This is an optimization exercise on Yosys and OpenROAD, whose aim is small area and a short achievable clock period, not a production implementation.
RTL that was checked went through simulation tests only; none was proved equivalent to the original.
The series may have gaps, and a smaller design here may also do less where the tests do not look.
For runs 2 to 9, only the layout was checked, not whether the RTL still works.

### design.v
module square_cell #(
	parameter WIDTH = 4,
	parameter STEP = 0
)(
	input clk,     
	input rst_n,   
	input valid_din,
	input [2 * WIDTH - 1:0]radicand,
	input [WIDTH - 1:0]last_dout,
	input [2 * WIDTH - 1:0]remainder_din,
	output reg valid_dout,
	output reg [2 * WIDTH - 1:0]radicand_dout,
	output reg [WIDTH - 1:0]this_dout,
	output reg [2 * WIDTH - 1:0]remainder_dout
);
wire [2 * WIDTH - 1:0]target_data = {remainder_din[2 * WIDTH - 3:0],radicand[2 * STEP +:2]};
wire [2 * WIDTH - 1:0]try_data = {{(WIDTH - 2){1'b0}},last_dout,2'b01};
always @(posedge clk or negedge rst_n) begin
	if(~rst_n) begin
		{valid_dout,radicand_dout,this_dout,remainder_dout} <= 'b0;
	end else begin
		valid_dout <= valid_din;
		radicand_dout <= radicand;
		if(target_data >= try_data) begin
			this_dout <= {last_dout[WIDTH - 2:0],1'b1};
			remainder_dout <= target_data - try_data;
		end else begin
			this_dout <= {last_dout[WIDTH - 2:0],1'b0};
			remainder_dout <= target_data;
		end
	end
end
endmodule
module square_extractor #(
	parameter WIDTH = 32
)(
	input clk,     
	input rst_n,   
	input din_valid,
	input [2 * WIDTH - 1:0]radicand,
	output dout_valid,
	output [WIDTH - 1:0]dout,
	output [2 * WIDTH - 1:0]remainder
);
genvar i;
generate
	for (i = WIDTH - 1; i >= 0; i = i - 1) begin:square
		wire [2 * WIDTH - 1:0]remainder_dout,remainder_din;
		wire [WIDTH - 1:0]this_dout,last_dout;
		wire [2 * WIDTH - 1:0]radicand_dout,radicand_din;
		wire valid_dout,valid_din;
		if(i == WIDTH - 1) begin
			assign remainder_din = 'b0;
			assign last_dout = 'b0;
			assign radicand_din = radicand;
			assign valid_din = din_valid;
		end else begin
			assign remainder_din = square[i + 1].remainder_dout;
			assign last_dout = square[i + 1].this_dout;
			assign radicand_din = square[i + 1].radicand_dout;
			assign valid_din = square[i + 1].valid_dout;
		end
		square_cell #(
			.WIDTH(WIDTH),
			.STEP(i)
		) u_square_cell (
			.clk(clk),     
			.rst_n(rst_n),   
			.valid_din(valid_din),
			.radicand(radicand_din),
			.last_dout(last_dout),
			.remainder_din(remainder_din),
			.valid_dout(valid_dout),
			.radicand_dout(radicand_dout),
			.this_dout(this_dout),
			.remainder_dout(remainder_dout)
		);
	end
endgenerate
assign dout_valid = square[0].valid_dout;
assign dout = square[0].this_dout;
assign remainder = square[0].remainder_dout;
endmodule
### run.sh
#!/bin/bash
# synth_recipe.tcl (not shown) runs the flow's synth.tcl, then flattens the netlist and writes it again
# the make line also repeats each setting of config.mk as NAME=value (left out here)
make -C /OpenROAD-flow-scripts/flow DESIGN_CONFIG=/design/flow/config.mk WORK_HOME=/design/flow/orfs CLKGATE_MAP_FILE= SYNTH_SCRIPT=/design/flow/synth_recipe.tcl finish
### config.mk
export PLATFORM = sky130hd
export DESIGN_NAME = square_extractor
export DESIGN_NICKNAME = square_extractor
export VERILOG_FILES = /design/flow/design.v
export SDC_FILE = /design/flow/constraint.sdc
export NUM_CORES = 8
export LEC_CHECK = 0
export CAP_MARGIN = 20
export CORE_MARGIN = 2
export CORE_UTILIZATION = 40
export SLEW_MARGIN = 20
### constraint.sdc
create_clock -name core_clock -period 5.5 [get_ports {clk}]
set_input_delay 1.1000 -clock core_clock [delete_from_list [all_inputs] [get_ports {clk}]]
set_output_delay 1.1000 -clock core_clock [all_outputs]
set_load 0.01 [all_outputs]
==> out/qor.csv, run 1 <==
stage;metric;value;unit
placed_design;Area after DPL;154000;µm²
detailed_routing;drt first pass iters;9;
synthesis;syn avg cell area;11.2;µm²
placed_design;GP Congestion;0.924;
synthesis;Synth Register Bits;3431;
detailed_routing;met2 wire length;161000;µm
floorplanning;Die Span Y;609;µm
global_routing;GR peak layer;met2;
setup_path;R2R cell count;10;
floorplanning;# rows;222;
sta;clock skew;64.7;ps
sta;Slew Limit Headroom;30.0;%
synthesis;Post-synth ARST share;100;%
global_routing;first-pass GRT wire length;531000;µm
sta;final setup fails;0;
cells_and_area;register area;85900;µm²
global_routing;largest net degree at the start of global routing;194;
detailed_routing;drt drc;0;
cells_and_area;dominant class by area;sequential cells;
setup_path;Worst Path Class, Setup;reg -> reg;
synthesis;Post-Synth Adder-Cell Area;4.81;%
synthesis;most instantiated cells after synthesis;dfrtp_1 (3,431), nor2_1 (964), xor2_1 (940);
global_routing;M1 GR Usage;22.2;%
floorplanning;Die W;609;µm
synthesis;sequential share of the synthesized area;58.6;%
cells_and_area;Layout Area Growth over Synthesis;14.1;%
cells_and_area;Seq area share;51.3;%
cells_and_area;Antenna diodes;16;
synthesis;Post-Synth Simple-Gate Area;14.7;%
synthesis;post-synth top area share;58.6;%
cells_and_area;clk_buf instances;515;
setup_path;CP Capture Type;flop;
detailed_routing;DR top layer;met4;
cells_and_area;seq_cells;3431;
cells_and_area;proportion of cell area occupied by multi-input gates;34.0;%
synthesis;Synth area leaders;dfrtp_1 (59%), xor2_1 (5.6%), ha_1 (4.8%);
sta;Final Hold Viols;0;
cells_and_area;Clock buf/inv share;7.68;%
setup_path;Worst Path Max Fanout;47;
synthesis;post-synthesis compound-gate area fraction;8.63;%
sta;Setup TNS;0;ps
clock_network;hold_buf cts;0;
synthesis;largest family of logic cells by synthesized area;simple AND/OR/NAND/NOR gates;
floorplanning;Initial Util;40.1;%
cells_and_area;leading cell types in the layout, fill and taps excluded;dfrtp_1 (3,431), nor2_1 (963), xor2_1 (940);
clock_network;Reg clk slew, reported paths;60;ps
detailed_routing;final WL;330000;µm
cells_and_area;multi-input gates;8606;
floorplanning;# Taps;4816;
clock_network;post-CTS sizing;0;
clock_network;CTS root buffer;clkbuf_16;
global_routing;met2 usage;30.5;%
synthesis;Cell Area, Synth;147000;µm²
placed_design;IO Port Bufs;163;
clock_network;CTS tree;built;
sta;unrepaired setup endpoints after global routing;no;
setup_path;CP Launch Type;flop;
clock_network;CTS H-Tree Depth;5;
synthesis;Post-synth EDFFs;0;
global_routing;vias in the first global route;96840;
clock_network;Post-CTS Setup Inserts;0;
detailed_routing;DR vias/cell;5.12;
cells_and_area;# fillers;33440;
cells_and_area;Non-CTS inverters;751;
placed_design;Final HPWL DP;248000;µm
synthesis;prevailing post-synth register cell;dfrtp_1;
setup_path;Critical Path Source;square[10].u_square_cell.remainder_dout[22]$_DFF_PN0_;
synthesis;Synth Warn #;32;
run;max-cap violations;0;
hold_path;Worst Hold Class;in -> async;
status;outcome;complete, no violations;
global_routing;Total GRT Usage;17.7;%
sta;Max Fclk;205;MHz
setup_path;r2r setup slk;620;ps
synthesis;cell type with the largest total area after synthesis;dfrtp_1;
placed_design;dpl cells;17879;
cells_and_area;cell area after layout;167000;µm²
detailed_routing;Detailed Route Iter0 Violations;6127;
floorplanning;Die ar.;371000;µm²
synthesis;mux cell area share after synthesis;0.601;%
sta;max-slew violations;0;
synthesis;xor and xnor fraction of the mapped netlist area;9.94;%
detailed_routing;WL met3;13700;µm
clock_network;count of clock tree sinks;3431;
cells_and_area;final core utilization;45.8;%
cells_and_area;Net count, final;14068;
detailed_routing;Met1 Wirelength;139000;µm
global_routing;GRT met3 Usage;2.61;%
floorplanning;core area;365000;µm²
setup_path;Data required, critical path;6290;ps
cells_and_area;Finished Layout Cells;18571;
setup_path;FF-to-FF Start;square[10].u_square_cell.remainder_dout[22]$_DFF_PN0_;
cells_and_area;Multi-input gate area;56900;µm²
setup_path;Worst Setup EP;square[9].u_square_cell.remainder_dout[60]$_DFF_PN0_;
cells_and_area;non-clk buf share;1.71;%
setup_path;RR Endpoint;square[9].u_square_cell.remainder_dout[60]$_DFF_PN0_;
clock_network;maximum clock path buffer count;4;
cells_and_area;layout cells sized above 1;6.94;%
floorplanning;io pins;164;
synthesis;post-synth cell types;93;
synthesis;most frequent cell after synthesis;dfrtp_1;
detailed_routing;routed wire length per instance;17.7;µm
sta;Worst-Margin Slew;1050;ps
detailed_routing;Antenna Nets Post-Route;0;
setup_path;Arrival @ worst endpoint;5680;ps
synthesis;Cells after Synth;13085;
cells_and_area;commonest non-fill, non-tap cell in the layout;dfrtp_1;
global_routing;initial antenna violation count;7;
cells_and_area;count of non-CTS buffers in the layout;275;
detailed_routing;total number of vias;95005;
sta;final period utilization;88.8;%
sta;post-layout min period;4880;ps
global_routing;global route overflow;0;
run 1: worst max-delay path, cell delays in order (launching register included):
cell and delay [ps]:
dfrtp_1 450, or3_1 500, nor4_1 790, nand4_1 320
or4_1 690, a211o_1 310, a31o_2 520, o211ai_1 480
or3_1 430, nor4_1 110, xor2_1 160
run 1: metrics by stage:
| step | worst slack [ps] | hold slack, ps |
|---|---|---|
| final | 617 | 183 |
| after global placement | 816 | 331 |
| after floorplan | 1540 | 331 |
| after CTS | 639 | 122 |
| after global routing | 328 | 144 |
| after detailed placement | 635 | 335 |
run 1: state kept, by name, indices dropped and copies added, names as in the netlist:
register	count
square.u_square_cell.remainder_dout	1879
square.u_square_cell.radicand_dout	992
square.u_square_cell.this_dout	528
square.u_square_cell.valid_dout	32
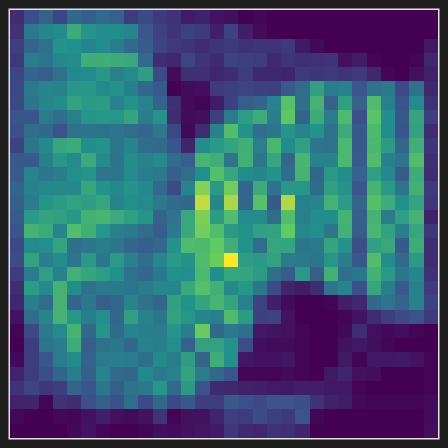
**Above:** run 1 (signal metal coverage by tile).
30 x 30 tiles, from dark purple (low) to yellow (high), scaled to the fullest tile. Values are wire area over tile area, all layers added.
fullest tile: 0.44
emptiest ninth of the die: lower right
nearly empty tiles: 13%
mean over tiles: 0.14
tiles over half the peak: 23%
densest ninth of the die: center

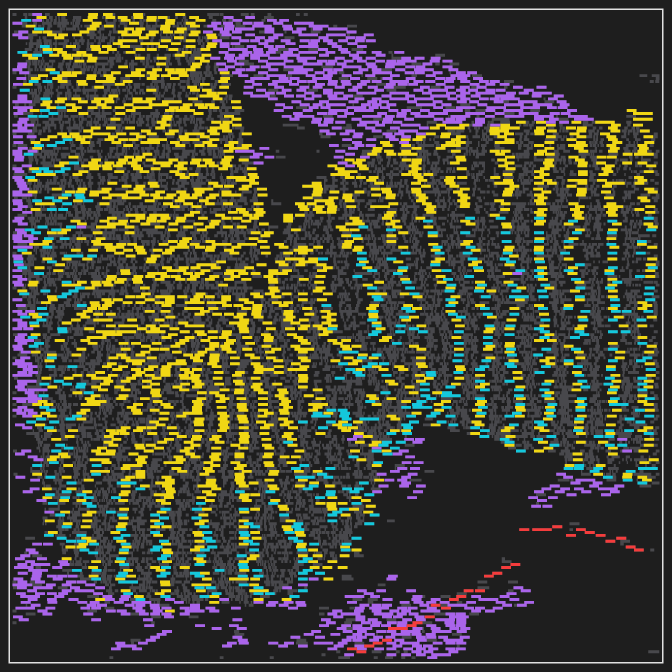
**Above:** run 1 (sequential cells colored by netlist name).
Other cells in gray.
[yellow] square.u_square_cell.remainder_dout | placed flops: 1,879
[cyan] square.u_square_cell.this_dout | placed flops: 528
[purple] square.u_square_cell.radicand_dout | placed flops: 992 | where: all over the die
[red] square.u_square_cell.valid_dout | placed flops: 32

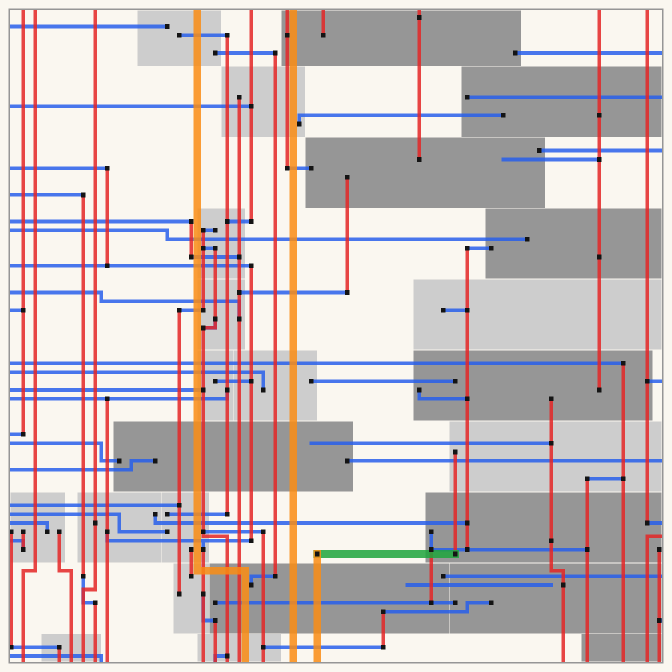
**Above:** run 1 (close-up of the layout).
Window x 445 to 470, y 445 to 470 µm. Cells in gray, sequential cells in the stronger gray; small squares are vias.
[blue] met1
[red] met2
[orange] met4
[green] met3
cells with their middle in the window: 21
netlist names of flops here include: square.u_square_cell.remainder_dout (9)
sequential cells in the window: 9
most frequent: dfrtp_1 (9)

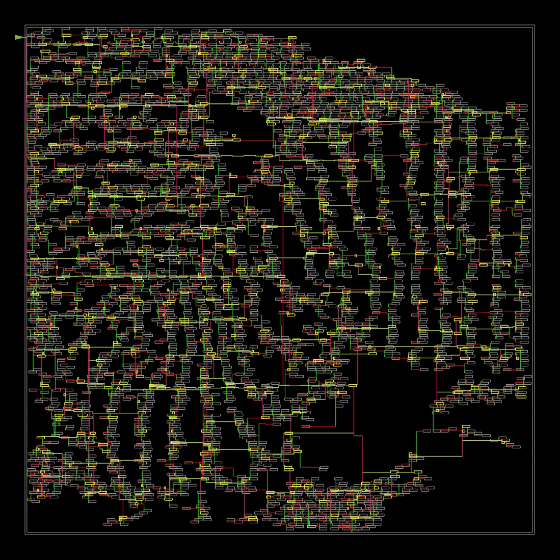
**Above:** run 1 (the clock network).
latest clock arrival within the worst-skew pair: 940 ps
total CTS buffers: 372

**Run 1: clock wires, drivers and flops**

Bar = 200 µm.
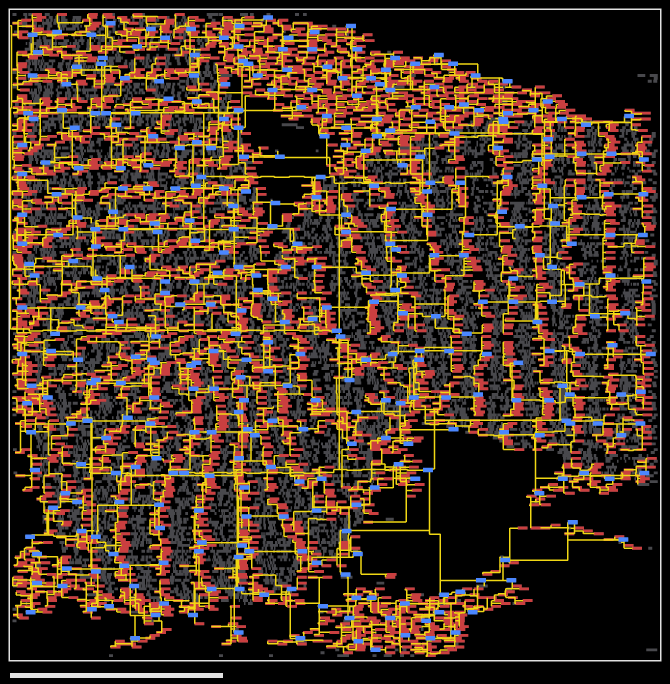

## Run 2: files that changed since run 1, shown whole
==> design.v <==
module square_cell #(
	parameter J = 1
)(
	input  [J:0]   r,      
	input  [J-1:0] q,      
	input  [1:0]   b,      
	output [J+1:0] nr,
	output [J:0]   nq
);
	wire [J+1:0] s = {1'b0, r} + {1'b0, 1'b1, ~q} + {{(J+1){1'b0}}, |b};
	wire ge = s[J+1];
	assign nq = {q, ge};
	assign nr[1:0]   = ge ? {~(b[1] ^ b[0]), ~b[0]} : b;
	assign nr[J+1:2] = ge ? s[J-1:0] : r[J-1:0];
endmodule
module square_extractor #(
	parameter WIDTH = 32
)(
	input clk,     
	input rst_n,   
	input din_valid,
	input [2 * WIDTH - 1:0]radicand,
	output dout_valid,
	output [WIDTH - 1:0]dout,
	output [2 * WIDTH - 1:0]remainder
);
	wire [0:0] q_1;
	wire [1:0] r_1;
	wire [61:0] x_1 = radicand[61:0];
	assign q_1 = |radicand[63:62];
	assign r_1 = {radicand[63] & radicand[62], radicand[63] & ~radicand[62]};
	reg v_s0;
	reg [0:0] q_s0;
	reg [1:0] r_s0;
	reg [61:0] x_s0;
	always @(posedge clk or negedge rst_n)
		if (!rst_n) v_s0 <= 1'b0;
		else v_s0 <= din_valid;
	always @(posedge clk) begin q_s0 <= q_1; r_s0 <= r_1; x_s0 <= x_1; end
	wire [0:0] q_1_s = q_s0;
	wire [1:0] r_1_s = r_s0;
	wire [61:0] x_1_s = x_s0;
	wire [1:0] q_2;
	wire [2:0] r_2;
	wire [59:0] x_2 = x_1_s[59:0];
	square_cell #(.J(1)) u_row1 (.r(r_1_s), .q(q_1_s), .b(x_1_s[61:60]), .nr(r_2), .nq(q_2));
	reg v_s1;
	reg [1:0] q_s1;
	reg [2:0] r_s1;
	reg [59:0] x_s1;
	always @(posedge clk or negedge rst_n)
		if (!rst_n) v_s1 <= 1'b0;
		else v_s1 <= v_s0;
	always @(posedge clk) begin q_s1 <= q_2; r_s1 <= r_2; x_s1 <= x_2; end
	wire [1:0] q_2_s = q_s1;
	wire [2:0] r_2_s = r_s1;
	wire [59:0] x_2_s = x_s1;
	wire [2:0] q_3;
	wire [3:0] r_3;
	wire [57:0] x_3 = x_2_s[57:0];
	square_cell #(.J(2)) u_row2 (.r(r_2_s), .q(q_2_s), .b(x_2_s[59:58]), .nr(r_3), .nq(q_3));
	reg v_s2;
	reg [2:0] q_s2;
	reg [3:0] r_s2;
	reg [57:0] x_s2;
	always @(posedge clk or negedge rst_n)
		if (!rst_n) v_s2 <= 1'b0;
		else v_s2 <= v_s1;
	always @(posedge clk) begin q_s2 <= q_3; r_s2 <= r_3; x_s2 <= x_3; end
	wire [2:0] q_3_s = q_s2;
	wire [3:0] r_3_s = r_s2;
	wire [57:0] x_3_s = x_s2;
	wire [3:0] q_4;
	wire [4:0] r_4;
	wire [55:0] x_4 = x_3_s[55:0];
	square_cell #(.J(3)) u_row3 (.r(r_3_s), .q(q_3_s), .b(x_3_s[57:56]), .nr(r_4), .nq(q_4));
	reg v_s3;
	reg [3:0] q_s3;
	reg [4:0] r_s3;
	reg [55:0] x_s3;
	always @(posedge clk or negedge rst_n)
		if (!rst_n) v_s3 <= 1'b0;
		else v_s3 <= v_s2;
	always @(posedge clk) begin q_s3 <= q_4; r_s3 <= r_4; x_s3 <= x_4; end
	wire [3:0] q_4_s = q_s3;
	wire [4:0] r_4_s = r_s3;
	wire [55:0] x_4_s = x_s3;
	wire [4:0] q_5;
	wire [5:0] r_5;
	wire [53:0] x_5 = x_4_s[53:0];
	square_cell #(.J(4)) u_row4 (.r(r_4_s), .q(q_4_s), .b(x_4_s[55:54]), .nr(r_5), .nq(q_5));
	reg v_s4;
	reg [4:0] q_s4;
	reg [5:0] r_s4;
	reg [53:0] x_s4;
	always @(posedge clk or negedge rst_n)
		if (!rst_n) v_s4 <= 1'b0;
		else v_s4 <= v_s3;
	always @(posedge clk) begin q_s4 <= q_5; r_s4 <= r_5; x_s4 <= x_5; end
	wire [4:0] q_5_s = q_s4;
	wire [5:0] r_5_s = r_s4;
	wire [53:0] x_5_s = x_s4;
	wire [5:0] q_6;
	wire [6:0] r_6;
	wire [51:0] x_6 = x_5_s[51:0];
	square_cell #(.J(5)) u_row5 (.r(r_5_s), .q(q_5_s), .b(x_5_s[53:52]), .nr(r_6), .nq(q_6));
	reg v_s5;
	reg [5:0] q_s5;
	reg [6:0] r_s5;
	reg [51:0] x_s5;
	always @(posedge clk or negedge rst_n)
		if (!rst_n) v_s5 <= 1'b0;
		else v_s5 <= v_s4;
	always @(posedge clk) begin q_s5 <= q_6; r_s5 <= r_6; x_s5 <= x_6; end
	wire [5:0] q_6_s = q_s5;
	wire [6:0] r_6_s = r_s5;
	wire [51:0] x_6_s = x_s5;
	wire [6:0] q_7;
	wire [7:0] r_7;
	wire [49:0] x_7 = x_6_s[49:0];
	square_cell #(.J(6)) u_row6 (.r(r_6_s), .q(q_6_s), .b(x_6_s[51:50]), .nr(r_7), .nq(q_7));
	reg v_s6;
	reg [6:0] q_s6;
	reg [7:0] r_s6;
	reg [49:0] x_s6;
	always @(posedge clk or negedge rst_n)
		if (!rst_n) v_s6 <= 1'b0;
		else v_s6 <= v_s5;
	always @(posedge clk) begin q_s6 <= q_7; r_s6 <= r_7; x_s6 <= x_7; end
	wire [6:0] q_7_s = q_s6;
	wire [7:0] r_7_s = r_s6;
	wire [49:0] x_7_s = x_s6;
	wire [7:0] q_8;
	wire [8:0] r_8;
	wire [47:0] x_8 = x_7_s[47:0];
	square_cell #(.J(7)) u_row7 (.r(r_7_s), .q(q_7_s), .b(x_7_s[49:48]), .nr(r_8), .nq(q_8));
	reg v_s7;
	reg [7:0] q_s7;
	reg [8:0] r_s7;
	reg [47:0] x_s7;
	always @(posedge clk or negedge rst_n)
		if (!rst_n) v_s7 <= 1'b0;
		else v_s7 <= v_s6;
	always @(posedge clk) begin q_s7 <= q_8; r_s7 <= r_8; x_s7 <= x_8; end
	wire [7:0] q_8_s = q_s7;
	wire [8:0] r_8_s = r_s7;
	wire [47:0] x_8_s = x_s7;
	wire [8:0] q_9;
	wire [9:0] r_9;
	wire [45:0] x_9 = x_8_s[45:0];
	square_cell #(.J(8)) u_row8 (.r(r_8_s), .q(q_8_s), .b(x_8_s[47:46]), .nr(r_9), .nq(q_9));
	reg v_s8;
	reg [8:0] q_s8;
	reg [9:0] r_s8;
	reg [45:0] x_s8;
	always @(posedge clk or negedge rst_n)
		if (!rst_n) v_s8 <= 1'b0;
		else v_s8 <= v_s7;
	always @(posedge clk) begin q_s8 <= q_9; r_s8 <= r_9; x_s8 <= x_9; end
	wire [8:0] q_9_s = q_s8;
	wire [9:0] r_9_s = r_s8;
	wire [45:0] x_9_s = x_s8;
	wire [9:0] q_10;
	wire [10:0] r_10;
	wire [43:0] x_10 = x_9_s[43:0];
	square_cell #(.J(9)) u_row9 (.r(r_9_s), .q(q_9_s), .b(x_9_s[45:44]), .nr(r_10), .nq(q_10));
	reg v_s9;
	reg [9:0] q_s9;
	reg [10:0] r_s9;
	reg [43:0] x_s9;
	always @(posedge clk or negedge rst_n)
		if (!rst_n) v_s9 <= 1'b0;
		else v_s9 <= v_s8;
	always @(posedge clk) begin q_s9 <= q_10; r_s9 <= r_10; x_s9 <= x_10; end
	wire [9:0] q_10_s = q_s9;
	wire [10:0] r_10_s = r_s9;
	wire [43:0] x_10_s = x_s9;
	wire [10:0] q_11;
	wire [11:0] r_11;
	wire [41:0] x_11 = x_10_s[41:0];
	square_cell #(.J(10)) u_row10 (.r(r_10_s), .q(q_10_s), .b(x_10_s[43:42]), .nr(r_11), .nq(q_11));
	reg v_s10;
	reg [10:0] q_s10;
	reg [11:0] r_s10;
	reg [41:0] x_s10;
	always @(posedge clk or negedge rst_n)
		if (!rst_n) v_s10 <= 1'b0;
		else v_s10 <= v_s9;
	always @(posedge clk) begin q_s10 <= q_11; r_s10 <= r_11; x_s10 <= x_11; end
	wire [10:0] q_11_s = q_s10;
	wire [11:0] r_11_s = r_s10;
	wire [41:0] x_11_s = x_s10;
	wire [11:0] q_12;
	wire [12:0] r_12;
	wire [39:0] x_12 = x_11_s[39:0];
	square_cell #(.J(11)) u_row11 (.r(r_11_s), .q(q_11_s), .b(x_11_s[41:40]), .nr(r_12), .nq(q_12));
	reg v_s11;
	reg [11:0] q_s11;
	reg [12:0] r_s11;
	reg [39:0] x_s11;
	always @(posedge clk or negedge rst_n)
		if (!rst_n) v_s11 <= 1'b0;
		else v_s11 <= v_s10;
	always @(posedge clk) begin q_s11 <= q_12; r_s11 <= r_12; x_s11 <= x_12; end
	wire [11:0] q_12_s = q_s11;
	wire [12:0] r_12_s = r_s11;
	wire [39:0] x_12_s = x_s11;
	wire [12:0] q_13;
	wire [13:0] r_13;
	wire [37:0] x_13 = x_12_s[37:0];
	square_cell #(.J(12)) u_row12 (.r(r_12_s), .q(q_12_s), .b(x_12_s[39:38]), .nr(r_13), .nq(q_13));
	reg v_s12;
	reg [12:0] q_s12;
	reg [13:0] r_s12;
	reg [37:0] x_s12;
	always @(posedge clk or negedge rst_n)
		if (!rst_n) v_s12 <= 1'b0;
		else v_s12 <= v_s11;
	always @(posedge clk) begin q_s12 <= q_13; r_s12 <= r_13; x_s12 <= x_13; end
	wire [12:0] q_13_s = q_s12;
	wire [13:0] r_13_s = r_s12;
	wire [37:0] x_13_s = x_s12;
	wire [13:0] q_14;
	wire [14:0] r_14;
	wire [35:0] x_14 = x_13_s[35:0];
	square_cell #(.J(13)) u_row13 (.r(r_13_s), .q(q_13_s), .b(x_13_s[37:36]), .nr(r_14), .nq(q_14));
	reg v_s13;
	reg [13:0] q_s13;
	reg [14:0] r_s13;
	reg [35:0] x_s13;
	always @(posedge clk or negedge rst_n)
		if (!rst_n) v_s13 <= 1'b0;
		else v_s13 <= v_s12;
	always @(posedge clk) begin q_s13 <= q_14; r_s13 <= r_14; x_s13 <= x_14; end
	wire [13:0] q_14_s = q_s13;
	wire [14:0] r_14_s = r_s13;
	wire [35:0] x_14_s = x_s13;
	wire [14:0] q_15;
	wire [15:0] r_15;
	wire [33:0] x_15 = x_14_s[33:0];
	square_cell #(.J(14)) u_row14 (.r(r_14_s), .q(q_14_s), .b(x_14_s[35:34]), .nr(r_15), .nq(q_15));
	reg v_s14;
	reg [14:0] q_s14;
	reg [15:0] r_s14;
	reg [33:0] x_s14;
	always @(posedge clk or negedge rst_n)
		if (!rst_n) v_s14 <= 1'b0;
		else v_s14 <= v_s13;
	always @(posedge clk) begin q_s14 <= q_15; r_s14 <= r_15; x_s14 <= x_15; end
	wire [14:0] q_15_s = q_s14;
	wire [15:0] r_15_s = r_s14;
	wire [33:0] x_15_s = x_s14;
	wire [15:0] q_16;
	wire [16:0] r_16;
	wire [31:0] x_16 = x_15_s[31:0];
	square_cell #(.J(15)) u_row15 (.r(r_15_s), .q(q_15_s), .b(x_15_s[33:32]), .nr(r_16), .nq(q_16));
	reg v_s15;
	reg [15:0] q_s15;
	reg [16:0] r_s15;
	reg [31:0] x_s15;
	always @(posedge clk or negedge rst_n)
		if (!rst_n) v_s15 <= 1'b0;
		else v_s15 <= v_s14;
	always @(posedge clk) begin q_s15 <= q_16; r_s15 <= r_16; x_s15 <= x_16; end
	wire [15:0] q_16_s = q_s15;
	wire [16:0] r_16_s = r_s15;
	wire [31:0] x_16_s = x_s15;
	wire [16:0] q_17;
	wire [17:0] r_17;
	wire [29:0] x_17 = x_16_s[29:0];
	square_cell #(.J(16)) u_row16 (.r(r_16_s), .q(q_16_s), .b(x_16_s[31:30]), .nr(r_17), .nq(q_17));
	reg v_s16;
	reg [16:0] q_s16;
	reg [17:0] r_s16;
	reg [29:0] x_s16;
	always @(posedge clk or negedge rst_n)
		if (!rst_n) v_s16 <= 1'b0;
		else v_s16 <= v_s15;
	always @(posedge clk) begin q_s16 <= q_17; r_s16 <= r_17; x_s16 <= x_17; end
	wire [16:0] q_17_s = q_s16;
	wire [17:0] r_17_s = r_s16;
	wire [29:0] x_17_s = x_s16;
	wire [17:0] q_18;
	wire [18:0] r_18;
	wire [27:0] x_18 = x_17_s[27:0];
	square_cell #(.J(17)) u_row17 (.r(r_17_s), .q(q_17_s), .b(x_17_s[29:28]), .nr(r_18), .nq(q_18));
	reg v_s17;
	reg [17:0] q_s17;
	reg [18:0] r_s17;
	reg [27:0] x_s17;
	always @(posedge clk or negedge rst_n)
		if (!rst_n) v_s17 <= 1'b0;
		else v_s17 <= v_s16;
	always @(posedge clk) begin q_s17 <= q_18; r_s17 <= r_18; x_s17 <= x_18; end
	wire [17:0] q_18_s = q_s17;
	wire [18:0] r_18_s = r_s17;
	wire [27:0] x_18_s = x_s17;
	wire [18:0] q_19;
	wire [19:0] r_19;
	wire [25:0] x_19 = x_18_s[25:0];
	square_cell #(.J(18)) u_row18 (.r(r_18_s), .q(q_18_s), .b(x_18_s[27:26]), .nr(r_19), .nq(q_19));
	reg v_s18;
	reg [18:0] q_s18;
	reg [19:0] r_s18;
	reg [25:0] x_s18;
	always @(posedge clk or negedge rst_n)
		if (!rst_n) v_s18 <= 1'b0;
		else v_s18 <= v_s17;
	always @(posedge clk) begin q_s18 <= q_19; r_s18 <= r_19; x_s18 <= x_19; end
	wire [18:0] q_19_s = q_s18;
	wire [19:0] r_19_s = r_s18;
	wire [25:0] x_19_s = x_s18;
	wire [19:0] q_20;
	wire [20:0] r_20;
	wire [23:0] x_20 = x_19_s[23:0];
	square_cell #(.J(19)) u_row19 (.r(r_19_s), .q(q_19_s), .b(x_19_s[25:24]), .nr(r_20), .nq(q_20));
	reg v_s19;
	reg [19:0] q_s19;
	reg [20:0] r_s19;
	reg [23:0] x_s19;
	always @(posedge clk or negedge rst_n)
		if (!rst_n) v_s19 <= 1'b0;
		else v_s19 <= v_s18;
	always @(posedge clk) begin q_s19 <= q_20; r_s19 <= r_20; x_s19 <= x_20; end
	wire [19:0] q_20_s = q_s19;
	wire [20:0] r_20_s = r_s19;
	wire [23:0] x_20_s = x_s19;
	wire [20:0] q_21;
	wire [21:0] r_21;
	wire [21:0] x_21 = x_20_s[21:0];
	square_cell #(.J(20)) u_row20 (.r(r_20_s), .q(q_20_s), .b(x_20_s[23:22]), .nr(r_21), .nq(q_21));
	reg v_s20;
	reg [20:0] q_s20;
	reg [21:0] r_s20;
	reg [21:0] x_s20;
	always @(posedge clk or negedge rst_n)
		if (!rst_n) v_s20 <= 1'b0;
		else v_s20 <= v_s19;
	always @(posedge clk) begin q_s20 <= q_21; r_s20 <= r_21; x_s20 <= x_21; end
	wire [20:0] q_21_s = q_s20;
	wire [21:0] r_21_s = r_s20;
	wire [21:0] x_21_s = x_s20;
	wire [21:0] q_22;
	wire [22:0] r_22;
	wire [19:0] x_22 = x_21_s[19:0];
	square_cell #(.J(21)) u_row21 (.r(r_21_s), .q(q_21_s), .b(x_21_s[21:20]), .nr(r_22), .nq(q_22));
	reg v_s21;
	reg [21:0] q_s21;
	reg [22:0] r_s21;
	reg [19:0] x_s21;
	always @(posedge clk or negedge rst_n)
		if (!rst_n) v_s21 <= 1'b0;
		else v_s21 <= v_s20;
	always @(posedge clk) begin q_s21 <= q_22; r_s21 <= r_22; x_s21 <= x_22; end
	wire [21:0] q_22_s = q_s21;
	wire [22:0] r_22_s = r_s21;
	wire [19:0] x_22_s = x_s21;
	wire [22:0] q_23;
	wire [23:0] r_23;
	wire [17:0] x_23 = x_22_s[17:0];
	square_cell #(.J(22)) u_row22 (.r(r_22_s), .q(q_22_s), .b(x_22_s[19:18]), .nr(r_23), .nq(q_23));
	reg v_s22;
	reg [22:0] q_s22;
	reg [23:0] r_s22;
	reg [17:0] x_s22;
	always @(posedge clk or negedge rst_n)
		if (!rst_n) v_s22 <= 1'b0;
		else v_s22 <= v_s21;
	always @(posedge clk) begin q_s22 <= q_23; r_s22 <= r_23; x_s22 <= x_23; end
	wire [22:0] q_23_s = q_s22;
	wire [23:0] r_23_s = r_s22;
	wire [17:0] x_23_s = x_s22;
	wire [23:0] q_24;
	wire [24:0] r_24;
	wire [15:0] x_24 = x_23_s[15:0];
	square_cell #(.J(23)) u_row23 (.r(r_23_s), .q(q_23_s), .b(x_23_s[17:16]), .nr(r_24), .nq(q_24));
	reg v_s23;
	reg [23:0] q_s23;
	reg [24:0] r_s23;
	reg [15:0] x_s23;
	always @(posedge clk or negedge rst_n)
		if (!rst_n) v_s23 <= 1'b0;
		else v_s23 <= v_s22;
	always @(posedge clk) begin q_s23 <= q_24; r_s23 <= r_24; x_s23 <= x_24; end
	wire [23:0] q_24_s = q_s23;
	wire [24:0] r_24_s = r_s23;
	wire [15:0] x_24_s = x_s23;
	wire [24:0] q_25;
	wire [25:0] r_25;
	wire [13:0] x_25 = x_24_s[13:0];
	square_cell #(.J(24)) u_row24 (.r(r_24_s), .q(q_24_s), .b(x_24_s[15:14]), .nr(r_25), .nq(q_25));
	reg v_s24;
	reg [24:0] q_s24;
	reg [25:0] r_s24;
	reg [13:0] x_s24;
	always @(posedge clk or negedge rst_n)
		if (!rst_n) v_s24 <= 1'b0;
		else v_s24 <= v_s23;
	always @(posedge clk) begin q_s24 <= q_25; r_s24 <= r_25; x_s24 <= x_25; end
	wire [24:0] q_25_s = q_s24;
	wire [25:0] r_25_s = r_s24;
	wire [13:0] x_25_s = x_s24;
	wire [25:0] q_26;
	wire [26:0] r_26;
	wire [11:0] x_26 = x_25_s[11:0];
	square_cell #(.J(25)) u_row25 (.r(r_25_s), .q(q_25_s), .b(x_25_s[13:12]), .nr(r_26), .nq(q_26));
	reg v_s25;
	reg [25:0] q_s25;
	reg [26:0] r_s25;
	reg [11:0] x_s25;
	always @(posedge clk or negedge rst_n)
		if (!rst_n) v_s25 <= 1'b0;
		else v_s25 <= v_s24;
	always @(posedge clk) begin q_s25 <= q_26; r_s25 <= r_26; x_s25 <= x_26; end
	wire [25:0] q_26_s = q_s25;
	wire [26:0] r_26_s = r_s25;
	wire [11:0] x_26_s = x_s25;
	wire [26:0] q_27;
	wire [27:0] r_27;
	wire [9:0] x_27 = x_26_s[9:0];
	square_cell #(.J(26)) u_row26 (.r(r_26_s), .q(q_26_s), .b(x_26_s[11:10]), .nr(r_27), .nq(q_27));
	reg v_s26;
	reg [26:0] q_s26;
	reg [27:0] r_s26;
	reg [9:0] x_s26;
	always @(posedge clk or negedge rst_n)
		if (!rst_n) v_s26 <= 1'b0;
		else v_s26 <= v_s25;
	always @(posedge clk) begin q_s26 <= q_27; r_s26 <= r_27; x_s26 <= x_27; end
	wire [26:0] q_27_s = q_s26;
	wire [27:0] r_27_s = r_s26;
	wire [9:0] x_27_s = x_s26;
	wire [27:0] q_28;
	wire [28:0] r_28;
	wire [7:0] x_28 = x_27_s[7:0];
	square_cell #(.J(27)) u_row27 (.r(r_27_s), .q(q_27_s), .b(x_27_s[9:8]), .nr(r_28), .nq(q_28));
	reg v_s27;
	reg [27:0] q_s27;
	reg [28:0] r_s27;
	reg [7:0] x_s27;
	always @(posedge clk or negedge rst_n)
		if (!rst_n) v_s27 <= 1'b0;
		else v_s27 <= v_s26;
	always @(posedge clk) begin q_s27 <= q_28; r_s27 <= r_28; x_s27 <= x_28; end
	wire [27:0] q_28_s = q_s27;
	wire [28:0] r_28_s = r_s27;
	wire [7:0] x_28_s = x_s27;
	wire [28:0] q_29;
	wire [29:0] r_29;
	wire [5:0] x_29 = x_28_s[5:0];
	square_cell #(.J(28)) u_row28 (.r(r_28_s), .q(q_28_s), .b(x_28_s[7:6]), .nr(r_29), .nq(q_29));
	reg v_s28;
	reg [28:0] q_s28;
	reg [29:0] r_s28;
	reg [5:0] x_s28;
	always @(posedge clk or negedge rst_n)
		if (!rst_n) v_s28 <= 1'b0;
		else v_s28 <= v_s27;
	always @(posedge clk) begin q_s28 <= q_29; r_s28 <= r_29; x_s28 <= x_29; end
	wire [28:0] q_29_s = q_s28;
	wire [29:0] r_29_s = r_s28;
	wire [5:0] x_29_s = x_s28;
	wire [29:0] q_30;
	wire [30:0] r_30;
	wire [3:0] x_30 = x_29_s[3:0];
	square_cell #(.J(29)) u_row29 (.r(r_29_s), .q(q_29_s), .b(x_29_s[5:4]), .nr(r_30), .nq(q_30));
	reg v_s29;
	reg [29:0] q_s29;
	reg [30:0] r_s29;
	reg [3:0] x_s29;
	always @(posedge clk or negedge rst_n)
		if (!rst_n) v_s29 <= 1'b0;
		else v_s29 <= v_s28;
	always @(posedge clk) begin q_s29 <= q_30; r_s29 <= r_30; x_s29 <= x_30; end
	wire [29:0] q_30_s = q_s29;
	wire [30:0] r_30_s = r_s29;
	wire [3:0] x_30_s = x_s29;
	wire [30:0] q_31;
	wire [31:0] r_31;
	wire [1:0] x_31 = x_30_s[1:0];
	square_cell #(.J(30)) u_row30 (.r(r_30_s), .q(q_30_s), .b(x_30_s[3:2]), .nr(r_31), .nq(q_31));
	reg v_s30;
	reg [30:0] q_s30;
	reg [31:0] r_s30;
	reg [1:0] x_s30;
	always @(posedge clk or negedge rst_n)
		if (!rst_n) v_s30 <= 1'b0;
		else v_s30 <= v_s29;
	always @(posedge clk) begin q_s30 <= q_31; r_s30 <= r_31; x_s30 <= x_31; end
	wire [30:0] q_31_s = q_s30;
	wire [31:0] r_31_s = r_s30;
	wire [1:0] x_31_s = x_s30;
	wire [31:0] q_32;
	wire [32:0] r_32;
	square_cell #(.J(31)) u_row31 (.r(r_31_s), .q(q_31_s), .b(x_31_s[1:0]), .nr(r_32), .nq(q_32));
	reg v_s31;
	reg [31:0] q_s31;
	reg [32:0] r_s31;
	always @(posedge clk or negedge rst_n)
		if (!rst_n) v_s31 <= 1'b0;
		else v_s31 <= v_s30;
	always @(posedge clk) begin q_s31 <= q_32; r_s31 <= r_32; end
	wire [31:0] q_32_s = q_s31;
	wire [32:0] r_32_s = r_s31;
	assign dout_valid = v_s31;
	assign dout = q_32_s;
	assign remainder = {31'b0, r_32_s};
endmodule
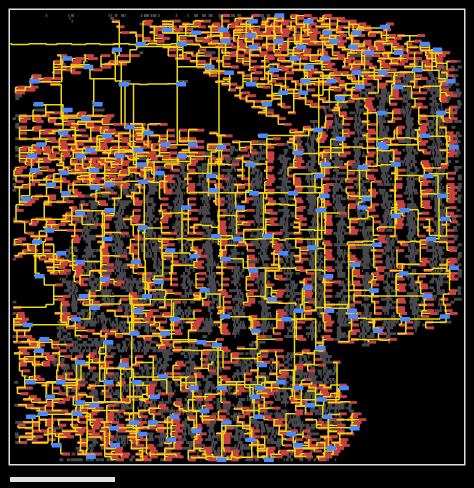
**Above:** run 2 (clock wires, drivers and flops).
Bar = 100 µm.
[red] flip-flops | count: 2,112
[yellow] clock wires | length: 23.1 mm
[blue] cells driving clock nets | count: 208
routed clock nets: 209

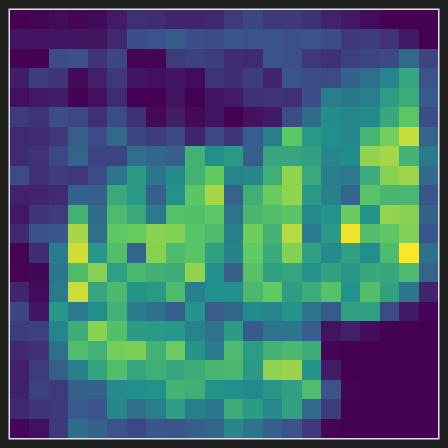
**Above:** run 2 (signal metal coverage by tile).
22 x 22 tiles, from dark purple (low) to yellow (high), scaled to the fullest tile. Values are wire area over tile area, all layers added.
tiles over half the peak: 33%
mean over tiles: 0.10
emptiest ninth of the die: upper left
nearly empty tiles: 11%
fullest tile: 0.28

==> run 2 against run 1 <==
Compared with the run above: count of clock-buffer cells in the layout shrank 227; final cell count shrank 50%; non-clock buffer count shrank 120; critical path depth up 5; flip-flop and latch count decreased by 1319; via count fell by 55%; sequential share of layout area shrank 1.0 points; largest cell class unchanged; first-iteration DRC count decreased by 67%; core utilization grew 0.85 points; clock skew is 8.2 ps lower.
==> out/qor.csv, run 2 <==
stage;metric;value;unit;change
status;outcome;complete, no violations;;
cells_and_area;final core utilization;46.7;%;+0.85 points
synthesis;mux cell area share after synthesis;4.73;%;+4.1 points
setup_path;r2r setup slk;1100;ps;+480 ps
setup_path;R2R cell count;15;;+5
detailed_routing;routed wire length per instance;12.4;µm;-30%
floorplanning;Die W;431;µm;-29%
global_routing;first-pass GRT wire length;197000;µm;-63%
setup_path;Worst path top cell family by delay;compound AO/OA/AOI/OAI gates;;
synthesis;Cells after Synth;6512;;-50%
cells_and_area;commonest non-fill, non-tap cell in the layout;dfxtp_1;;
sta;Final Hold Viols;0;;unchanged
global_routing;Total GRT Usage;12.5;%;-5.3 points
global_routing;initial antenna violation count;0;;-7
sta;final period utilization;80.0;%;-8.8 points
detailed_routing;Detailed Route Iter0 Violations;2050;;-67%
setup_path;worst-path cell chain;inv_1 > ha_1 > inv_1 > fa_1 > inv_1 > fa_1 > nor2b_1 > o31a_1 > o41ai_2 > a31oi_1 > a221oi_1 > o31a_1 > o21a_1 > buf_4 > mux2_2;;
cells_and_area;max reg flops;62;;-97%
floorplanning;io pins;164;;unchanged
floorplanning;Die ar.;186000;µm²;-50%
synthesis;Synth Warn #;1;;-97%
cells_and_area;Finished Layout Cells;9342;;-50%
global_routing;vias in the first global route;43049;;-56%
synthesis;post-synthesis compound-gate area fraction;10.8;%;+2.2 points
cells_and_area;biggest registers after layout;x_s0: 62 flops, x_s1: 60 flops, x_s2: 58 flops;;
cells_and_area;cell area after layout;84400;µm²;-50%
sta;Setup TNS;0;ps;unchanged
floorplanning;Die Span Y;431;µm;-29%
synthesis;largest family of logic cells by synthesized area;compound AO/OA/AOI/OAI gates;;
synthesis;post-synth top area share;57.1;%;-1.4 points
clock_network;Reg clk slew, reported paths;60;ps;about the same
setup_path;Arrival @ worst endpoint;5130;ps;-550 ps
synthesis;prevailing post-synth register cell;dfxtp_1;;
hold_path;Worst Hold Class;reg -> reg;;
placed_design;Area after DPL;76900;µm²;-50%
setup_path;Max stage delay on crit path;500;ps;-290 ps
placed_design;GP Congestion;0.873;;-5.5%
sta;final setup fails;0;;unchanged
synthesis;syn avg cell area;11.2;µm²;-0.12%
sta;post-layout min period;4400;ps;-482 ps
clock_network;hold_buf cts;0;;unchanged
clock_network;post-CTS sizing;0;;unchanged
global_routing;largest net degree at the start of global routing;56;;-71%
setup_path;CP Launch Type;flop;;
cells_and_area;Net count, final;7418;;-47%
setup_path;Critical Path Source;x_s30[0]$_DFF_P_;;
detailed_routing;DR top layer;met4;;
synthesis;Post-synth ARST share;1.52;%;-98 points
synthesis;Synth Register Bits;2112;;-38%
setup_path;Worst Setup EP;r_s31[2]$_DFF_P_;;
hold_path;WHS Path Cells;0;;
sta;Max Fclk;227;MHz;+11%
clock_network;total CTS buffers;208;;-44%
floorplanning;Initial Util;40.3;%;+0.14 points
global_routing;global route overflow;0;;unchanged
cells_and_area;leading cell types in the layout, fill and taps excluded;dfxtp_1 (2,080), inv_1 (721), ha_1 (495);;
placed_design;IO Port Bufs;132;;-19%
cells_and_area;Biggest register;x_s0;;
synthesis;Post-Synth Adder-Cell Area;10.1;%;+5.3 points
setup_path;Data required, critical path;6230;ps;-60 ps
clock_network;maximum clock path buffer count;3;;-1
placed_design;dpl ws;1110;ps;+471 ps
detailed_routing;Met1 Wirelength;55300;µm;-60%
cells_and_area;layout cells sized above 1;9.85;%;+2.9 points
setup_path;Levels on crit path;15;;+5
synthesis;post-synth cell types;84;;-9.7%
clock_network;Post-CTS Setup Inserts;0;;unchanged
synthesis;Synth area leaders;dfxtp_1 (57%), ha_1 (8.5%), inv_1 (3.7%);;
placed_design;Final HPWL DP;84000;µm;-66%
hold_path;hold_sp;x_s7[18]$_DFF_P_;;
synthesis;Post-Synth Simple-Gate Area;6.99;%;-7.7 points
setup_path;Worst Path Max Fanout;28;;-40%
setup_path;CP max stage cell;a221oi_1;;
sta;Hold WS;280;ps;+97.4 ps
detailed_routing;drt first pass iters;5;;-4
sta;Slew Limit Headroom;29.2;%;-0.76 points
clock_network;CTS H-Tree Depth;4;;-1
synthesis;most frequent cell after synthesis;dfxtp_1;;
setup_path;CP bufs+invs;4;;+4
cells_and_area;Antenna diodes;0;;-16
floorplanning;core area;181000;µm²;-50%
cells_and_area;Layout Area Growth over Synthesis;15.8;%;
synthesis;xor and xnor fraction of the mapped netlist area;4.49;%;-5.4 points
sta;Worst-Margin Slew;1030;ps;-15.3 ps
detailed_routing;final WL;116000;µm;-65%
synthesis;sequential share of the synthesized area;58.2;%;-0.33 points
setup_path;CP Capture Type;flop;;
synthesis;Cell Area, Synth;72900;µm²;-50%
sta;unrepaired setup endpoints after global routing;no;;
run;max-cap violations;0;;unchanged
setup_path;most used cell, CP;inv_1;;
detailed_routing;total number of vias;43006;;-55%
placed_design;dpl cells;8956;;-50%
detailed_routing;met2 wire length;52400;µm;-67%
sta;max-slew violations;0;;unchanged
setup_path;Worst Path Class, Setup;reg -> reg;;
clock_network;CTS root buffer;clkbuf_16;;
synthesis;cell type with the largest total area after synthesis;dfxtp_1;;
setup_path;RR Endpoint;r_s31[2]$_DFF_P_;;
detailed_routing;drt drc;0;;unchanged
detailed_routing;DR vias/cell;4.60;;-10%
synthesis;Post-synth EDFFs;0;;unchanged
detailed_routing;Antenna Nets Post-Route;0;;unchanged
floorplanning;# rows;156;;-30%
sta;Final WS setup;1100;ps;+482 ps
setup_path;FF-to-FF Start;x_s30[0]$_DFF_P_;;
synthesis;most instantiated cells after synthesis;dfxtp_1 (2,080), inv_1 (721), ha_1 (495);;
detailed_routing;WL met3;4400;µm;-68%
clock_network;CTS tree;built;;
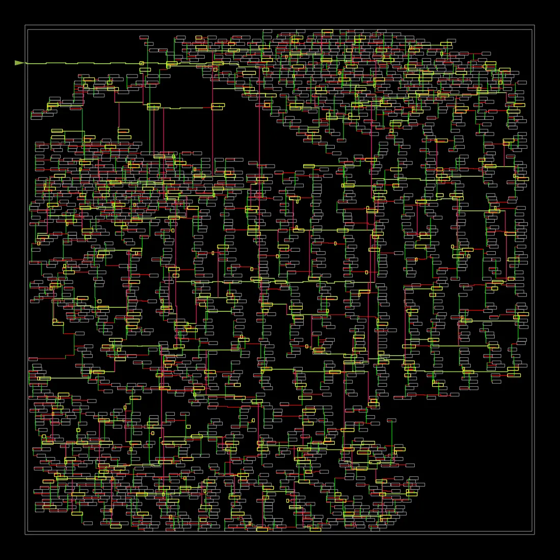
**Above:** run 2 (the clock network).
clock skew: 56.4 ps
latest clock arrival within the worst-skew pair: 850 ps
count of clock tree sinks: 2,112

-- run 2: layer usage --
metal	vias up	GRT usage [%]
met1	19657	15.5
li1	22412	-
met4	0	5.90
met5	-	0
met2	642	20.7
met3	295	2.56
-- run 2: cell type report --
cell class,instances,area (µm²)
Clock buffer,288,5940
Clock inverter,98,1570
Fill cell,16214,96500
Inverter,723,2710
Multi-Input combinational cell,3596,27300
Sequential cell,2112,42400
Tap cell,2370,2970
Timing Repair Buffer,155,1490
-- run 2: how the worst min path moves through the flow --
stage,to
2_1_floorplan,x_s10[0]$_DFF_P_
3_3_place_gp,x_s4[0]$_DFF_P_
3_5_place_dp,x_s10[2]$_DFF_P_
4_1_cts,x_s8[18]$_DFF_P_
5_1_grt,x_s8[18]$_DFF_P_
6_report,x_s8[18]$_DFF_P_
==> run 3, diff against run 2 <==
--- a/config.mk
+++ b/config.mk
@@ -7,2 +7,3 @@
 export LEC_CHECK = 0
+export ABC_CLOCK_PERIOD_IN_PS = 1500
 export CAP_MARGIN = 20
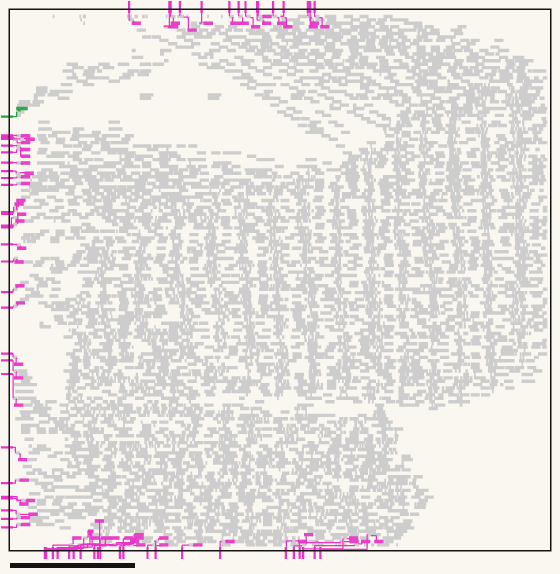
**Above:** run 3 (nets reached from selected ports).
Bar = 100 µm.
[green] din_valid | bits: 1 | direction: input | end cells: 1 | buffers: 1 | wire: 11.9 µm
[magenta] radicand | bits: 64 | direction: input | end cells: 65 | buffers: 64 | wire: 1,120 µm

==> run 3 against run 2 <==
Compared with the run above: still clean on timing, DRC and antenna; via count did not move; register-to-register slack is essentially flat; critical path depth did not move; wire length stayed put; first-iteration DRC count unchanged; non-clock buffer count stayed put; clock skew did not move; global-route usage did not move; critical path type unchanged.
==> out/qor.csv, run 3 <==
stage;metric;value;unit;change
status;outcome;complete, no violations;;
detailed_routing;drt drc;0;;unchanged
synthesis;Synth Register Bits;2112;;unchanged
synthesis;Post-synth EDFFs;0;;unchanged
floorplanning;Die W;431;µm;unchanged
setup_path;Levels on crit path;15;;unchanged
placed_design;GP Congestion;0.873;;unchanged
hold_path;hold_sp;x_s7[18]$_DFF_P_;;
detailed_routing;total number of vias;43006;;unchanged
clock_network;Post-CTS Setup Inserts;0;;unchanged
sta;final period utilization;80.0;%;unchanged
sta;Setup TNS;0;ps;unchanged
setup_path;CP max stage cell;a221oi_1;;
cells_and_area;leading cell types in the layout, fill and taps excluded;dfxtp_1 (2,080), inv_1 (721), ha_1 (495);;
placed_design;dpl ws;1110;ps;unchanged
floorplanning;Die Span Y;431;µm;unchanged
detailed_routing;Detailed Route Iter0 Violations;2050;;unchanged
sta;max-slew violations;0;;unchanged
clock_network;CTS root buffer;clkbuf_16;;
setup_path;r2r setup slk;1100;ps;about the same
cells_and_area;# fillers;16214;;unchanged
global_routing;global route overflow;0;;unchanged
floorplanning;# rows;156;;unchanged
global_routing;largest net degree at the start of global routing;56;;unchanged
sta;Slew Limit Headroom;29.2;%;unchanged
clock_network;total CTS buffers;208;;unchanged
cells_and_area;max reg flops;62;;unchanged
sta;clock skew;56.4;ps;unchanged
synthesis;Synth area leaders;dfxtp_1 (57%), ha_1 (8.5%), inv_1 (3.7%);;
synthesis;Post-Synth Adder-Cell Area;10.1;%;unchanged
floorplanning;Initial Util;40.3;%;unchanged
floorplanning;core area;181000;µm²;unchanged
sta;Hold WS;280;ps;unchanged
clock_network;Reg clk slew, reported paths;60;ps;about the same
run;max-cap violations;0;;unchanged
cells_and_area;Layout Area Growth over Synthesis;15.8;%;unchanged
clock_network;post-CTS sizing;0;;unchanged
synthesis;syn avg cell area;11.2;µm²;unchanged
detailed_routing;drt first pass iters;5;;unchanged
synthesis;most instantiated cells after synthesis;dfxtp_1 (2,080), inv_1 (721), ha_1 (495);;
synthesis;cell type with the largest total area after synthesis;dfxtp_1;;
clock_network;CTS tree;built;;
setup_path;Worst Path Class, Setup;reg -> reg;;
setup_path;Worst Path Max Fanout;28;;unchanged
setup_path;Worst path top cell family by delay;compound AO/OA/AOI/OAI gates;;
clock_network;count of clock tree sinks;2112;;unchanged
sta;Final Hold Viols;0;;unchanged
synthesis;largest family of logic cells by synthesized area;compound AO/OA/AOI/OAI gates;;
placed_design;Final HPWL DP;84000;µm;unchanged
setup_path;Critical Path Source;x_s30[0]$_DFF_P_;;
setup_path;most used cell, CP;inv_1;;
sta;unrepaired setup endpoints after global routing;no;;
detailed_routing;DR vias/cell;4.60;;unchanged
setup_path;R2R cell count;15;;unchanged
setup_path;FF-to-FF Start;x_s30[0]$_DFF_P_;;
synthesis;Synth Warn #;1;;unchanged
cells_and_area;Finished Layout Cells;9342;;unchanged
synthesis;post-synth top area share;57.1;%;unchanged
clock_network;latest clock arrival within the worst-skew pair;850;ps;about the same
global_routing;first-pass GRT wire length;197000;µm;unchanged
setup_path;CP Launch Type;flop;;
setup_path;worst-path cell chain;inv_1 > ha_1 > inv_1 > fa_1 > inv_1 > fa_1 > nor2b_1 > o31a_1 > o41ai_2 > a31oi_1 > a221oi_1 > o31a_1 > o21a_1 > buf_4 > mux2_2;;
synthesis;post-synth cell types;84;;unchanged
setup_path;Arrival @ worst endpoint;5130;ps;about the same
synthesis;mux cell area share after synthesis;4.73;%;unchanged
cells_and_area;Net count, final;7418;;unchanged
synthesis;Post-Synth Simple-Gate Area;6.99;%;unchanged
synthesis;Post-synth ARST share;1.52;%;unchanged
synthesis;Cell Area, Synth;72900;µm²;unchanged
setup_path;RR Endpoint;r_s31[2]$_DFF_P_;;
sta;Final WS setup;1100;ps;unchanged
sta;final setup fails;0;;unchanged
synthesis;post-synthesis compound-gate area fraction;10.8;%;unchanged
clock_network;CTS H-Tree Depth;4;;unchanged
placed_design;dpl cells;8956;;unchanged
floorplanning;io pins;164;;unchanged
synthesis;Cells after Synth;6512;;unchanged
global_routing;Total GRT Usage;12.5;%;unchanged
synthesis;sequential share of the synthesized area;58.2;%;unchanged
clock_network;maximum clock path buffer count;3;;unchanged
global_routing;vias in the first global route;43049;;unchanged
clock_network;hold_buf cts;0;;unchanged
placed_design;Area after DPL;76900;µm²;unchanged
cells_and_area;final core utilization;46.7;%;unchanged
synthesis;most frequent cell after synthesis;dfxtp_1;;
setup_path;Worst Setup EP;r_s31[2]$_DFF_P_;;
cells_and_area;cell area after layout;84400;µm²;unchanged
cells_and_area;commonest non-fill, non-tap cell in the layout;dfxtp_1;;
setup_path;CP bufs+invs;4;;unchanged
floorplanning;Die ar.;186000;µm²;unchanged
setup_path;Data required, critical path;6230;ps;about the same
hold_path;WHS Path Cells;0;;unchanged
hold_path;Hold Path End;x_s8[18]$_DFF_P_;;
cells_and_area;Biggest register;x_s0;;
detailed_routing;final WL;116000;µm;unchanged
cells_and_area;Antenna diodes;0;;unchanged
sta;post-layout min period;4400;ps;unchanged
setup_path;Max stage delay on crit path;500;ps;about the same
setup_path;CP Capture Type;flop;;
synthesis;xor and xnor fraction of the mapped netlist area;4.49;%;unchanged
placed_design;IO Port Bufs;132;;unchanged
cells_and_area;biggest registers after layout;x_s0: 62 flops, x_s1: 60 flops, x_s2: 58 flops;;
global_routing;initial antenna violation count;0;;unchanged
detailed_routing;routed wire length per instance;12.4;µm;unchanged
sta;Max Fclk;227;MHz;unchanged
cells_and_area;layout cells sized above 1;9.85;%;unchanged
detailed_routing;Antenna Nets Post-Route;0;;unchanged
hold_path;Worst Hold Class;reg -> reg;;
synthesis;prevailing post-synth register cell;dfxtp_1;;
sta;Worst-Margin Slew;1030;ps;unchanged
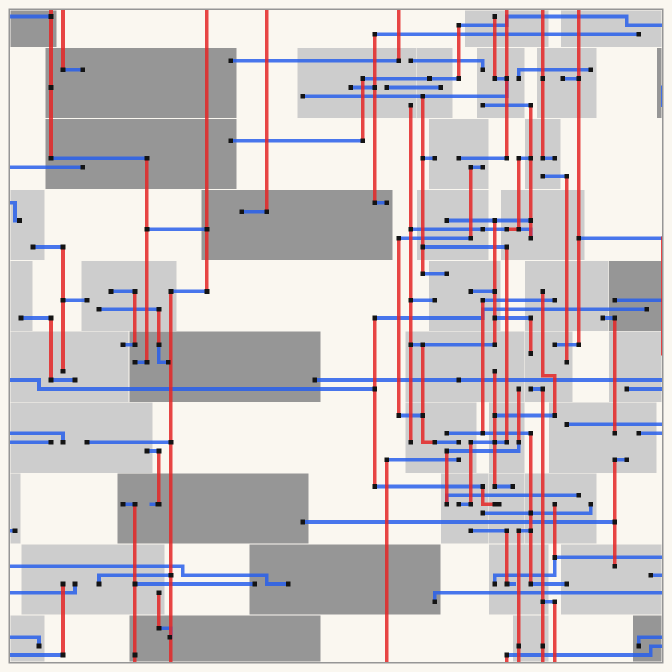
**Above:** run 3 (close-up of the layout).
Window x 311 to 336, y 311 to 336 µm. Cells in gray, sequential cells in the stronger gray; small squares are vias.
[red] met2
[blue] met1
netlist names of flops here include: r_s27 (4), q_s27 (3)
most frequent: dfxtp_1 (7), inv_1 (4)
cells with their middle in the window: 36
sequential cells in the window: 7

[run 3: cell counts after synthesis]
Identical to the previous run, type by type.
[run 3: layout make-up]
| type | count | area (µm²) | area share [%] |
|---|---|---|---|
| Tap cell | 2370 | 2970 | 3.51 |
| Clock buffer | 288 | 5940 | 7.03 |
| Inverter | 723 | 2710 | 3.21 |
| Clock inverter | 98 | 1570 | 1.86 |
| Sequential cell | 2112 | 42400 | 50.3 |
| Multi-Input combinational cell | 3596 | 27300 | 32.3 |
| Timing Repair Buffer | 155 | 1490 | 1.77 |
[run 3: cells by family after synthesis]
family	Yosys count
buffers and inverters	834
AO/OA/AOI/OAI	1246
other	1
multiplexers	303
adder cells (fa/ha/maj)	555
flip-flops	2112
XOR/XNOR	374
AND/OR/NAND/NOR	1087
[run 3: metal layers]
metal / GRT usage, % / share of wire (%) / vias to the layer above
li1: - / - / 22412
met1: 15.5 / 48 / 19657
met2: 20.7 / 45 / 642
met3: 2.56 / 3.8 / 295
met4: 5.90 / 3.6 / 0
met5: 0 / 0 / -
==> run 4, diff against run 3 <==
--- a/config.mk
+++ b/config.mk
@@ -11,2 +11,3 @@
 export CORE_UTILIZATION = 40
+export SETUP_SLACK_MARGIN = 3.0
 export SLEW_MARGIN = 20
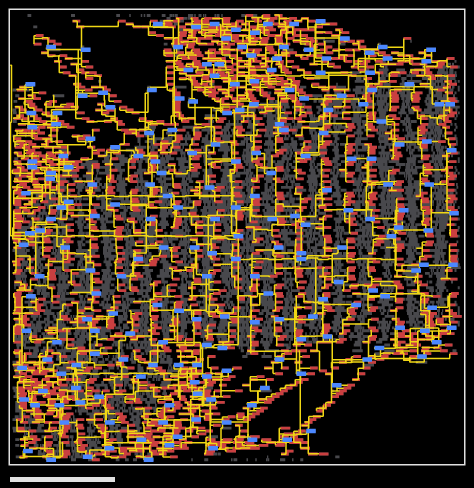
**Above:** run 4 (clock wires, drivers and flops).
Bar = 100 µm.
[red] flip-flops | count: 2,112
[blue] cells driving clock nets | count: 213
[yellow] clock wires | length: 23.6 mm
routed clock nets: 214

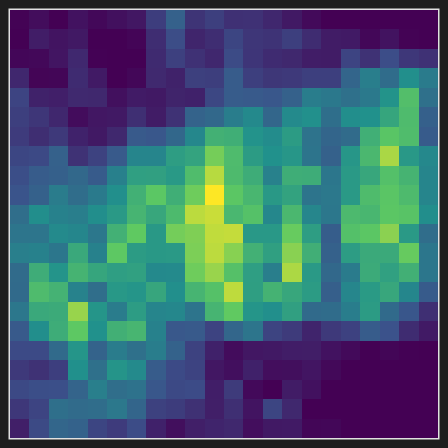
**Above:** run 4 (signal metal coverage by tile).
22 x 22 tiles, from dark purple (low) to yellow (high), scaled to the fullest tile. Values are wire area over tile area, all layers added.
final WL: 139,000 µm
routed wire length per instance: 14.3 µm
total number of vias: 45,849
Total GRT Usage: 14.6%

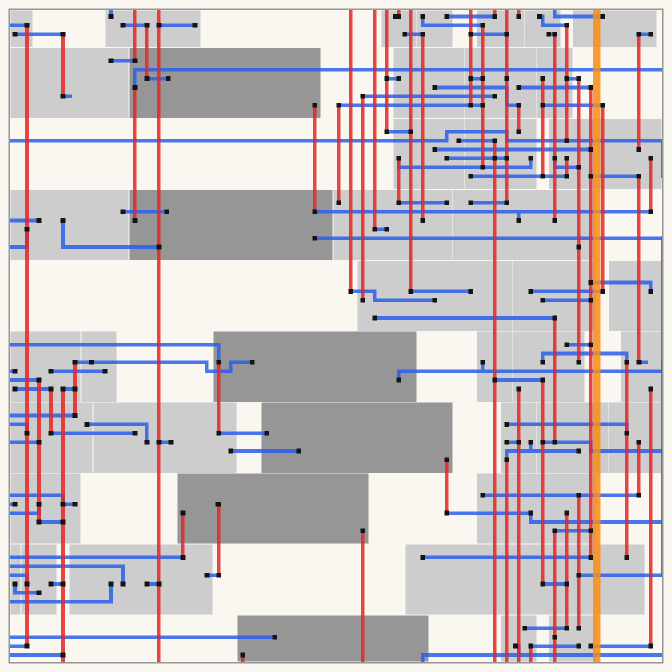
**Above:** run 4 (close-up of the layout).
Window x 311 to 336, y 311 to 336 µm. Cells in gray, sequential cells in the stronger gray; small squares are vias.
[red] met2
[blue] met1
[orange] met4
cells with their middle in the window: 42
sequential cells in the window: 6
netlist names of flops here include: r_s27 (4), q_s27 (2)

==> run 4 against run 3 <==
Compared with the run above: still clean on timing, DRC and antenna; sequential share of layout area fell by 5.1 points; register-to-register slack improved by 640 ps; wire length rose by 20%; largest cell class unchanged.
==> out/qor.csv, run 4 <==
stage;metric;value;unit;change
synthesis;syn avg cell area;11.2;µm²;unchanged
sta;Max Fclk;266;MHz;+17%
floorplanning;Die ar.;186000;µm²;unchanged
sta;final period utilization;68.4;%;-12 points
synthesis;post-synth top area share;57.1;%;unchanged
setup_path;Worst Path Max Fanout;30;;+7.1%
setup_path;worst-path cell chain;inv_2 > ha_4 > inv_2 > fa_2 > inv_2 > fa_2 > nor2b_1 > o31a_1 > o41a_1 > o221a_4 > a21oi_4 > o21ai_1 > o41a_1 > a211o_1 > buf_12 > mux2_4;;
hold_path;WHS Path Cells;0;;unchanged
cells_and_area;Biggest register;x_s0;;
placed_design;Final HPWL DP;87100;µm;+3.7%
setup_path;Data required, critical path;6200;ps;-30 ps
synthesis;most instantiated cells after synthesis;dfxtp_1 (2,080), inv_1 (721), ha_1 (495);;
hold_path;Worst Hold Class;reg -> reg;;
detailed_routing;drt first pass iters;5;;unchanged
clock_network;latest clock arrival within the worst-skew pair;850;ps;about the same
setup_path;Arrival @ worst endpoint;4460;ps;-670 ps
detailed_routing;Antenna Nets Post-Route;0;;unchanged
detailed_routing;met2 wire length;74600;µm;+42%
setup_path;Levels on crit path;16;;+1
sta;Slew Limit Headroom;48.2;%;+19 points
setup_path;r2r setup slk;1740;ps;+640 ps
floorplanning;Initial Util;40.3;%;unchanged
sta;Worst-Margin Slew;773;ps;-261 ps
sta;post-layout min period;3760;ps;-637 ps
global_routing;largest net degree at the start of global routing;33;;-41%
cells_and_area;leading cell types in the layout, fill and taps excluded;dfxtp_1 (2,019), inv_1 (643), ha_1 (454);;
setup_path;most used cell, CP;inv_2;;
floorplanning;core area;181000;µm²;unchanged
cells_and_area;max reg flops;62;;unchanged
clock_network;hold_buf cts;0;;unchanged
clock_network;Reg clk slew, reported paths;60;ps;about the same
clock_network;post-CTS sizing;966;;+966
sta;Setup TNS;0;ps;unchanged
setup_path;FF-to-FF Start;x_s26[9]$_DFF_P_;;
detailed_routing;WL met3;4630;µm;+5.0%
clock_network;Post-CTS Setup Inserts;232;;+232
sta;max-slew violations;0;;unchanged
detailed_routing;Met1 Wirelength;52400;µm;-5.2%
synthesis;most frequent cell after synthesis;dfxtp_1;;
sta;Final Hold Viols;0;;unchanged
global_routing;initial antenna violation count;2;;+2
cells_and_area;Layout Area Growth over Synthesis;29.3;%;
global_routing;met2 usage;28.0;%;+7.3 points
run;max-cap violations;0;;unchanged
sta;unrepaired setup endpoints after global routing;yes;;
setup_path;Worst path top cell family by delay;compound AO/OA/AOI/OAI gates;;
cells_and_area;layout cells sized above 1;25.9;%;+16 points
setup_path;Worst Setup EP;r_s27[19]$_DFF_P_;;
synthesis;Cells after Synth;6512;;unchanged
setup_path;R2R cell count;16;;+1
cells_and_area;biggest registers after layout;x_s0: 62 flops, x_s1: 60 flops, x_s2: 58 flops;;
placed_design;GP Congestion;0.892;;+2.2%
cells_and_area;final core utilization;52.1;%;+5.4 points
synthesis;Cell Area, Synth;72900;µm²;unchanged
floorplanning;# rows;156;;unchanged
floorplanning;Die Span Y;431;µm;unchanged
global_routing;GR peak layer;met2;;
floorplanning;io pins;164;;unchanged
clock_network;CTS H-Tree Depth;4;;unchanged
clock_network;maximum clock path buffer count;3;;unchanged
synthesis;Synth Register Bits;2112;;unchanged
synthesis;Post-synth EDFFs;0;;unchanged
synthesis;Synth area leaders;dfxtp_1 (57%), ha_1 (8.5%), inv_1 (3.7%);;
placed_design;IO Port Bufs;132;;unchanged
synthesis;post-synth cell types;84;;unchanged
global_routing;GRT met3 Usage;2.70;%;+0.14 points
global_routing;M1 GR Usage;14.5;%;-1.0 points
sta;final setup fails;0;;unchanged
setup_path;Max stage delay on crit path;400;ps;-100 ps
hold_path;hold_sp;x_s26[7]$_DFF_P_;;
global_routing;global route overflow;0;;unchanged
detailed_routing;DR vias/cell;4.70;;+2.1%
detailed_routing;Detailed Route Iter0 Violations;1646;;-20%
clock_network;count of clock tree sinks;2112;;unchanged
status;outcome;complete, no violations;;
detailed_routing;DR top layer;met4;;
detailed_routing;drt drc;0;;unchanged
setup_path;Worst Path Class, Setup;reg -> reg;;
setup_path;CP bufs+invs;4;;unchanged
setup_path;RR Endpoint;r_s27[19]$_DFF_P_;;
synthesis;sequential share of the synthesized area;58.2;%;unchanged
cells_and_area;commonest non-fill, non-tap cell in the layout;dfxtp_1;;
synthesis;Synth Warn #;1;;unchanged
hold_path;Hold Path End;x_s27[7]$_DFF_P_;;
setup_path;CP Launch Type;flop;;
synthesis;prevailing post-synth register cell;dfxtp_1;;
clock_network;total CTS buffers;213;;+2.4%
synthesis;Post-synth ARST share;1.52;%;unchanged
setup_path;CP max stage cell;o41a_1;;
synthesis;cell type with the largest total area after synthesis;dfxtp_1;;
clock_network;CTS tree;built;;
cells_and_area;Net count, final;7817;;+5.4%
sta;clock skew;39.7;ps;-16.7 ps
floorplanning;Die W;431;µm;unchanged
global_routing;first-pass GRT wire length;224000;µm;+13%
setup_path;CP Capture Type;flop;;
setup_path;Critical Path Source;x_s26[9]$_DFF_P_;;
global_routing;vias in the first global route;46729;;+8.5%
clock_network;CTS root buffer;clkbuf_16;;
[run 4: kinds of logic after synthesis]
group                      share of synthesized area (%)
AOI/OAI and AO/OA                                   10.8
buffers and inverters                               4.55
and+or+nand+nor                                     6.99
other                                            0.00515
xor gates and xnor gates                            4.49
muxes                                               4.73
adders and majority gates                           10.1
DFF                                                 58.2
[run 4: layout make-up]
cell class | instances | area, µm²
Timing Repair Buffer | 537 | 6060
Sequential cell | 2112 | 42500
Fill cell | 15296 | 86700
Clock inverter | 100 | 1610
Antenna cell | 10 | 25.0
Multi-Input combinational cell | 3605 | 32000
Inverter | 723 | 2770
Clock buffer | 296 | 6180
Tap cell | 2370 | 2970
Timing Repair inverter | 3 | 66.3
[run 4: stage by stage]
stage               hold slack, ps  cells  area [µm²]  setup WS [ps]
finish                         298   9756       94300           1740
global route                   304   9755       94300           1620
CTS                            307   9646       91800           1730
detailed placement             312   8958       78400           1380
global placement               310   8958       78400           1440
floorplan                      310   6542       75000           1950
**Run 4: the clock network**

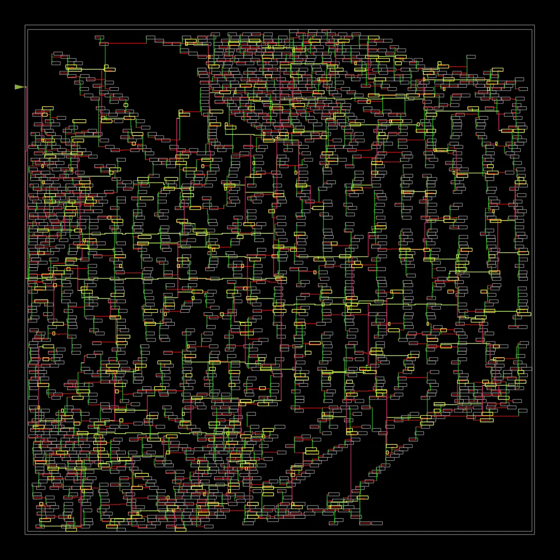

==> run 5, diff against run 4 <==
--- a/config.mk
+++ b/config.mk
@@ -7,3 +7,3 @@
 export LEC_CHECK = 0
-export ABC_CLOCK_PERIOD_IN_PS = 1500
+export ABC_AREA = 1
 export CAP_MARGIN = 20
@@ -11,3 +11,2 @@
 export CORE_UTILIZATION = 40
-export SETUP_SLACK_MARGIN = 3.0
 export SLEW_MARGIN = 20
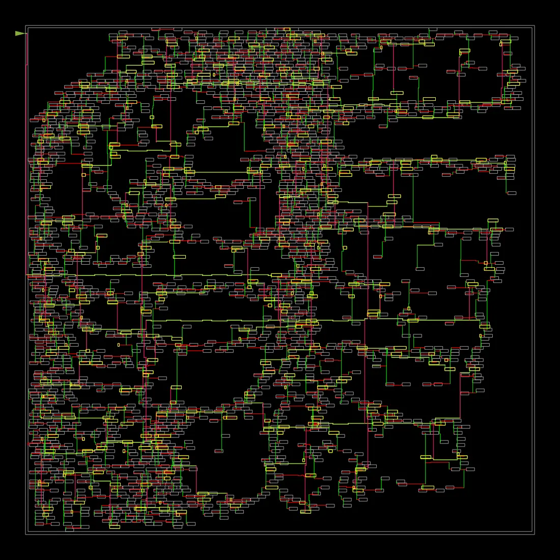
**Above:** run 5 (the clock network).
total CTS buffers: 209
clock skew: 45.7 ps
clk_buf instances: 297
latest clock arrival within the worst-skew pair: 870 ps

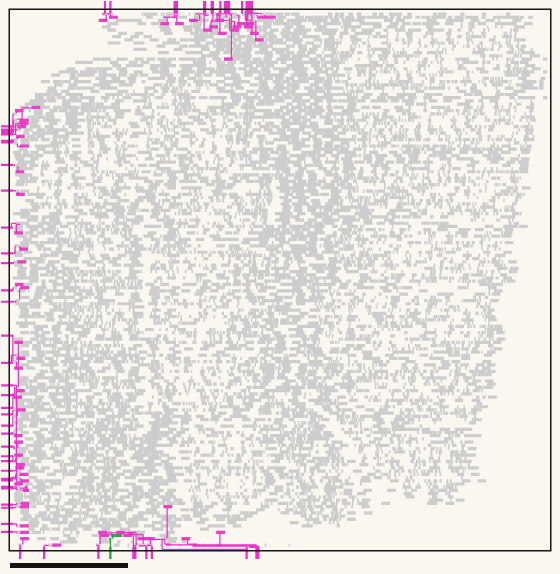
**Above:** run 5 (nets reached from selected ports).
Bar = 100 µm.
[green] din_valid | bits: 1 | direction: input | end cells: 1 | buffers: 1 | wire: 12.6 µm
[magenta] radicand | bits: 64 | direction: input | end cells: 66 | buffers: 64 | wire: 1,420 µm

==> run 5 against run 4 <==
Compared with the run above: still clean on timing, DRC and antenna; critical path depth unchanged; die area increased by 12%; via count increased by 31%; register-to-register slack improved by 310 ps; flip-flop and latch count unchanged; fmax increased by 8.9%; synthesized cell count increased by 51%; clock skew increased by 6.0 ps; core utilization decreased by 6.4 points; critical endpoint is now r_s27[22]$_DFF_P_.
==> out/qor.csv, run 5 <==
stage;metric;value;unit;change
detailed_routing;drt drc;0;;unchanged
setup_path;Critical Path Source;x_s26[8]$_DFF_P_;;
synthesis;Post-synth ARST share;1.52;%;unchanged
clock_network;hold_buf cts;0;;unchanged
floorplanning;Die ar.;208000;µm²;+12%
global_routing;initial antenna violation count;3;;+1
detailed_routing;DR top layer;met4;;
placed_design;GP Congestion;0.893;;about the same
cells_and_area;count of non-CTS buffers in the layout;137;;-74%
sta;Worst-Margin Slew;967;ps;+194 ps
setup_path;CP Launch Type;flop;;
synthesis;post-synth cell types;51;;-39%
cells_and_area;proportion of cell area occupied by multi-input gates;34.9;%;+0.92 points
detailed_routing;DR vias/cell;4.62;;-1.8%
setup_path;CP Capture Type;flop;;
synthesis;mux cell area share after synthesis;0;%;-4.7 points
floorplanning;# rows;166;;+6.4%
setup_path;Arrival @ worst endpoint;4150;ps;-310 ps
cells_and_area;layout cells sized above 1;4.33;%;-22 points
sta;Slew Limit Headroom;35.4;%;-13 points
sta;final period utilization;62.8;%;-5.6 points
synthesis;cell type with the largest total area after synthesis;dfxtp_1;;
hold_path;Worst Hold Class;reg -> reg;;
status;outcome;complete, no violations;;
detailed_routing;drt first pass iters;6;;+1
detailed_routing;WL met3;8590;µm;+86%
global_routing;GR peak layer;met2;;
synthesis;Post-Synth Adder-Cell Area;9.04;%;-1.1 points
cells_and_area;seq_cells;2112;;unchanged
detailed_routing;Met1 Wirelength;93000;µm;+78%
cells_and_area;Multi-input gate area;32500;µm²;+1.5%
detailed_routing;total number of vias;59838;;+31%
sta;unrepaired setup endpoints after global routing;no;;
cells_and_area;max reg flops;62;;unchanged
synthesis;sequential share of the synthesized area;51.9;%;-6.4 points
floorplanning;Die W;456;µm;+5.9%
floorplanning;# Taps;2688;;+13%
detailed_routing;routed wire length per instance;15.5;µm;+8.8%
hold_path;hold_sp;x_s17[18]$_DFF_P_;;
setup_path;r2r setup slk;2040;ps;+310 ps
synthesis;most frequent cell after synthesis;nand2_1;;
global_routing;Total GRT Usage;19.2;%;+4.6 points
floorplanning;io pins;164;;unchanged
hold_path;WHS Path Cells;0;;unchanged
sta;Final Hold Viols;0;;unchanged
clock_network;Reg clk slew, reported paths;70;ps;about the same
cells_and_area;register area;42400;µm²;-0.22%
cells_and_area;Clock buf/inv share;7.95;%;-0.31 points
cells_and_area;Finished Layout Cells;12962;;+33%
floorplanning;core area;204000;µm²;+13%
placed_design;Final HPWL DP;159000;µm;+83%
global_routing;global route overflow;0;;unchanged
sta;Setup TNS;0;ps;unchanged
detailed_routing;met2 wire length;94800;µm;+27%
setup_path;FF-to-FF Start;x_s26[8]$_DFF_P_;;
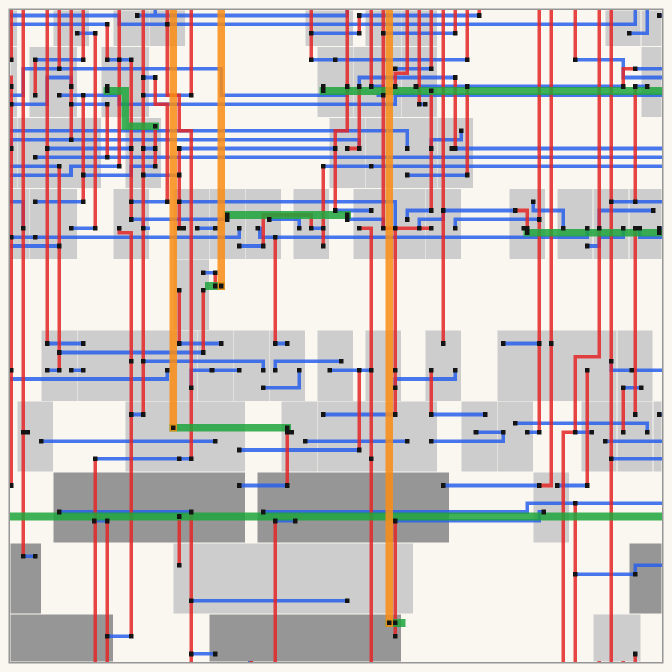
**Above:** run 5 (close-up of the layout).
Window x 330 to 355, y 330 to 355 µm. Cells in gray, sequential cells in the stronger gray; small squares are vias.
[blue] met1
[green] met3
[orange] met4
[red] met2
sequential cells in the window: 4
most frequent: nand2_1 (22), inv_1 (17)
cells with their middle in the window: 58
netlist names of flops here include: q_s29 (2), r_s29 (2)

[run 5: changes by cell type after synthesis, sizes merged, moves of 108 or more]
| cell | change |
|---|---|
| mux2 | -257 |
| nand3 | +542 |
| nand4 | +108 |
| nor2 | +284 |
| nand2 | +2547 |
| xnor2 | -142 |
| inv | +882 |
[run 5: critical path: stages, from the launching register on]
cell and delay, ps:
dfxtp_1 340, inv_1 50, ha_1 190, inv_1 70, fa_1 210, inv_1 80
fa_1 410, inv_1 100, nand3_1 70, nand3_1 180, nand3_1 100, nand3_1 150
nand3b_1 110, nand2_2 580, inv_2 440, nand2_1 150, nand2_1 80
[run 5: per-stage QoR]
| stage | setup slack (ps) | hold WS (ps) | util [%] | instance area, µm² |
|---|---|---|---|---|
| after floorplan | 3080 | 310 | - | 81900 |
| after global placement | 2130 | 310 | 42.0 | 85700 |
| after detailed placement | 2080 | 312 | 42.0 | 85700 |
| after CTS | 2060 | 301 | 45.7 | 93100 |
| after global routing | 1750 | 302 | 45.7 | 93100 |
| final | 2040 | 303 | 45.7 | 93100 |
**Run 5: clock wires, drivers and flops**

Bar = 100 µm.
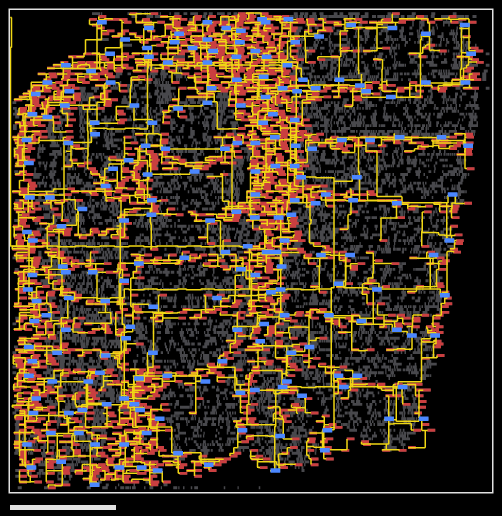

==> run 6, diff against run 5 <==
--- a/config.mk
+++ b/config.mk
@@ -11,2 +11,3 @@
 export CORE_UTILIZATION = 40
+export SETUP_SLACK_MARGIN = 3.0
 export SLEW_MARGIN = 20
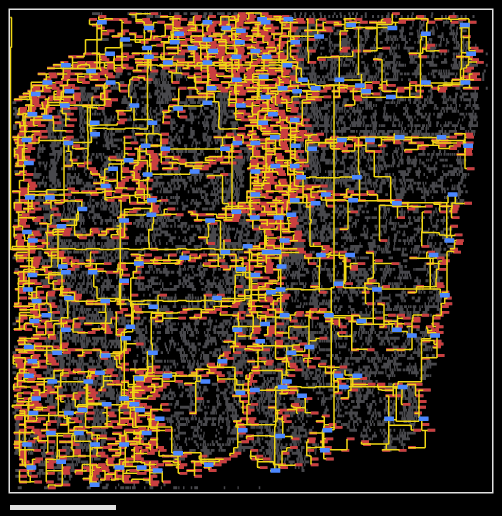
**Above:** run 6 (clock wires, drivers and flops).
Bar = 100 µm.
[blue] cells driving clock nets | count: 209
[red] flip-flops | count: 2,112
[yellow] clock wires | length: 24.3 mm
routed clock nets: 210

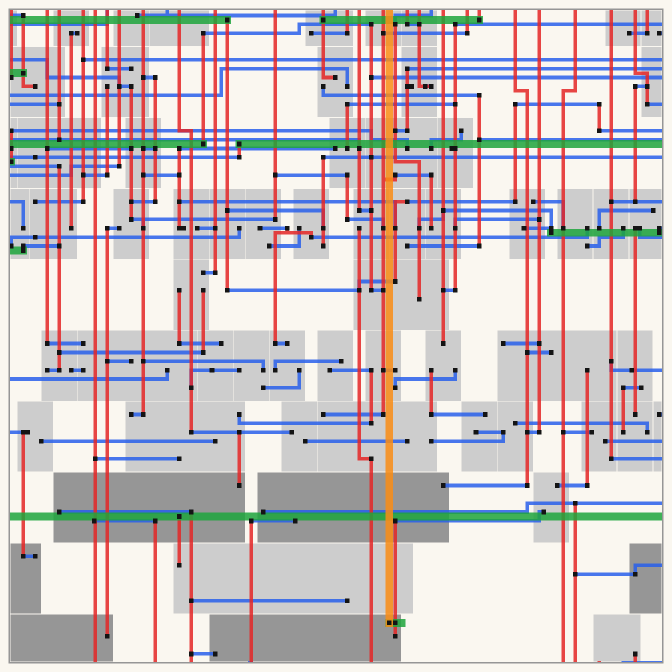
**Above:** run 6 (close-up of the layout).
Window x 330 to 355, y 330 to 355 µm. Cells in gray, sequential cells in the stronger gray; small squares are vias.
[green] met3
[blue] met1
[red] met2
[orange] met4
netlist names of flops here include: q_s29 (2), r_s29 (2)
cells with their middle in the window: 58
most frequent: nand2_1 (21), inv_1 (17)
sequential cells in the window: 4

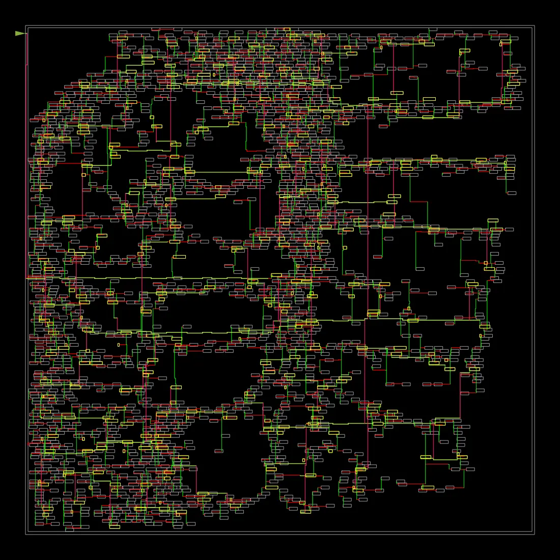
**Above:** run 6 (the clock network).
clock skew: 48.9 ps
seq_cells: 2,112

==> run 6 against run 5 <==
Compared with the run above: still clean on timing, DRC and antenna; hold slack lost 3.8 ps; first-iteration DRC count shrank 2.0%; die area is the same; global-route usage grew 0.67 points; largest cell class unchanged; highest routed layer unchanged.
==> out/qor.csv, run 6 <==
stage;metric;value;unit;change
sta;Worst-Margin Slew;841;ps;-126 ps
global_routing;GRT met3 Usage;2.67;%;
synthesis;post-synth cell types;51;;unchanged
synthesis;cell type with the largest total area after synthesis;dfxtp_1;;
setup_path;Data required, critical path;6280;ps;
setup_path;Worst Path Class, Setup;reg -> reg;;
cells_and_area;Multi-input gate area;34400;µm²;+5.9%
clock_network;maximum clock path buffer count;3;;
floorplanning;# Taps;2688;;unchanged
detailed_routing;WL met3;9460;µm;+10%
floorplanning;# rows;166;;unchanged
global_routing;Total GRT Usage;19.8;%;+0.67 points
synthesis;post-synth top area share;50.9;%;
global_routing;initial antenna violation count;3;;unchanged
cells_and_area;clk_buf instances;297;;unchanged
synthesis;largest family of logic cells by synthesized area;simple AND/OR/NAND/NOR gates;;
hold_path;Worst Hold Class;reg -> reg;;
sta;Setup TNS;0;ps;unchanged
sta;Hold WS;299;ps;-3.79 ps
setup_path;CP Capture Type;flop;;
synthesis;mux cell area share after synthesis;0;%;unchanged
synthesis;Cell Area, Synth;81800;µm²;
floorplanning;io pins;164;;unchanged
detailed_routing;final WL;213000;µm;
global_routing;GR peak layer;met2;;
setup_path;CP max stage cell;fa_2;;
detailed_routing;routed wire length per instance;16.2;µm;+4.2%
clock_network;CTS H-Tree Depth;4;;
detailed_routing;drt first pass iters;8;;+2
synthesis;most frequent cell after synthesis;nand2_1;;
detailed_routing;Antenna Nets Post-Route;0;;
setup_path;Arrival @ worst endpoint;3280;ps;-870 ps
cells_and_area;proportion of cell area occupied by multi-input gates;35.6;%;+0.72 points
setup_path;Max stage delay on crit path;410;ps;-170 ps
placed_design;IO Port Bufs;132;;
cells_and_area;Non-CTS inverters;1620;;
clock_network;latest clock arrival within the worst-skew pair;870;ps;about the same
placed_design;GP Congestion;0.893;;unchanged
cells_and_area;max reg flops;62;;unchanged
global_routing;vias in the first global route;59795;;
clock_network;count of clock tree sinks;2112;;
synthesis;Post-Synth Adder-Cell Area;9.04;%;unchanged
setup_path;Worst path top cell family by delay;adder cells;;
cells_and_area;count of non-CTS buffers in the layout;281;;+110%
sta;Slew Limit Headroom;43.7;%;+8.3 points
floorplanning;Die W;456;µm;unchanged
placed_design;Final HPWL DP;159000;µm;unchanged
sta;final period utilization;45.4;%;-17 points
synthesis;sequential share of the synthesized area;51.9;%;unchanged
cells_and_area;Antenna diodes;1;;
clock_network;Reg clk slew, reported paths;70;ps;about the same
synthesis;most instantiated cells after synthesis;nand2_1 (2,827), dfxtp_1 (2,080), inv_1 (1,590);;
detailed_routing;DR top layer;met4;;
cells_and_area;Net count, final;10918;;
sta;Max Fclk;400;MHz;
synthesis;Synth Register Bits;2112;;
cells_and_area;leading cell types in the layout, fill and taps excluded;nand2_1 (2,704), dfxtp_1 (2,046), inv_1 (1,562);;
detailed_routing;DR vias/cell;4.67;;+1.2%
sta;Final Hold Viols;0;;unchanged
detailed_routing;met2 wire length;100000;µm;+5.5%
sta;post-layout min period;2500;ps;
synthesis;Post-Synth Simple-Gate Area;22.3;%;
cells_and_area;register area;42500;µm²;+0.11%
setup_path;CP Launch Type;flop;;
synthesis;Cells after Synth;9854;;
global_routing;M1 GR Usage;26.2;%;
synthesis;Post-synth ARST share;1.52;%;unchanged
cells_and_area;Biggest register;x_s0;;
cells_and_area;Clock buf/inv share;7.66;%;-0.29 points
sta;unrepaired setup endpoints after global routing;yes;;
status;outcome;complete, no violations;;
cells_and_area;multi-input gates;6072;;
synthesis;Post-synth EDFFs;0;;
sta;final setup fails;0;;
cells_and_area;Seq area share;44.0;%;
setup_path;CP bufs+invs;4;;-1
detailed_routing;Detailed Route Iter0 Violations;3963;;
cells_and_area;non-clk buf share;2.66;%;
setup_path;worst-path cell chain;inv_2 > ha_4 > inv_2 > fa_2 > fa_2 > nand2_2 > nand3_4 > nand2_4 > o21ai_4 > nand2_2 > nand3_4 > buf_12 > clkinv_8 > nand2_1 > o21ai_1;;
clock_network;total CTS buffers;209;;unchanged
global_routing;largest net degree at the start of global routing;46;;
global_routing;global route overflow;0;;unchanged
synthesis;post-synthesis compound-gate area fraction;5.50;%;
floorplanning;Die ar.;208000;µm²;unchanged
synthesis;Synth area leaders;dfxtp_1 (51%), nand2_1 (13%), ha_1 (7.6%);;
global_routing;met2 usage;33.7;%;
cells_and_area;Layout Area Growth over Synthesis;18.1;%;
detailed_routing;Met1 Wirelength;98200;µm;+5.6%
detailed_routing;total number of vias;61426;;+2.7%
cells_and_area;biggest registers after layout;x_s0: 62 flops, x_s1: 60 flops, x_s2: 58 flops;;
cells_and_area;layout cells sized above 1;9.89;%;+5.6 points
floorplanning;core area;204000;µm²;unchanged
detailed_routing;drt drc;0;;unchanged
[run 6: stage by stage]
step	setup WS, ps	util [%]	instances	area (µm²)
2_1_floorplan	3080	-	9884	81900
3_5_place_dp	2080	42.0	12580	85700
5_1_grt	2880	47.4	13154	96600
3_3_place_gp	2130	42.0	12580	85700
4_1_cts	2980	46.4	13061	94600
6_report	3000	47.4	13154	96600
[run 6: worst paths after layout]
path | start | endpoint | slack (ps) | depth (start not counted)
worst max-delay path | x_s22[17]$_DFF_P_ | r_s23[10]$_DFF_P_ | 3000 | 15
worst min-delay path | x_s17[18]$_DFF_P_ | x_s18[18]$_DFF_P_ | 300 | 0
worst max register to register | x_s22[17]$_DFF_P_ | r_s23[10]$_DFF_P_ | 3000 | 15
worst min register to register | x_s17[18]$_DFF_P_ | x_s18[18]$_DFF_P_ | 300 | 0
max in group asynchronous | rst_n | v_s9$_DFF_PN0_ | 4570 | 2
min in group asynchronous | rst_n | v_s0$_DFF_PN0_ | 630 | 2
[run 6: repair_timing]
item | CTS | global route
pin swaps | 35 | 122
gates cloned | 29 | 23
buffers inserted | 72 | 69
endpoints found under the setup margin | 600 | 491
resized for setup | 475 | 333
hold buffers | 0 | 0
**Run 6: nets reached from selected ports**

Bar = 100 µm.
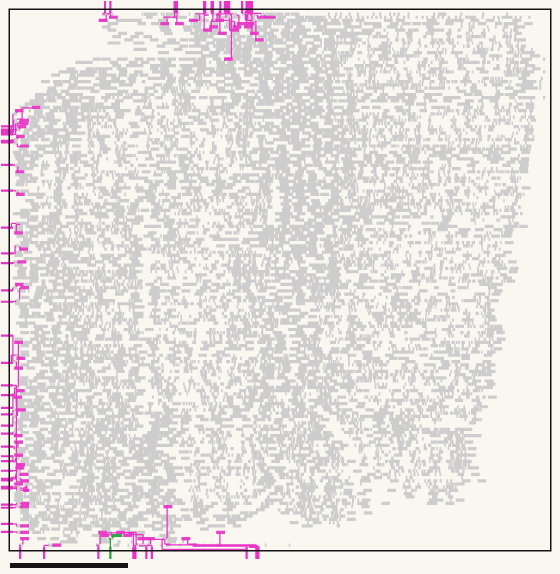

==> run 7, diff against run 6 <==
--- a/config.mk
+++ b/config.mk
@@ -11,3 +11,3 @@
 export CORE_UTILIZATION = 40
-export SETUP_SLACK_MARGIN = 3.0
+export SETUP_SLACK_MARGIN = 2.0
 export SLEW_MARGIN = 20
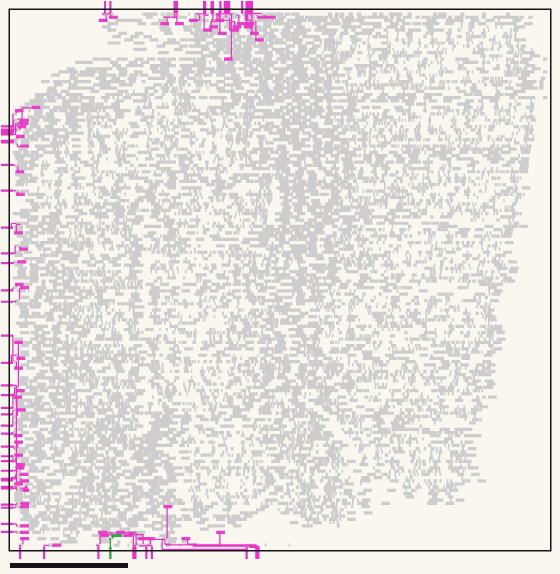
**Above:** run 7 (nets reached from selected ports).
Bar = 100 µm.
[green] din_valid | bits: 1 | direction: input | end cells: 1 | buffers: 1 | wire: 12.6 µm
[magenta] radicand | bits: 64 | direction: input | end cells: 66 | buffers: 64 | wire: 1,420 µm

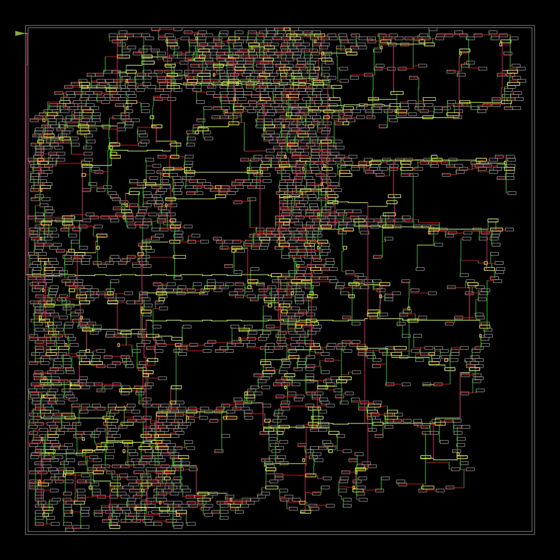
**Above:** run 7 (the clock network).
clock skew: 49.8 ps
latest clock arrival within the worst-skew pair: 860 ps

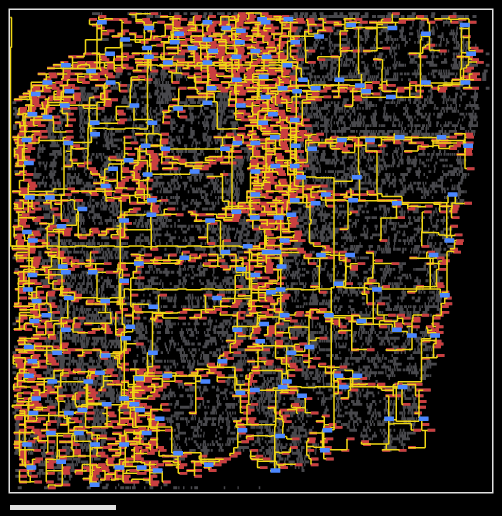
**Above:** run 7 (clock wires, drivers and flops).
Bar = 100 µm.
[red] flip-flops | count: 2,112
[yellow] clock wires | length: 24.3 mm
[blue] cells driving clock nets | count: 209
flops lie: all over the die
routed clock nets: 210

==> run 7 against run 6 <==
Compared with the run above: fmax down 21%; core utilization down 1.7 points; wire length down 5.4%; hold slack better by 2.5 ps; clock skew up 0.94 ps; non-clock buffer count down 144; critical path depth down 2; die area unchanged; critical endpoint is now r_s23[12]$_DFF_P_.
==> out/qor.csv, run 7 <==
stage;metric;value;unit;change
status;outcome;complete, no violations;;
synthesis;prevailing post-synth register cell;dfxtp_1;;
sta;Final WS setup;2330;ps;-675 ps
sta;Setup TNS;0;ps;unchanged
placed_design;dpl ws;2080;ps;unchanged
synthesis;Post-synth ARST share;1.52;%;unchanged
cells_and_area;biggest registers after layout;x_s0: 62 flops, x_s1: 60 flops, x_s2: 58 flops;;
sta;final period utilization;57.7;%;+12 points
global_routing;Total GRT Usage;19.2;%;-0.67 points
clock_network;total CTS buffers;209;;unchanged
setup_path;Worst path top cell family by delay;adder cells;;
floorplanning;Die ar.;208000;µm²;unchanged
setup_path;CP bufs+invs;3;;-1
setup_path;Worst Path Class, Setup;reg -> reg;;
detailed_routing;Antenna Nets Post-Route;0;;unchanged
setup_path;Max stage delay on crit path;490;ps;+80 ps
placed_design;Area after DPL;85700;µm²;unchanged
clock_network;Reg clk slew, reported paths;70;ps;about the same
global_routing;vias in the first global route;58536;;-2.1%
synthesis;Post-synth EDFFs;0;;unchanged
detailed_routing;drt drc;0;;unchanged
hold_path;Worst Hold Class;reg -> reg;;
synthesis;post-synth cell types;51;;unchanged
detailed_routing;DR top layer;met4;;
global_routing;M1 GR Usage;25.2;%;-1.0 points
synthesis;Cell Area, Synth;81800;µm²;unchanged
cells_and_area;Finished Layout Cells;12962;;-1.5%
setup_path;CP max stage cell;inv_4;;
detailed_routing;final WL;201000;µm;-5.4%
clock_network;count of clock tree sinks;2112;;unchanged
synthesis;most instantiated cells after synthesis;nand2_1 (2,827), dfxtp_1 (2,080), inv_1 (1,590);;
synthesis;sequential share of the synthesized area;51.9;%;unchanged
clock_network;post-CTS sizing;0;;-100%
floorplanning;Die W;456;µm;unchanged
detailed_routing;routed wire length per instance;15.5;µm;-4.0%
cells_and_area;cell area after layout;93200;µm²;-3.6%
cells_and_area;leading cell types in the layout, fill and taps excluded;nand2_1 (2,826), dfxtp_1 (2,080), inv_1 (1,590);;
global_routing;largest net degree at the start of global routing;46;;unchanged
synthesis;most frequent cell after synthesis;nand2_1;;
setup_path;CP Launch Type;flop;;
detailed_routing;Detailed Route Iter0 Violations;3944;;-0.48%
sta;Final Hold Viols;0;;unchanged
sta;final setup fails;0;;unchanged
global_routing;global route overflow;0;;unchanged
synthesis;Synth Register Bits;2112;;unchanged
detailed_routing;met2 wire length;94600;µm;-5.4%
setup_path;r2r setup slk;2330;ps;-680 ps
floorplanning;core area;204000;µm²;unchanged
clock_network;CTS tree;built;;
detailed_routing;WL met3;8780;µm;-7.2%
global_routing;GRT met3 Usage;2.69;%;+0.025 points
cells_and_area;Biggest register;x_s0;;
placed_design;GP Congestion;0.893;;unchanged
floorplanning;Initial Util;40.1;%;
detailed_routing;drt first pass iters;6;;-2
setup_path;Data required, critical path;6200;ps;-80 ps
clock_network;maximum clock path buffer count;3;;unchanged
global_routing;GR peak layer;met2;;
floorplanning;# rows;166;;unchanged
detailed_routing;total number of vias;59862;;-2.5%
sta;Worst-Margin Slew;1010;ps;+172 ps
floorplanning;io pins;164;;unchanged
sta;Slew Limit Headroom;32.3;%;-11 points
run;max-cap violations;0;;
floorplanning;Die Span Y;456;µm;
synthesis;Cells after Synth;9854;;unchanged
clock_network;Post-CTS Setup Inserts;0;;-100%
clock_network;CTS root buffer;clkbuf_16;;
global_routing;first-pass GRT wire length;319000;µm;
sta;unrepaired setup endpoints after global routing;no;;
cells_and_area;Net count, final;10726;;-1.8%
placed_design;IO Port Bufs;132;;unchanged
cells_and_area;layout cells sized above 1;4.34;%;-5.5 points
global_routing;initial antenna violation count;3;;unchanged
detailed_routing;DR vias/cell;4.62;;-1.1%
synthesis;Synth area leaders;dfxtp_1 (51%), nand2_1 (13%), ha_1 (7.6%);;
cells_and_area;max reg flops;62;;unchanged
synthesis;cell type with the largest total area after synthesis;dfxtp_1;;
cells_and_area;Layout Area Growth over Synthesis;13.9;%;
sta;Max Fclk;315;MHz;-21%
clock_network;CTS H-Tree Depth;4;;unchanged
synthesis;post-synth top area share;50.9;%;unchanged
setup_path;worst-path cell chain;inv_1 > ha_1 > inv_1 > fa_1 > fa_1 > nand2_1 > nand3_1 > nand2_1 > o21ai_2 > nand2_1 > nand3_2 > inv_4 > o21ai_0;;
detailed_routing;Met1 Wirelength;92900;µm;-5.4%
placed_design;Final HPWL DP;159000;µm;unchanged
sta;post-layout min period;3170;ps;+675 ps
sta;Hold WS;301;ps;+2.48 ps
setup_path;Arrival @ worst endpoint;3870;ps;+590 ps
global_routing;met2 usage;32.7;%;-1.1 points
setup_path;CP Capture Type;flop;;
placed_design;dpl cells;12580;;unchanged
synthesis;syn avg cell area;8.30;µm²;
cells_and_area;commonest non-fill, non-tap cell in the layout;nand2_1;;
clock_network;hold_buf cts;0;;unchanged
cells_and_area;final core utilization;45.7;%;-1.7 points
-- run 7: worst paths after layout --
check	start	to	cells after the start
hold / removal	x_s17[18]$_DFF_P_	x_s18[18]$_DFF_P_	0
hold reg to reg	x_s17[18]$_DFF_P_	x_s18[18]$_DFF_P_	0
min in group asynchronous	rst_n	v_s0$_DFF_PN0_	2
setup reg to reg	x_s22[16]$_DFF_P_	r_s23[12]$_DFF_P_	13
max in group asynchronous	rst_n	v_s9$_DFF_PN0_	2
setup / recovery	x_s22[16]$_DFF_P_	r_s23[12]$_DFF_P_	13
-- run 7: area by class of cell --
class | instances | area, µm²
Fill cell | 19994 | 111000
Sequential cell | 2112 | 42400
Multi-Input combinational cell | 6039 | 32600
Inverter | 1605 | 6040
Clock buffer | 297 | 6010
Tap cell | 2688 | 3360
Clock inverter | 83 | 1390
Timing Repair Buffer | 137 | 1370
Antenna cell | 1 | 2.50
-- run 7: kinds of logic (layout without fill, tap and decap cells) --
group,count (synthesis),count (layout),share of synthesized area [%]
flops,2112,2112,51.9
simple gates,4378,4378,22.3
xor+xnor,259,259,2.77
buf+inv,1733,2122,8.52
fa+ha+maj,555,555,9.04
compound gates,816,816,5.50
other cells,1,32,0.00458
**Run 7: signal metal coverage by tile**

23 x 23 tiles, from dark purple (low) to yellow (high), scaled to the fullest tile. Values are wire area over tile area, all layers added.
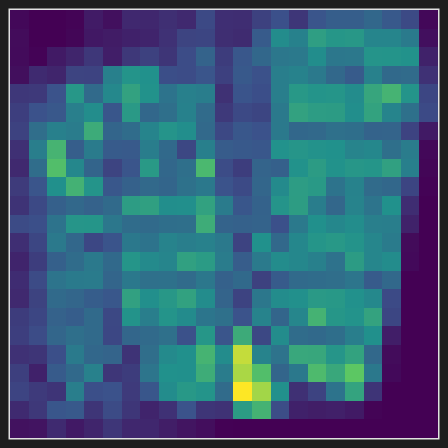

--- run 8: outline of the changes from run 7 ---
design.v: 508 -> 508 lines; modules unchanged: 0
  square_cell: edited, 15 -> 15 lines
  square_extractor: edited, 493 -> 493 lines
==> module square_cell as of run 8 <==
module square_cell #(
	parameter J = 1
)(
	input  [J:0]   r,      
	input  [J-1:0] qn,     
	input  [1:0]   b,      
	output [J+1:0] nr,
	output [J:0]   nqn
);
	wire [J+1:0] s = {1'b0, r} + {1'b0, 1'b1, qn} + {{(J+1){1'b0}}, |b};
	wire ge = s[J+1];
	assign nqn = {qn, ~ge};
	assign nr[1:0]   = ge ? {~(b[1] ^ b[0]), ~b[0]} : b;
	assign nr[J+1:2] = ge ? s[J-1:0] : r[J-1:0];
endmodule
--- a/config.mk
+++ b/config.mk
@@ -10,4 +10,4 @@
 export CORE_MARGIN = 2
 export CORE_UTILIZATION = 40
-export SETUP_SLACK_MARGIN = 2.0
+export SETUP_SLACK_MARGIN = 4.0
 export SLEW_MARGIN = 20
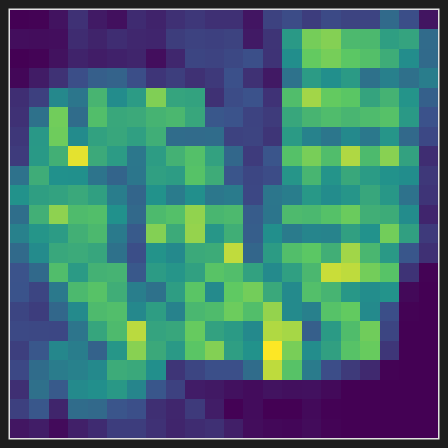
**Above:** run 8 (signal metal coverage by tile).
22 x 22 tiles, from dark purple (low) to yellow (high), scaled to the fullest tile. Values are wire area over tile area, all layers added.
nearly empty tiles: 7.6%
emptiest ninth of the die: lower right
fullest tile: 0.42
mean over tiles: 0.17
tiles over half the peak: 41%

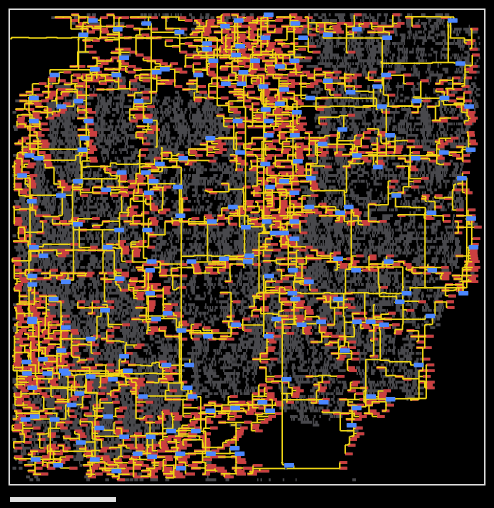
**Above:** run 8 (clock wires, drivers and flops).
Bar = 100 µm.
[yellow] clock wires | length: 24.2 mm
[red] flip-flops | count: 2,112
[blue] cells driving clock nets | count: 210
flops lie: all over the die
routed clock nets: 211

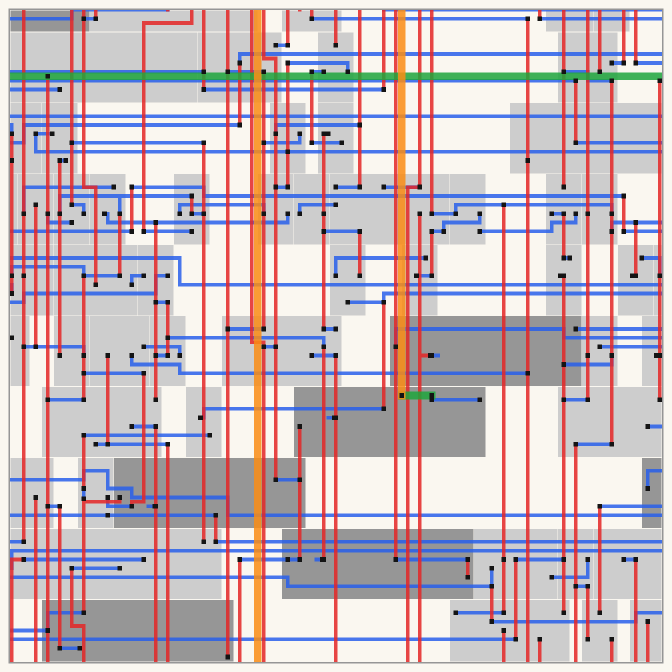
**Above:** run 8 (close-up of the layout).
Window x 324 to 349, y 324 to 349 µm. Cells in gray, sequential cells in the stronger gray; small squares are vias.
[orange] met4
[blue] met1
[red] met2
[green] met3
netlist names of flops here include: qn_s30 (3), r_s30 (2)
most frequent: nand2_1 (18), inv_1 (8)
cells with their middle in the window: 47
sequential cells in the window: 5

==> run 8 against run 7 <==
Compared with the run above: still clean; setup slack better by 740 ps; register-to-register slack better by 740 ps; highest routed layer unchanged; sequential share of layout area is 5.2 points lower; wire length is 6.9% higher; hold slack worse by 16 ps; critical endpoint is now r_s21[21]$_DFF_P_; core utilization is 7.9 points higher.
==> out/qor.csv, run 8 <==
stage;metric;value;unit;change
setup_path;CP bufs+invs;3;;unchanged
setup_path;Critical Path Source;x_s20[20]$_DFF_P_;;
setup_path;CP max stage cell;fa_2;;
global_routing;largest net degree at the start of global routing;33;;-28%
synthesis;post-synth cell types;51;;unchanged
cells_and_area;leading cell types in the layout, fill and taps excluded;nand2_1 (2,282), dfxtp_1 (1,945), inv_1 (987);;
synthesis;Synth Register Bits;2112;;unchanged
synthesis;largest family of logic cells by synthesized area;simple AND/OR/NAND/NOR gates;;
synthesis;most frequent cell after synthesis;nand2_1;;
hold_path;Worst Hold Class;reg -> reg;;
placed_design;Final HPWL DP;149000;µm;-6.5%
detailed_routing;WL met3;9750;µm;+11%
setup_path;RR Endpoint;r_s21[21]$_DFF_P_;;
setup_path;FF-to-FF Start;x_s20[20]$_DFF_P_;;
cells_and_area;# fillers;17812;;-11%
synthesis;sequential share of the synthesized area;53.5;%;+1.7 points
setup_path;Levels on crit path;13;;unchanged
synthesis;prevailing post-synth register cell;dfxtp_1;;
sta;unrepaired setup endpoints after global routing;yes;;
synthesis;xor and xnor fraction of the mapped netlist area;2.93;%;+0.15 points
clock_network;maximum clock path buffer count;3;;unchanged
detailed_routing;Detailed Route Iter0 Violations;3800;;-3.7%
floorplanning;io pins;164;;unchanged
floorplanning;Die Span Y;449;µm;-1.5%
sta;Slew Limit Headroom;55.8;%;+24 points
global_routing;GR peak layer;met2;;
setup_path;r2r setup slk;3070;ps;+740 ps
clock_network;CTS root buffer;clkbuf_16;;
floorplanning;Die ar.;202000;µm²;-3.1%
sta;Setup TNS;0;ps;unchanged
sta;max-slew violations;0;;
detailed_routing;Antenna Nets Post-Route;0;;unchanged
global_routing;Total GRT Usage;20.6;%;+1.5 points
detailed_routing;met2 wire length;104000;µm;+9.5%
setup_path;CP Launch Type;flop;;
synthesis;Synth area leaders;dfxtp_1 (53%), nand2_1 (14%), ha_1 (7.8%);;
floorplanning;Die W;449;µm;-1.5%
synthesis;cell type with the largest total area after synthesis;dfxtp_1;;
placed_design;GP Congestion;0.916;;+2.7%
synthesis;Post-Synth Adder-Cell Area;9.33;%;+0.29 points
clock_network;hold_buf cts;0;;unchanged
setup_path;CP Capture Type;flop;;
hold_path;WHS Path Cells;0;;unchanged
detailed_routing;DR top layer;met4;;
setup_path;Worst Setup EP;r_s21[21]$_DFF_P_;;
detailed_routing;total number of vias;61708;;+3.1%
sta;Max Fclk;411;MHz;+31%
synthesis;post-synthesis compound-gate area fraction;4.96;%;-0.54 points
clock_network;latest clock arrival within the worst-skew pair;860;ps;about the same
setup_path;Worst Path Max Fanout;5;;
cells_and_area;cell area after layout;106000;µm²;+13%
global_routing;initial antenna violation count;5;;+2
setup_path;Worst path top cell family by delay;adder cells;;
sta;Final Hold Viols;0;;unchanged
sta;final period utilization;44.2;%;-14 points
cells_and_area;biggest registers after layout;x_s0: 62 flops, x_s1: 60 flops, x_s2: 58 flops;;
setup_path;R2R cell count;13;;unchanged
detailed_routing;DR vias/cell;4.77;;+3.4%
sta;clock skew;72.1;ps;+22.3 ps
clock_network;total CTS buffers;210;;+0.48%
detailed_routing;drt first pass iters;6;;unchanged
placed_design;Area after DPL;84800;µm²;-1.1%
clock_network;CTS H-Tree Depth;4;;unchanged
floorplanning;# rows;163;;-1.8%
synthesis;Post-Synth Simple-Gate Area;23.0;%;+0.66 points
placed_design;IO Port Bufs;132;;unchanged
clock_network;count of clock tree sinks;2112;;unchanged
detailed_routing;drt drc;0;;unchanged
synthesis;most instantiated cells after synthesis;nand2_1 (3,061), dfxtp_1 (2,080), inv_1 (1,092);;
setup_path;Data required, critical path;6200;ps;about the same
hold_path;hold_sp;x_s14[2]$_DFF_P_;;
status;outcome;complete, no violations;;
synthesis;Post-synth EDFFs;0;;unchanged
clock_network;CTS tree;built;;
sta;Hold WS;286;ps;-15.7 ps
synthesis;Post-synth ARST share;1.52;%;unchanged
cells_and_area;max reg flops;62;;unchanged
detailed_routing;Met1 Wirelength;94500;µm;+1.8%
synthesis;Cell Area, Synth;79300;µm²;-3.1%
hold_path;Hold Path End;x_s15[2]$_DFF_P_;;
setup_path;worst-path cell chain;inv_2 > ha_4 > fa_2 > fa_2 > nor2_4 > nor2_4 > o21ai_2 > nand4_1 > nand3_4 > buf_12 > inv_12 > nand2_4 > nand2_1;;
global_routing;GRT met3 Usage;2.93;%;+0.23 points
cells_and_area;layout cells sized above 1;25.9;%;+22 points
cells_and_area;Net count, final;10720;;-0.056%
clock_network;Reg clk slew, reported paths;60;ps;about the same
synthesis;post-synth top area share;52.5;%;+1.6 points
setup_path;Worst Path Class, Setup;reg -> reg;;
cells_and_area;commonest non-fill, non-tap cell in the layout;nand2_1;;
global_routing;first-pass GRT wire length;332000;µm;+4.1%
floorplanning;Initial Util;40.2;%;+0.092 points
run;max-cap violations;0;;unchanged
floorplanning;core area;197000;µm²;-3.3%
synthesis;syn avg cell area;8.47;µm²;+2.0%
detailed_routing;routed wire length per instance;16.6;µm;+7.2%
synthesis;Synth Warn #;1;;
detailed_routing;final WL;215000;µm;+6.9%
global_routing;M1 GR Usage;26.5;%;+1.4 points
cells_and_area;Biggest register;x_s0;;
global_routing;global route overflow;0;;unchanged
sta;post-layout min period;2430;ps;-743 ps
sta;final setup fails;0;;unchanged
synthesis;Cells after Synth;9359;;-5.0%
global_routing;met2 usage;35.2;%;+2.5 points
setup_path;Arrival @ worst endpoint;3130;ps;-740 ps
sta;Worst-Margin Slew;661;ps;-353 ps
cells_and_area;Layout Area Growth over Synthesis;33.2;%;
global_routing;vias in the first global route;60927;;+4.1%
setup_path;Max stage delay on crit path;380;ps;-110 ps
synthesis;mux cell area share after synthesis;0.0142;%;+0.014 points
==> run 8: repair_timing <==
action | 4_1_cts | 5_1_grt
cloned | 109 | 6
buffers inserted | 270 | 94
pin swaps | 363 | 254
resized for setup | 1712 | 866
setup endpoints to repair | 649 | 651
==> run 8: cell type report <==
class | instances | area (µm²) | share of cell area (%)
flip-flops and latches | 2112 | 42600 | 40.4
multi-input cells | 6057 | 40500 | 38.3
repair buffers | 515 | 5570 | 5.28
well taps | 2640 | 3300 | 3.13
repair inverters | 83 | 1320 | 1.25
inverters | 1119 | 4630 | 4.39
diodes | 1 | 2.50 | 0.00237
clock inverters | 120 | 1740 | 1.65
clock buffers | 279 | 5920 | 5.61
==> run 8: logic make-up after synthesis <==
logic type               after synthesis
AO/OA/AOI/OAI                        735
buffers and inverters               1237
other                                  1
multiplexers                           1
adder cells (fa/ha/maj)              555
AND/OR/NAND/NOR                     4453
flip-flops                          2112
XOR/XNOR                             265
==> run 8: through the flow <==
stage | utilization, % | cells | worst slack [ps]
floorplan | - | 9389 | 3230
finish | 53.5 | 12926 | 3070
global placement | 43.0 | 12047 | 2410
detailed placement | 43.0 | 12047 | 2400
CTS | 51.3 | 12825 | 2980
global route | 53.5 | 12925 | 2980
**Run 8: nets reached from selected ports**

Bar = 100 µm.
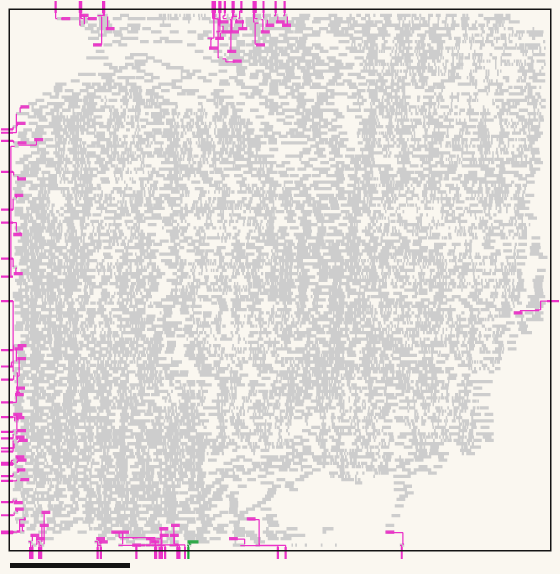

==> run 9, diff against run 8 <==
--- a/config.mk
+++ b/config.mk
@@ -11,3 +11,3 @@
 export CORE_UTILIZATION = 40
-export SETUP_SLACK_MARGIN = 4.0
+export SETUP_SLACK_MARGIN = 5.0
 export SLEW_MARGIN = 20
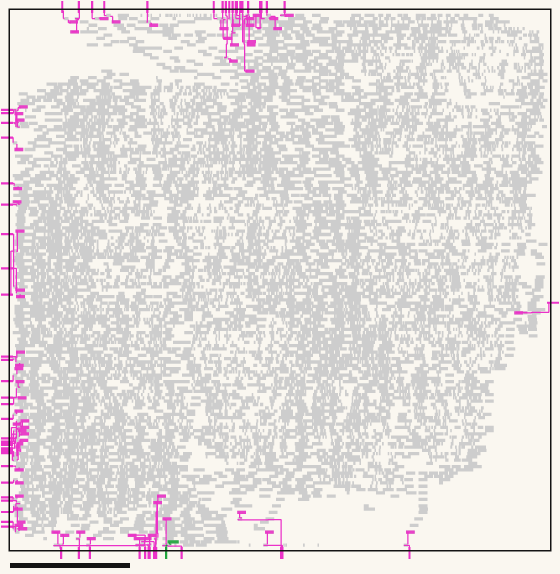
**Above:** run 9 (nets reached from selected ports).
Bar = 100 µm.
io pins: 164
IO Port Bufs: 132

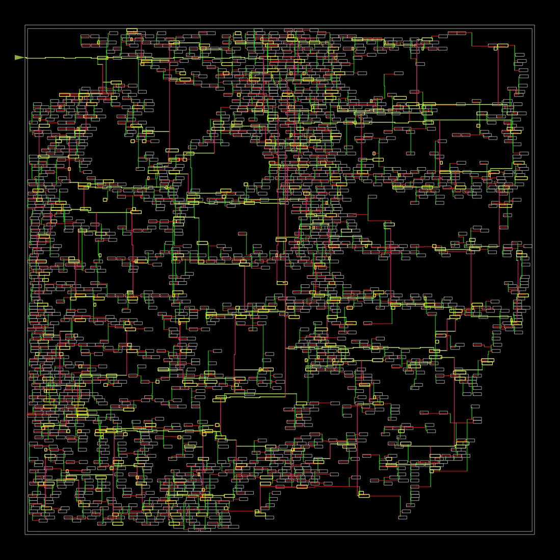
**Above:** run 9 (the clock network).
clock skew: 58.5 ps
clk_buf instances: 281

==> run 9 against run 8 <==
Compared with the run above: design area about the same; register-to-register slack hardly changed; via count about the same; non-clock buffer count rose by 3; die area unchanged; highest routed layer is now met5.
==> out/qor.csv, run 9 <==
stage;metric;value;unit;change
run;max-cap violations;0;;unchanged
setup_path;FF-to-FF Start;x_s22[17]$_DFF_P_;;
floorplanning;Initial Util;40.2;%;unchanged
setup_path;Worst Path Class, Setup;reg -> out;;
cells_and_area;Net count, final;10731;;+0.10%
cells_and_area;Finished Layout Cells;12934;;+0.062%
floorplanning;Die W;449;µm;unchanged
setup_path;CP Launch Type;flop;;
sta;Slew Limit Headroom;53.2;%;-2.6 points
detailed_routing;total number of vias;61746;;+0.062%
setup_path;RR Endpoint;r_s23[3]$_DFF_P_;;
setup_path;Worst path top cell family by delay;flip-flops;;
sta;Max Fclk;412;MHz;+0.20%
clock_network;CTS tree;built;;
detailed_routing;DR vias/cell;4.77;;about the same
detailed_routing;Antenna Nets Post-Route;0;;unchanged
setup_path;r2r setup slk;3080;ps;about the same
cells_and_area;leading cell types in the layout, fill and taps excluded;nand2_1 (2,318), dfxtp_1 (1,803), inv_1 (954);;
global_routing;Total GRT Usage;20.8;%;+0.12 points
hold_path;Worst Hold Class;in -> async;;
synthesis;Post-synth EDFFs;0;;unchanged
detailed_routing;drt drc;0;;unchanged
synthesis;sequential share of the synthesized area;53.5;%;unchanged
global_routing;global route overflow;0;;unchanged
cells_and_area;Layout Area Growth over Synthesis;33.1;%;about the same
sta;unrepaired setup endpoints after global routing;yes;;
synthesis;post-synth cell types;51;;unchanged
cells_and_area;biggest registers after layout;x_s0: 62 flops, x_s1: 60 flops, x_s2: 58 flops;;
sta;Setup TNS;0;ps;unchanged
clock_network;total CTS buffers;209;;-0.48%
synthesis;post-synth top area share;52.5;%;unchanged
synthesis;Cells after Synth;9359;;unchanged
global_routing;vias in the first global route;60652;;-0.45%
sta;final period utilization;44.1;%;-0.088 points
clock_network;maximum clock path buffer count;3;;unchanged
clock_network;latest clock arrival within the worst-skew pair;860;ps;about the same
synthesis;Synth area leaders;dfxtp_1 (53%), nand2_1 (14%), ha_1 (7.8%);;
cells_and_area;commonest non-fill, non-tap cell in the layout;nand2_1;;
placed_design;GP Congestion;0.922;;+0.63%
setup_path;CP bufs+invs;1;;-2
setup_path;Arrival @ worst endpoint;1330;ps;-1800 ps
global_routing;GR peak layer;met2;;
placed_design;Final HPWL DP;150000;µm;+0.72%
global_routing;largest net degree at the start of global routing;18;;-45%
floorplanning;Die ar.;202000;µm²;unchanged
cells_and_area;layout cells sized above 1;27.3;%;+1.3 points
sta;Hold WS;252;ps;-33.1 ps
setup_path;Critical Path Source;r_s31[21]$_DFF_P_;;
sta;Final Hold Viols;0;;unchanged
sta;Worst-Margin Slew;699;ps;+38.3 ps
placed_design;dpl cells;12046;;-0.0083%
global_routing;met2 usage;35.7;%;+0.49 points
setup_path;Levels on crit path;1;;-12
global_routing;first-pass GRT wire length;333000;µm;+0.16%
setup_path;R2R cell count;15;;+2
clock_network;CTS H-Tree Depth;4;;unchanged
synthesis;Post-synth ARST share;1.52;%;unchanged
synthesis;Cell Area, Synth;79300;µm²;unchanged
synthesis;Synth Warn #;1;;unchanged
setup_path;worst-path cell chain;buf_6;;
detailed_routing;routed wire length per instance;16.7;µm;+0.40%
status;outcome;complete, no violations;;
sta;final setup fails;0;;unchanged
sta;post-layout min period;2430;ps;-4.83 ps
setup_path;Worst Setup EP;remainder[21];;
setup_path;CP Capture Type;primary output;;
detailed_routing;drt first pass iters;6;;unchanged
global_routing;GRT met3 Usage;3.17;%;+0.24 points
cells_and_area;max reg flops;62;;unchanged
global_routing;initial antenna violation count;10;;+5
cells_and_area;Biggest register;x_s0;;
floorplanning;# rows;163;;unchanged
setup_path;Max stage delay on crit path;360;ps;-20 ps
global_routing;M1 GR Usage;26.6;%;+0.077 points
synthesis;cell type with the largest total area after synthesis;dfxtp_1;;
setup_path;Data required, critical path;4400;ps;-1800 ps
clock_network;CTS root buffer;clkbuf_16;;
clock_network;Reg clk slew, reported paths;70;ps;about the same
placed_design;Area after DPL;84800;µm²;+0.11%
synthesis;syn avg cell area;8.47;µm²;unchanged
detailed_routing;Detailed Route Iter0 Violations;3524;;-7.3%
clock_network;hold_buf cts;0;;unchanged
synthesis;Synth Register Bits;2112;;unchanged
cells_and_area;final core utilization;53.5;%;about the same
synthesis;most instantiated cells after synthesis;nand2_1 (3,061), dfxtp_1 (2,080), inv_1 (1,092);;
synthesis;most frequent cell after synthesis;nand2_1;;
setup_path;Worst Path Max Fanout;1;;-4
setup_path;CP max stage cell;dfxtp_2;;
synthesis;prevailing post-synth register cell;dfxtp_1;;
clock_network;count of clock tree sinks;2112;;unchanged
sta;Final WS setup;3070;ps;+4.83 ps
cells_and_area;cell area after layout;106000;µm²;about the same
floorplanning;Die Span Y;449;µm;unchanged
detailed_routing;final WL;216000;µm;+0.46%
placed_design;dpl ws;2400;ps;-3.34 ps
sta;max-slew violations;0;;unchanged
floorplanning;core area;197000;µm²;unchanged
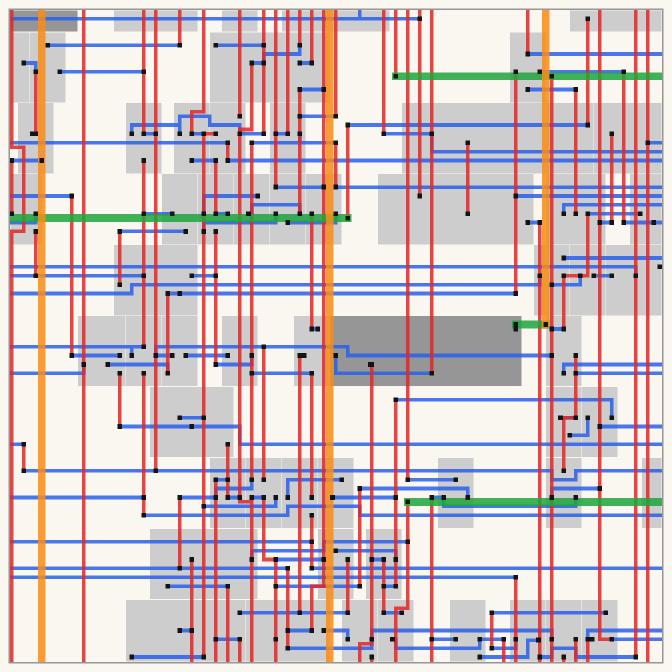
**Above:** run 9 (close-up of the layout).
Window x 324 to 349, y 324 to 349 µm. Cells in gray, sequential cells in the stronger gray; small squares are vias.
[orange] met4
[red] met2
[green] met3
[blue] met1
sequential cells in the window: 1
most frequent: nand2_1 (23), inv_1 (11), nor2_1 (3)
netlist names of flops here include: r_s30 (1)
cells with their middle in the window: 50

-- run 9: timing repair --
| item | 4_1_cts | 5_1_grt |
|---|---|---|
| hold endpoints to repair | 0 | 0 |
| gates resized for setup | 1954 | 801 |
| pin swaps | 346 | 277 |
| setup buffers | 276 | 98 |
| setup endpoints to repair | 864 | 728 |
| cloned | 113 | 5 |
-- run 9: kinds of logic after synthesis --
logic type                 count (synthesis)  synth area share (%)
and+or+nand+nor                         4453                  23.0
DFF                                     2112                  53.5
buffers and inverters                   1237                  6.30
AOI/OAI and AO/OA                        735                  4.96
adders and majority gates                555                  9.32
xor gates and xnor gates                 265                  2.93
other                                      1               0.00473
muxes                                      1                0.0142
-- run 9: layer usage --
metal,wire (µm),vias up
li1,-,31060
met1,94300,28917
met2,105000,1408
met3,10600,359
met4,6490,2
met5,9,-
-- run 9: cell type report --
cell class / instances / area, µm²
Inverter: 1119 / 4620
Timing Repair Buffer: 518 / 5650
Clock inverter: 109 / 1510
Tap cell: 2640 / 3300
Clock buffer: 281 / 5960
Fill cell: 17751 / 91700
Antenna cell: 6 / 15.0
Multi-Input combinational cell: 6065 / 40300
Sequential cell: 2112 / 42800
Timing Repair inverter: 84 / 1330

==> port drivers added, routing unchanged <==
The flow's constraints put no driver on any port. The routed layouts listed below were extracted and timed again, unchanged, in two steps.
Step 1 (the two cells are an assumption about what drives the block):
set clk [get_ports {clk}]
set_driving_cell -lib_cell sky130_fd_sc_hd__clkbuf_16 $clk
set_driving_cell -lib_cell sky130_fd_sc_hd__buf_2 [delete_from_list [all_inputs] $clk]
Step 2 also shifts input and output timing later by t, the mid clock arrival at the registers, as if the neighbouring blocks saw the same clock.
a / b / c = ideal ports / drivers / drivers and shift; a / b = the first two.
| run | shift t [ns] | slack for setup (ns) | slew at the worst register clock pin (ns) | worst data-port slew with drivers (ns) | pins driven straight from the clock port |
|---|---|---|---|---|---|
| run 1 | 1.020 | 0.617 / 0.617 / 0.617 | 0.07 / 0.07 | 0.08 | 1 |
| run 2 | 0.897 | 1.099 / 1.099 / 1.099 | 0.07 / 0.07 | 0.05 | 1 |
| run 3 | 0.897 | 1.099 / 1.099 / 1.099 | 0.07 / 0.07 | 0.05 | 1 |
| run 4 | 0.900 | 1.736 / 1.736 / 1.736 | 0.07 / 0.07 | 0.06 | 1 |
| run 5 | 0.923 | 2.045 / 2.045 / 2.045 | 0.07 / 0.07 | 0.07 | 1 |
| run 6 | 0.927 | 3.002 / 2.971 / 3.002 | 0.07 / 0.07 | 0.07 | 1 |
| run 7 | 0.924 | 2.327 / 2.327 / 2.327 | 0.07 / 0.07 | 0.07 | 1 |
| run 8 | 0.913 | 3.069 / 2.987 / 3.069 | 0.07 / 0.07 | 0.07 | 1 |
| run 9 | 0.910 | 3.074 / 2.991 / 3.078 | 0.07 / 0.07 | 0.07 | 1 |
After both steps setup and hold are still met in every run listed.
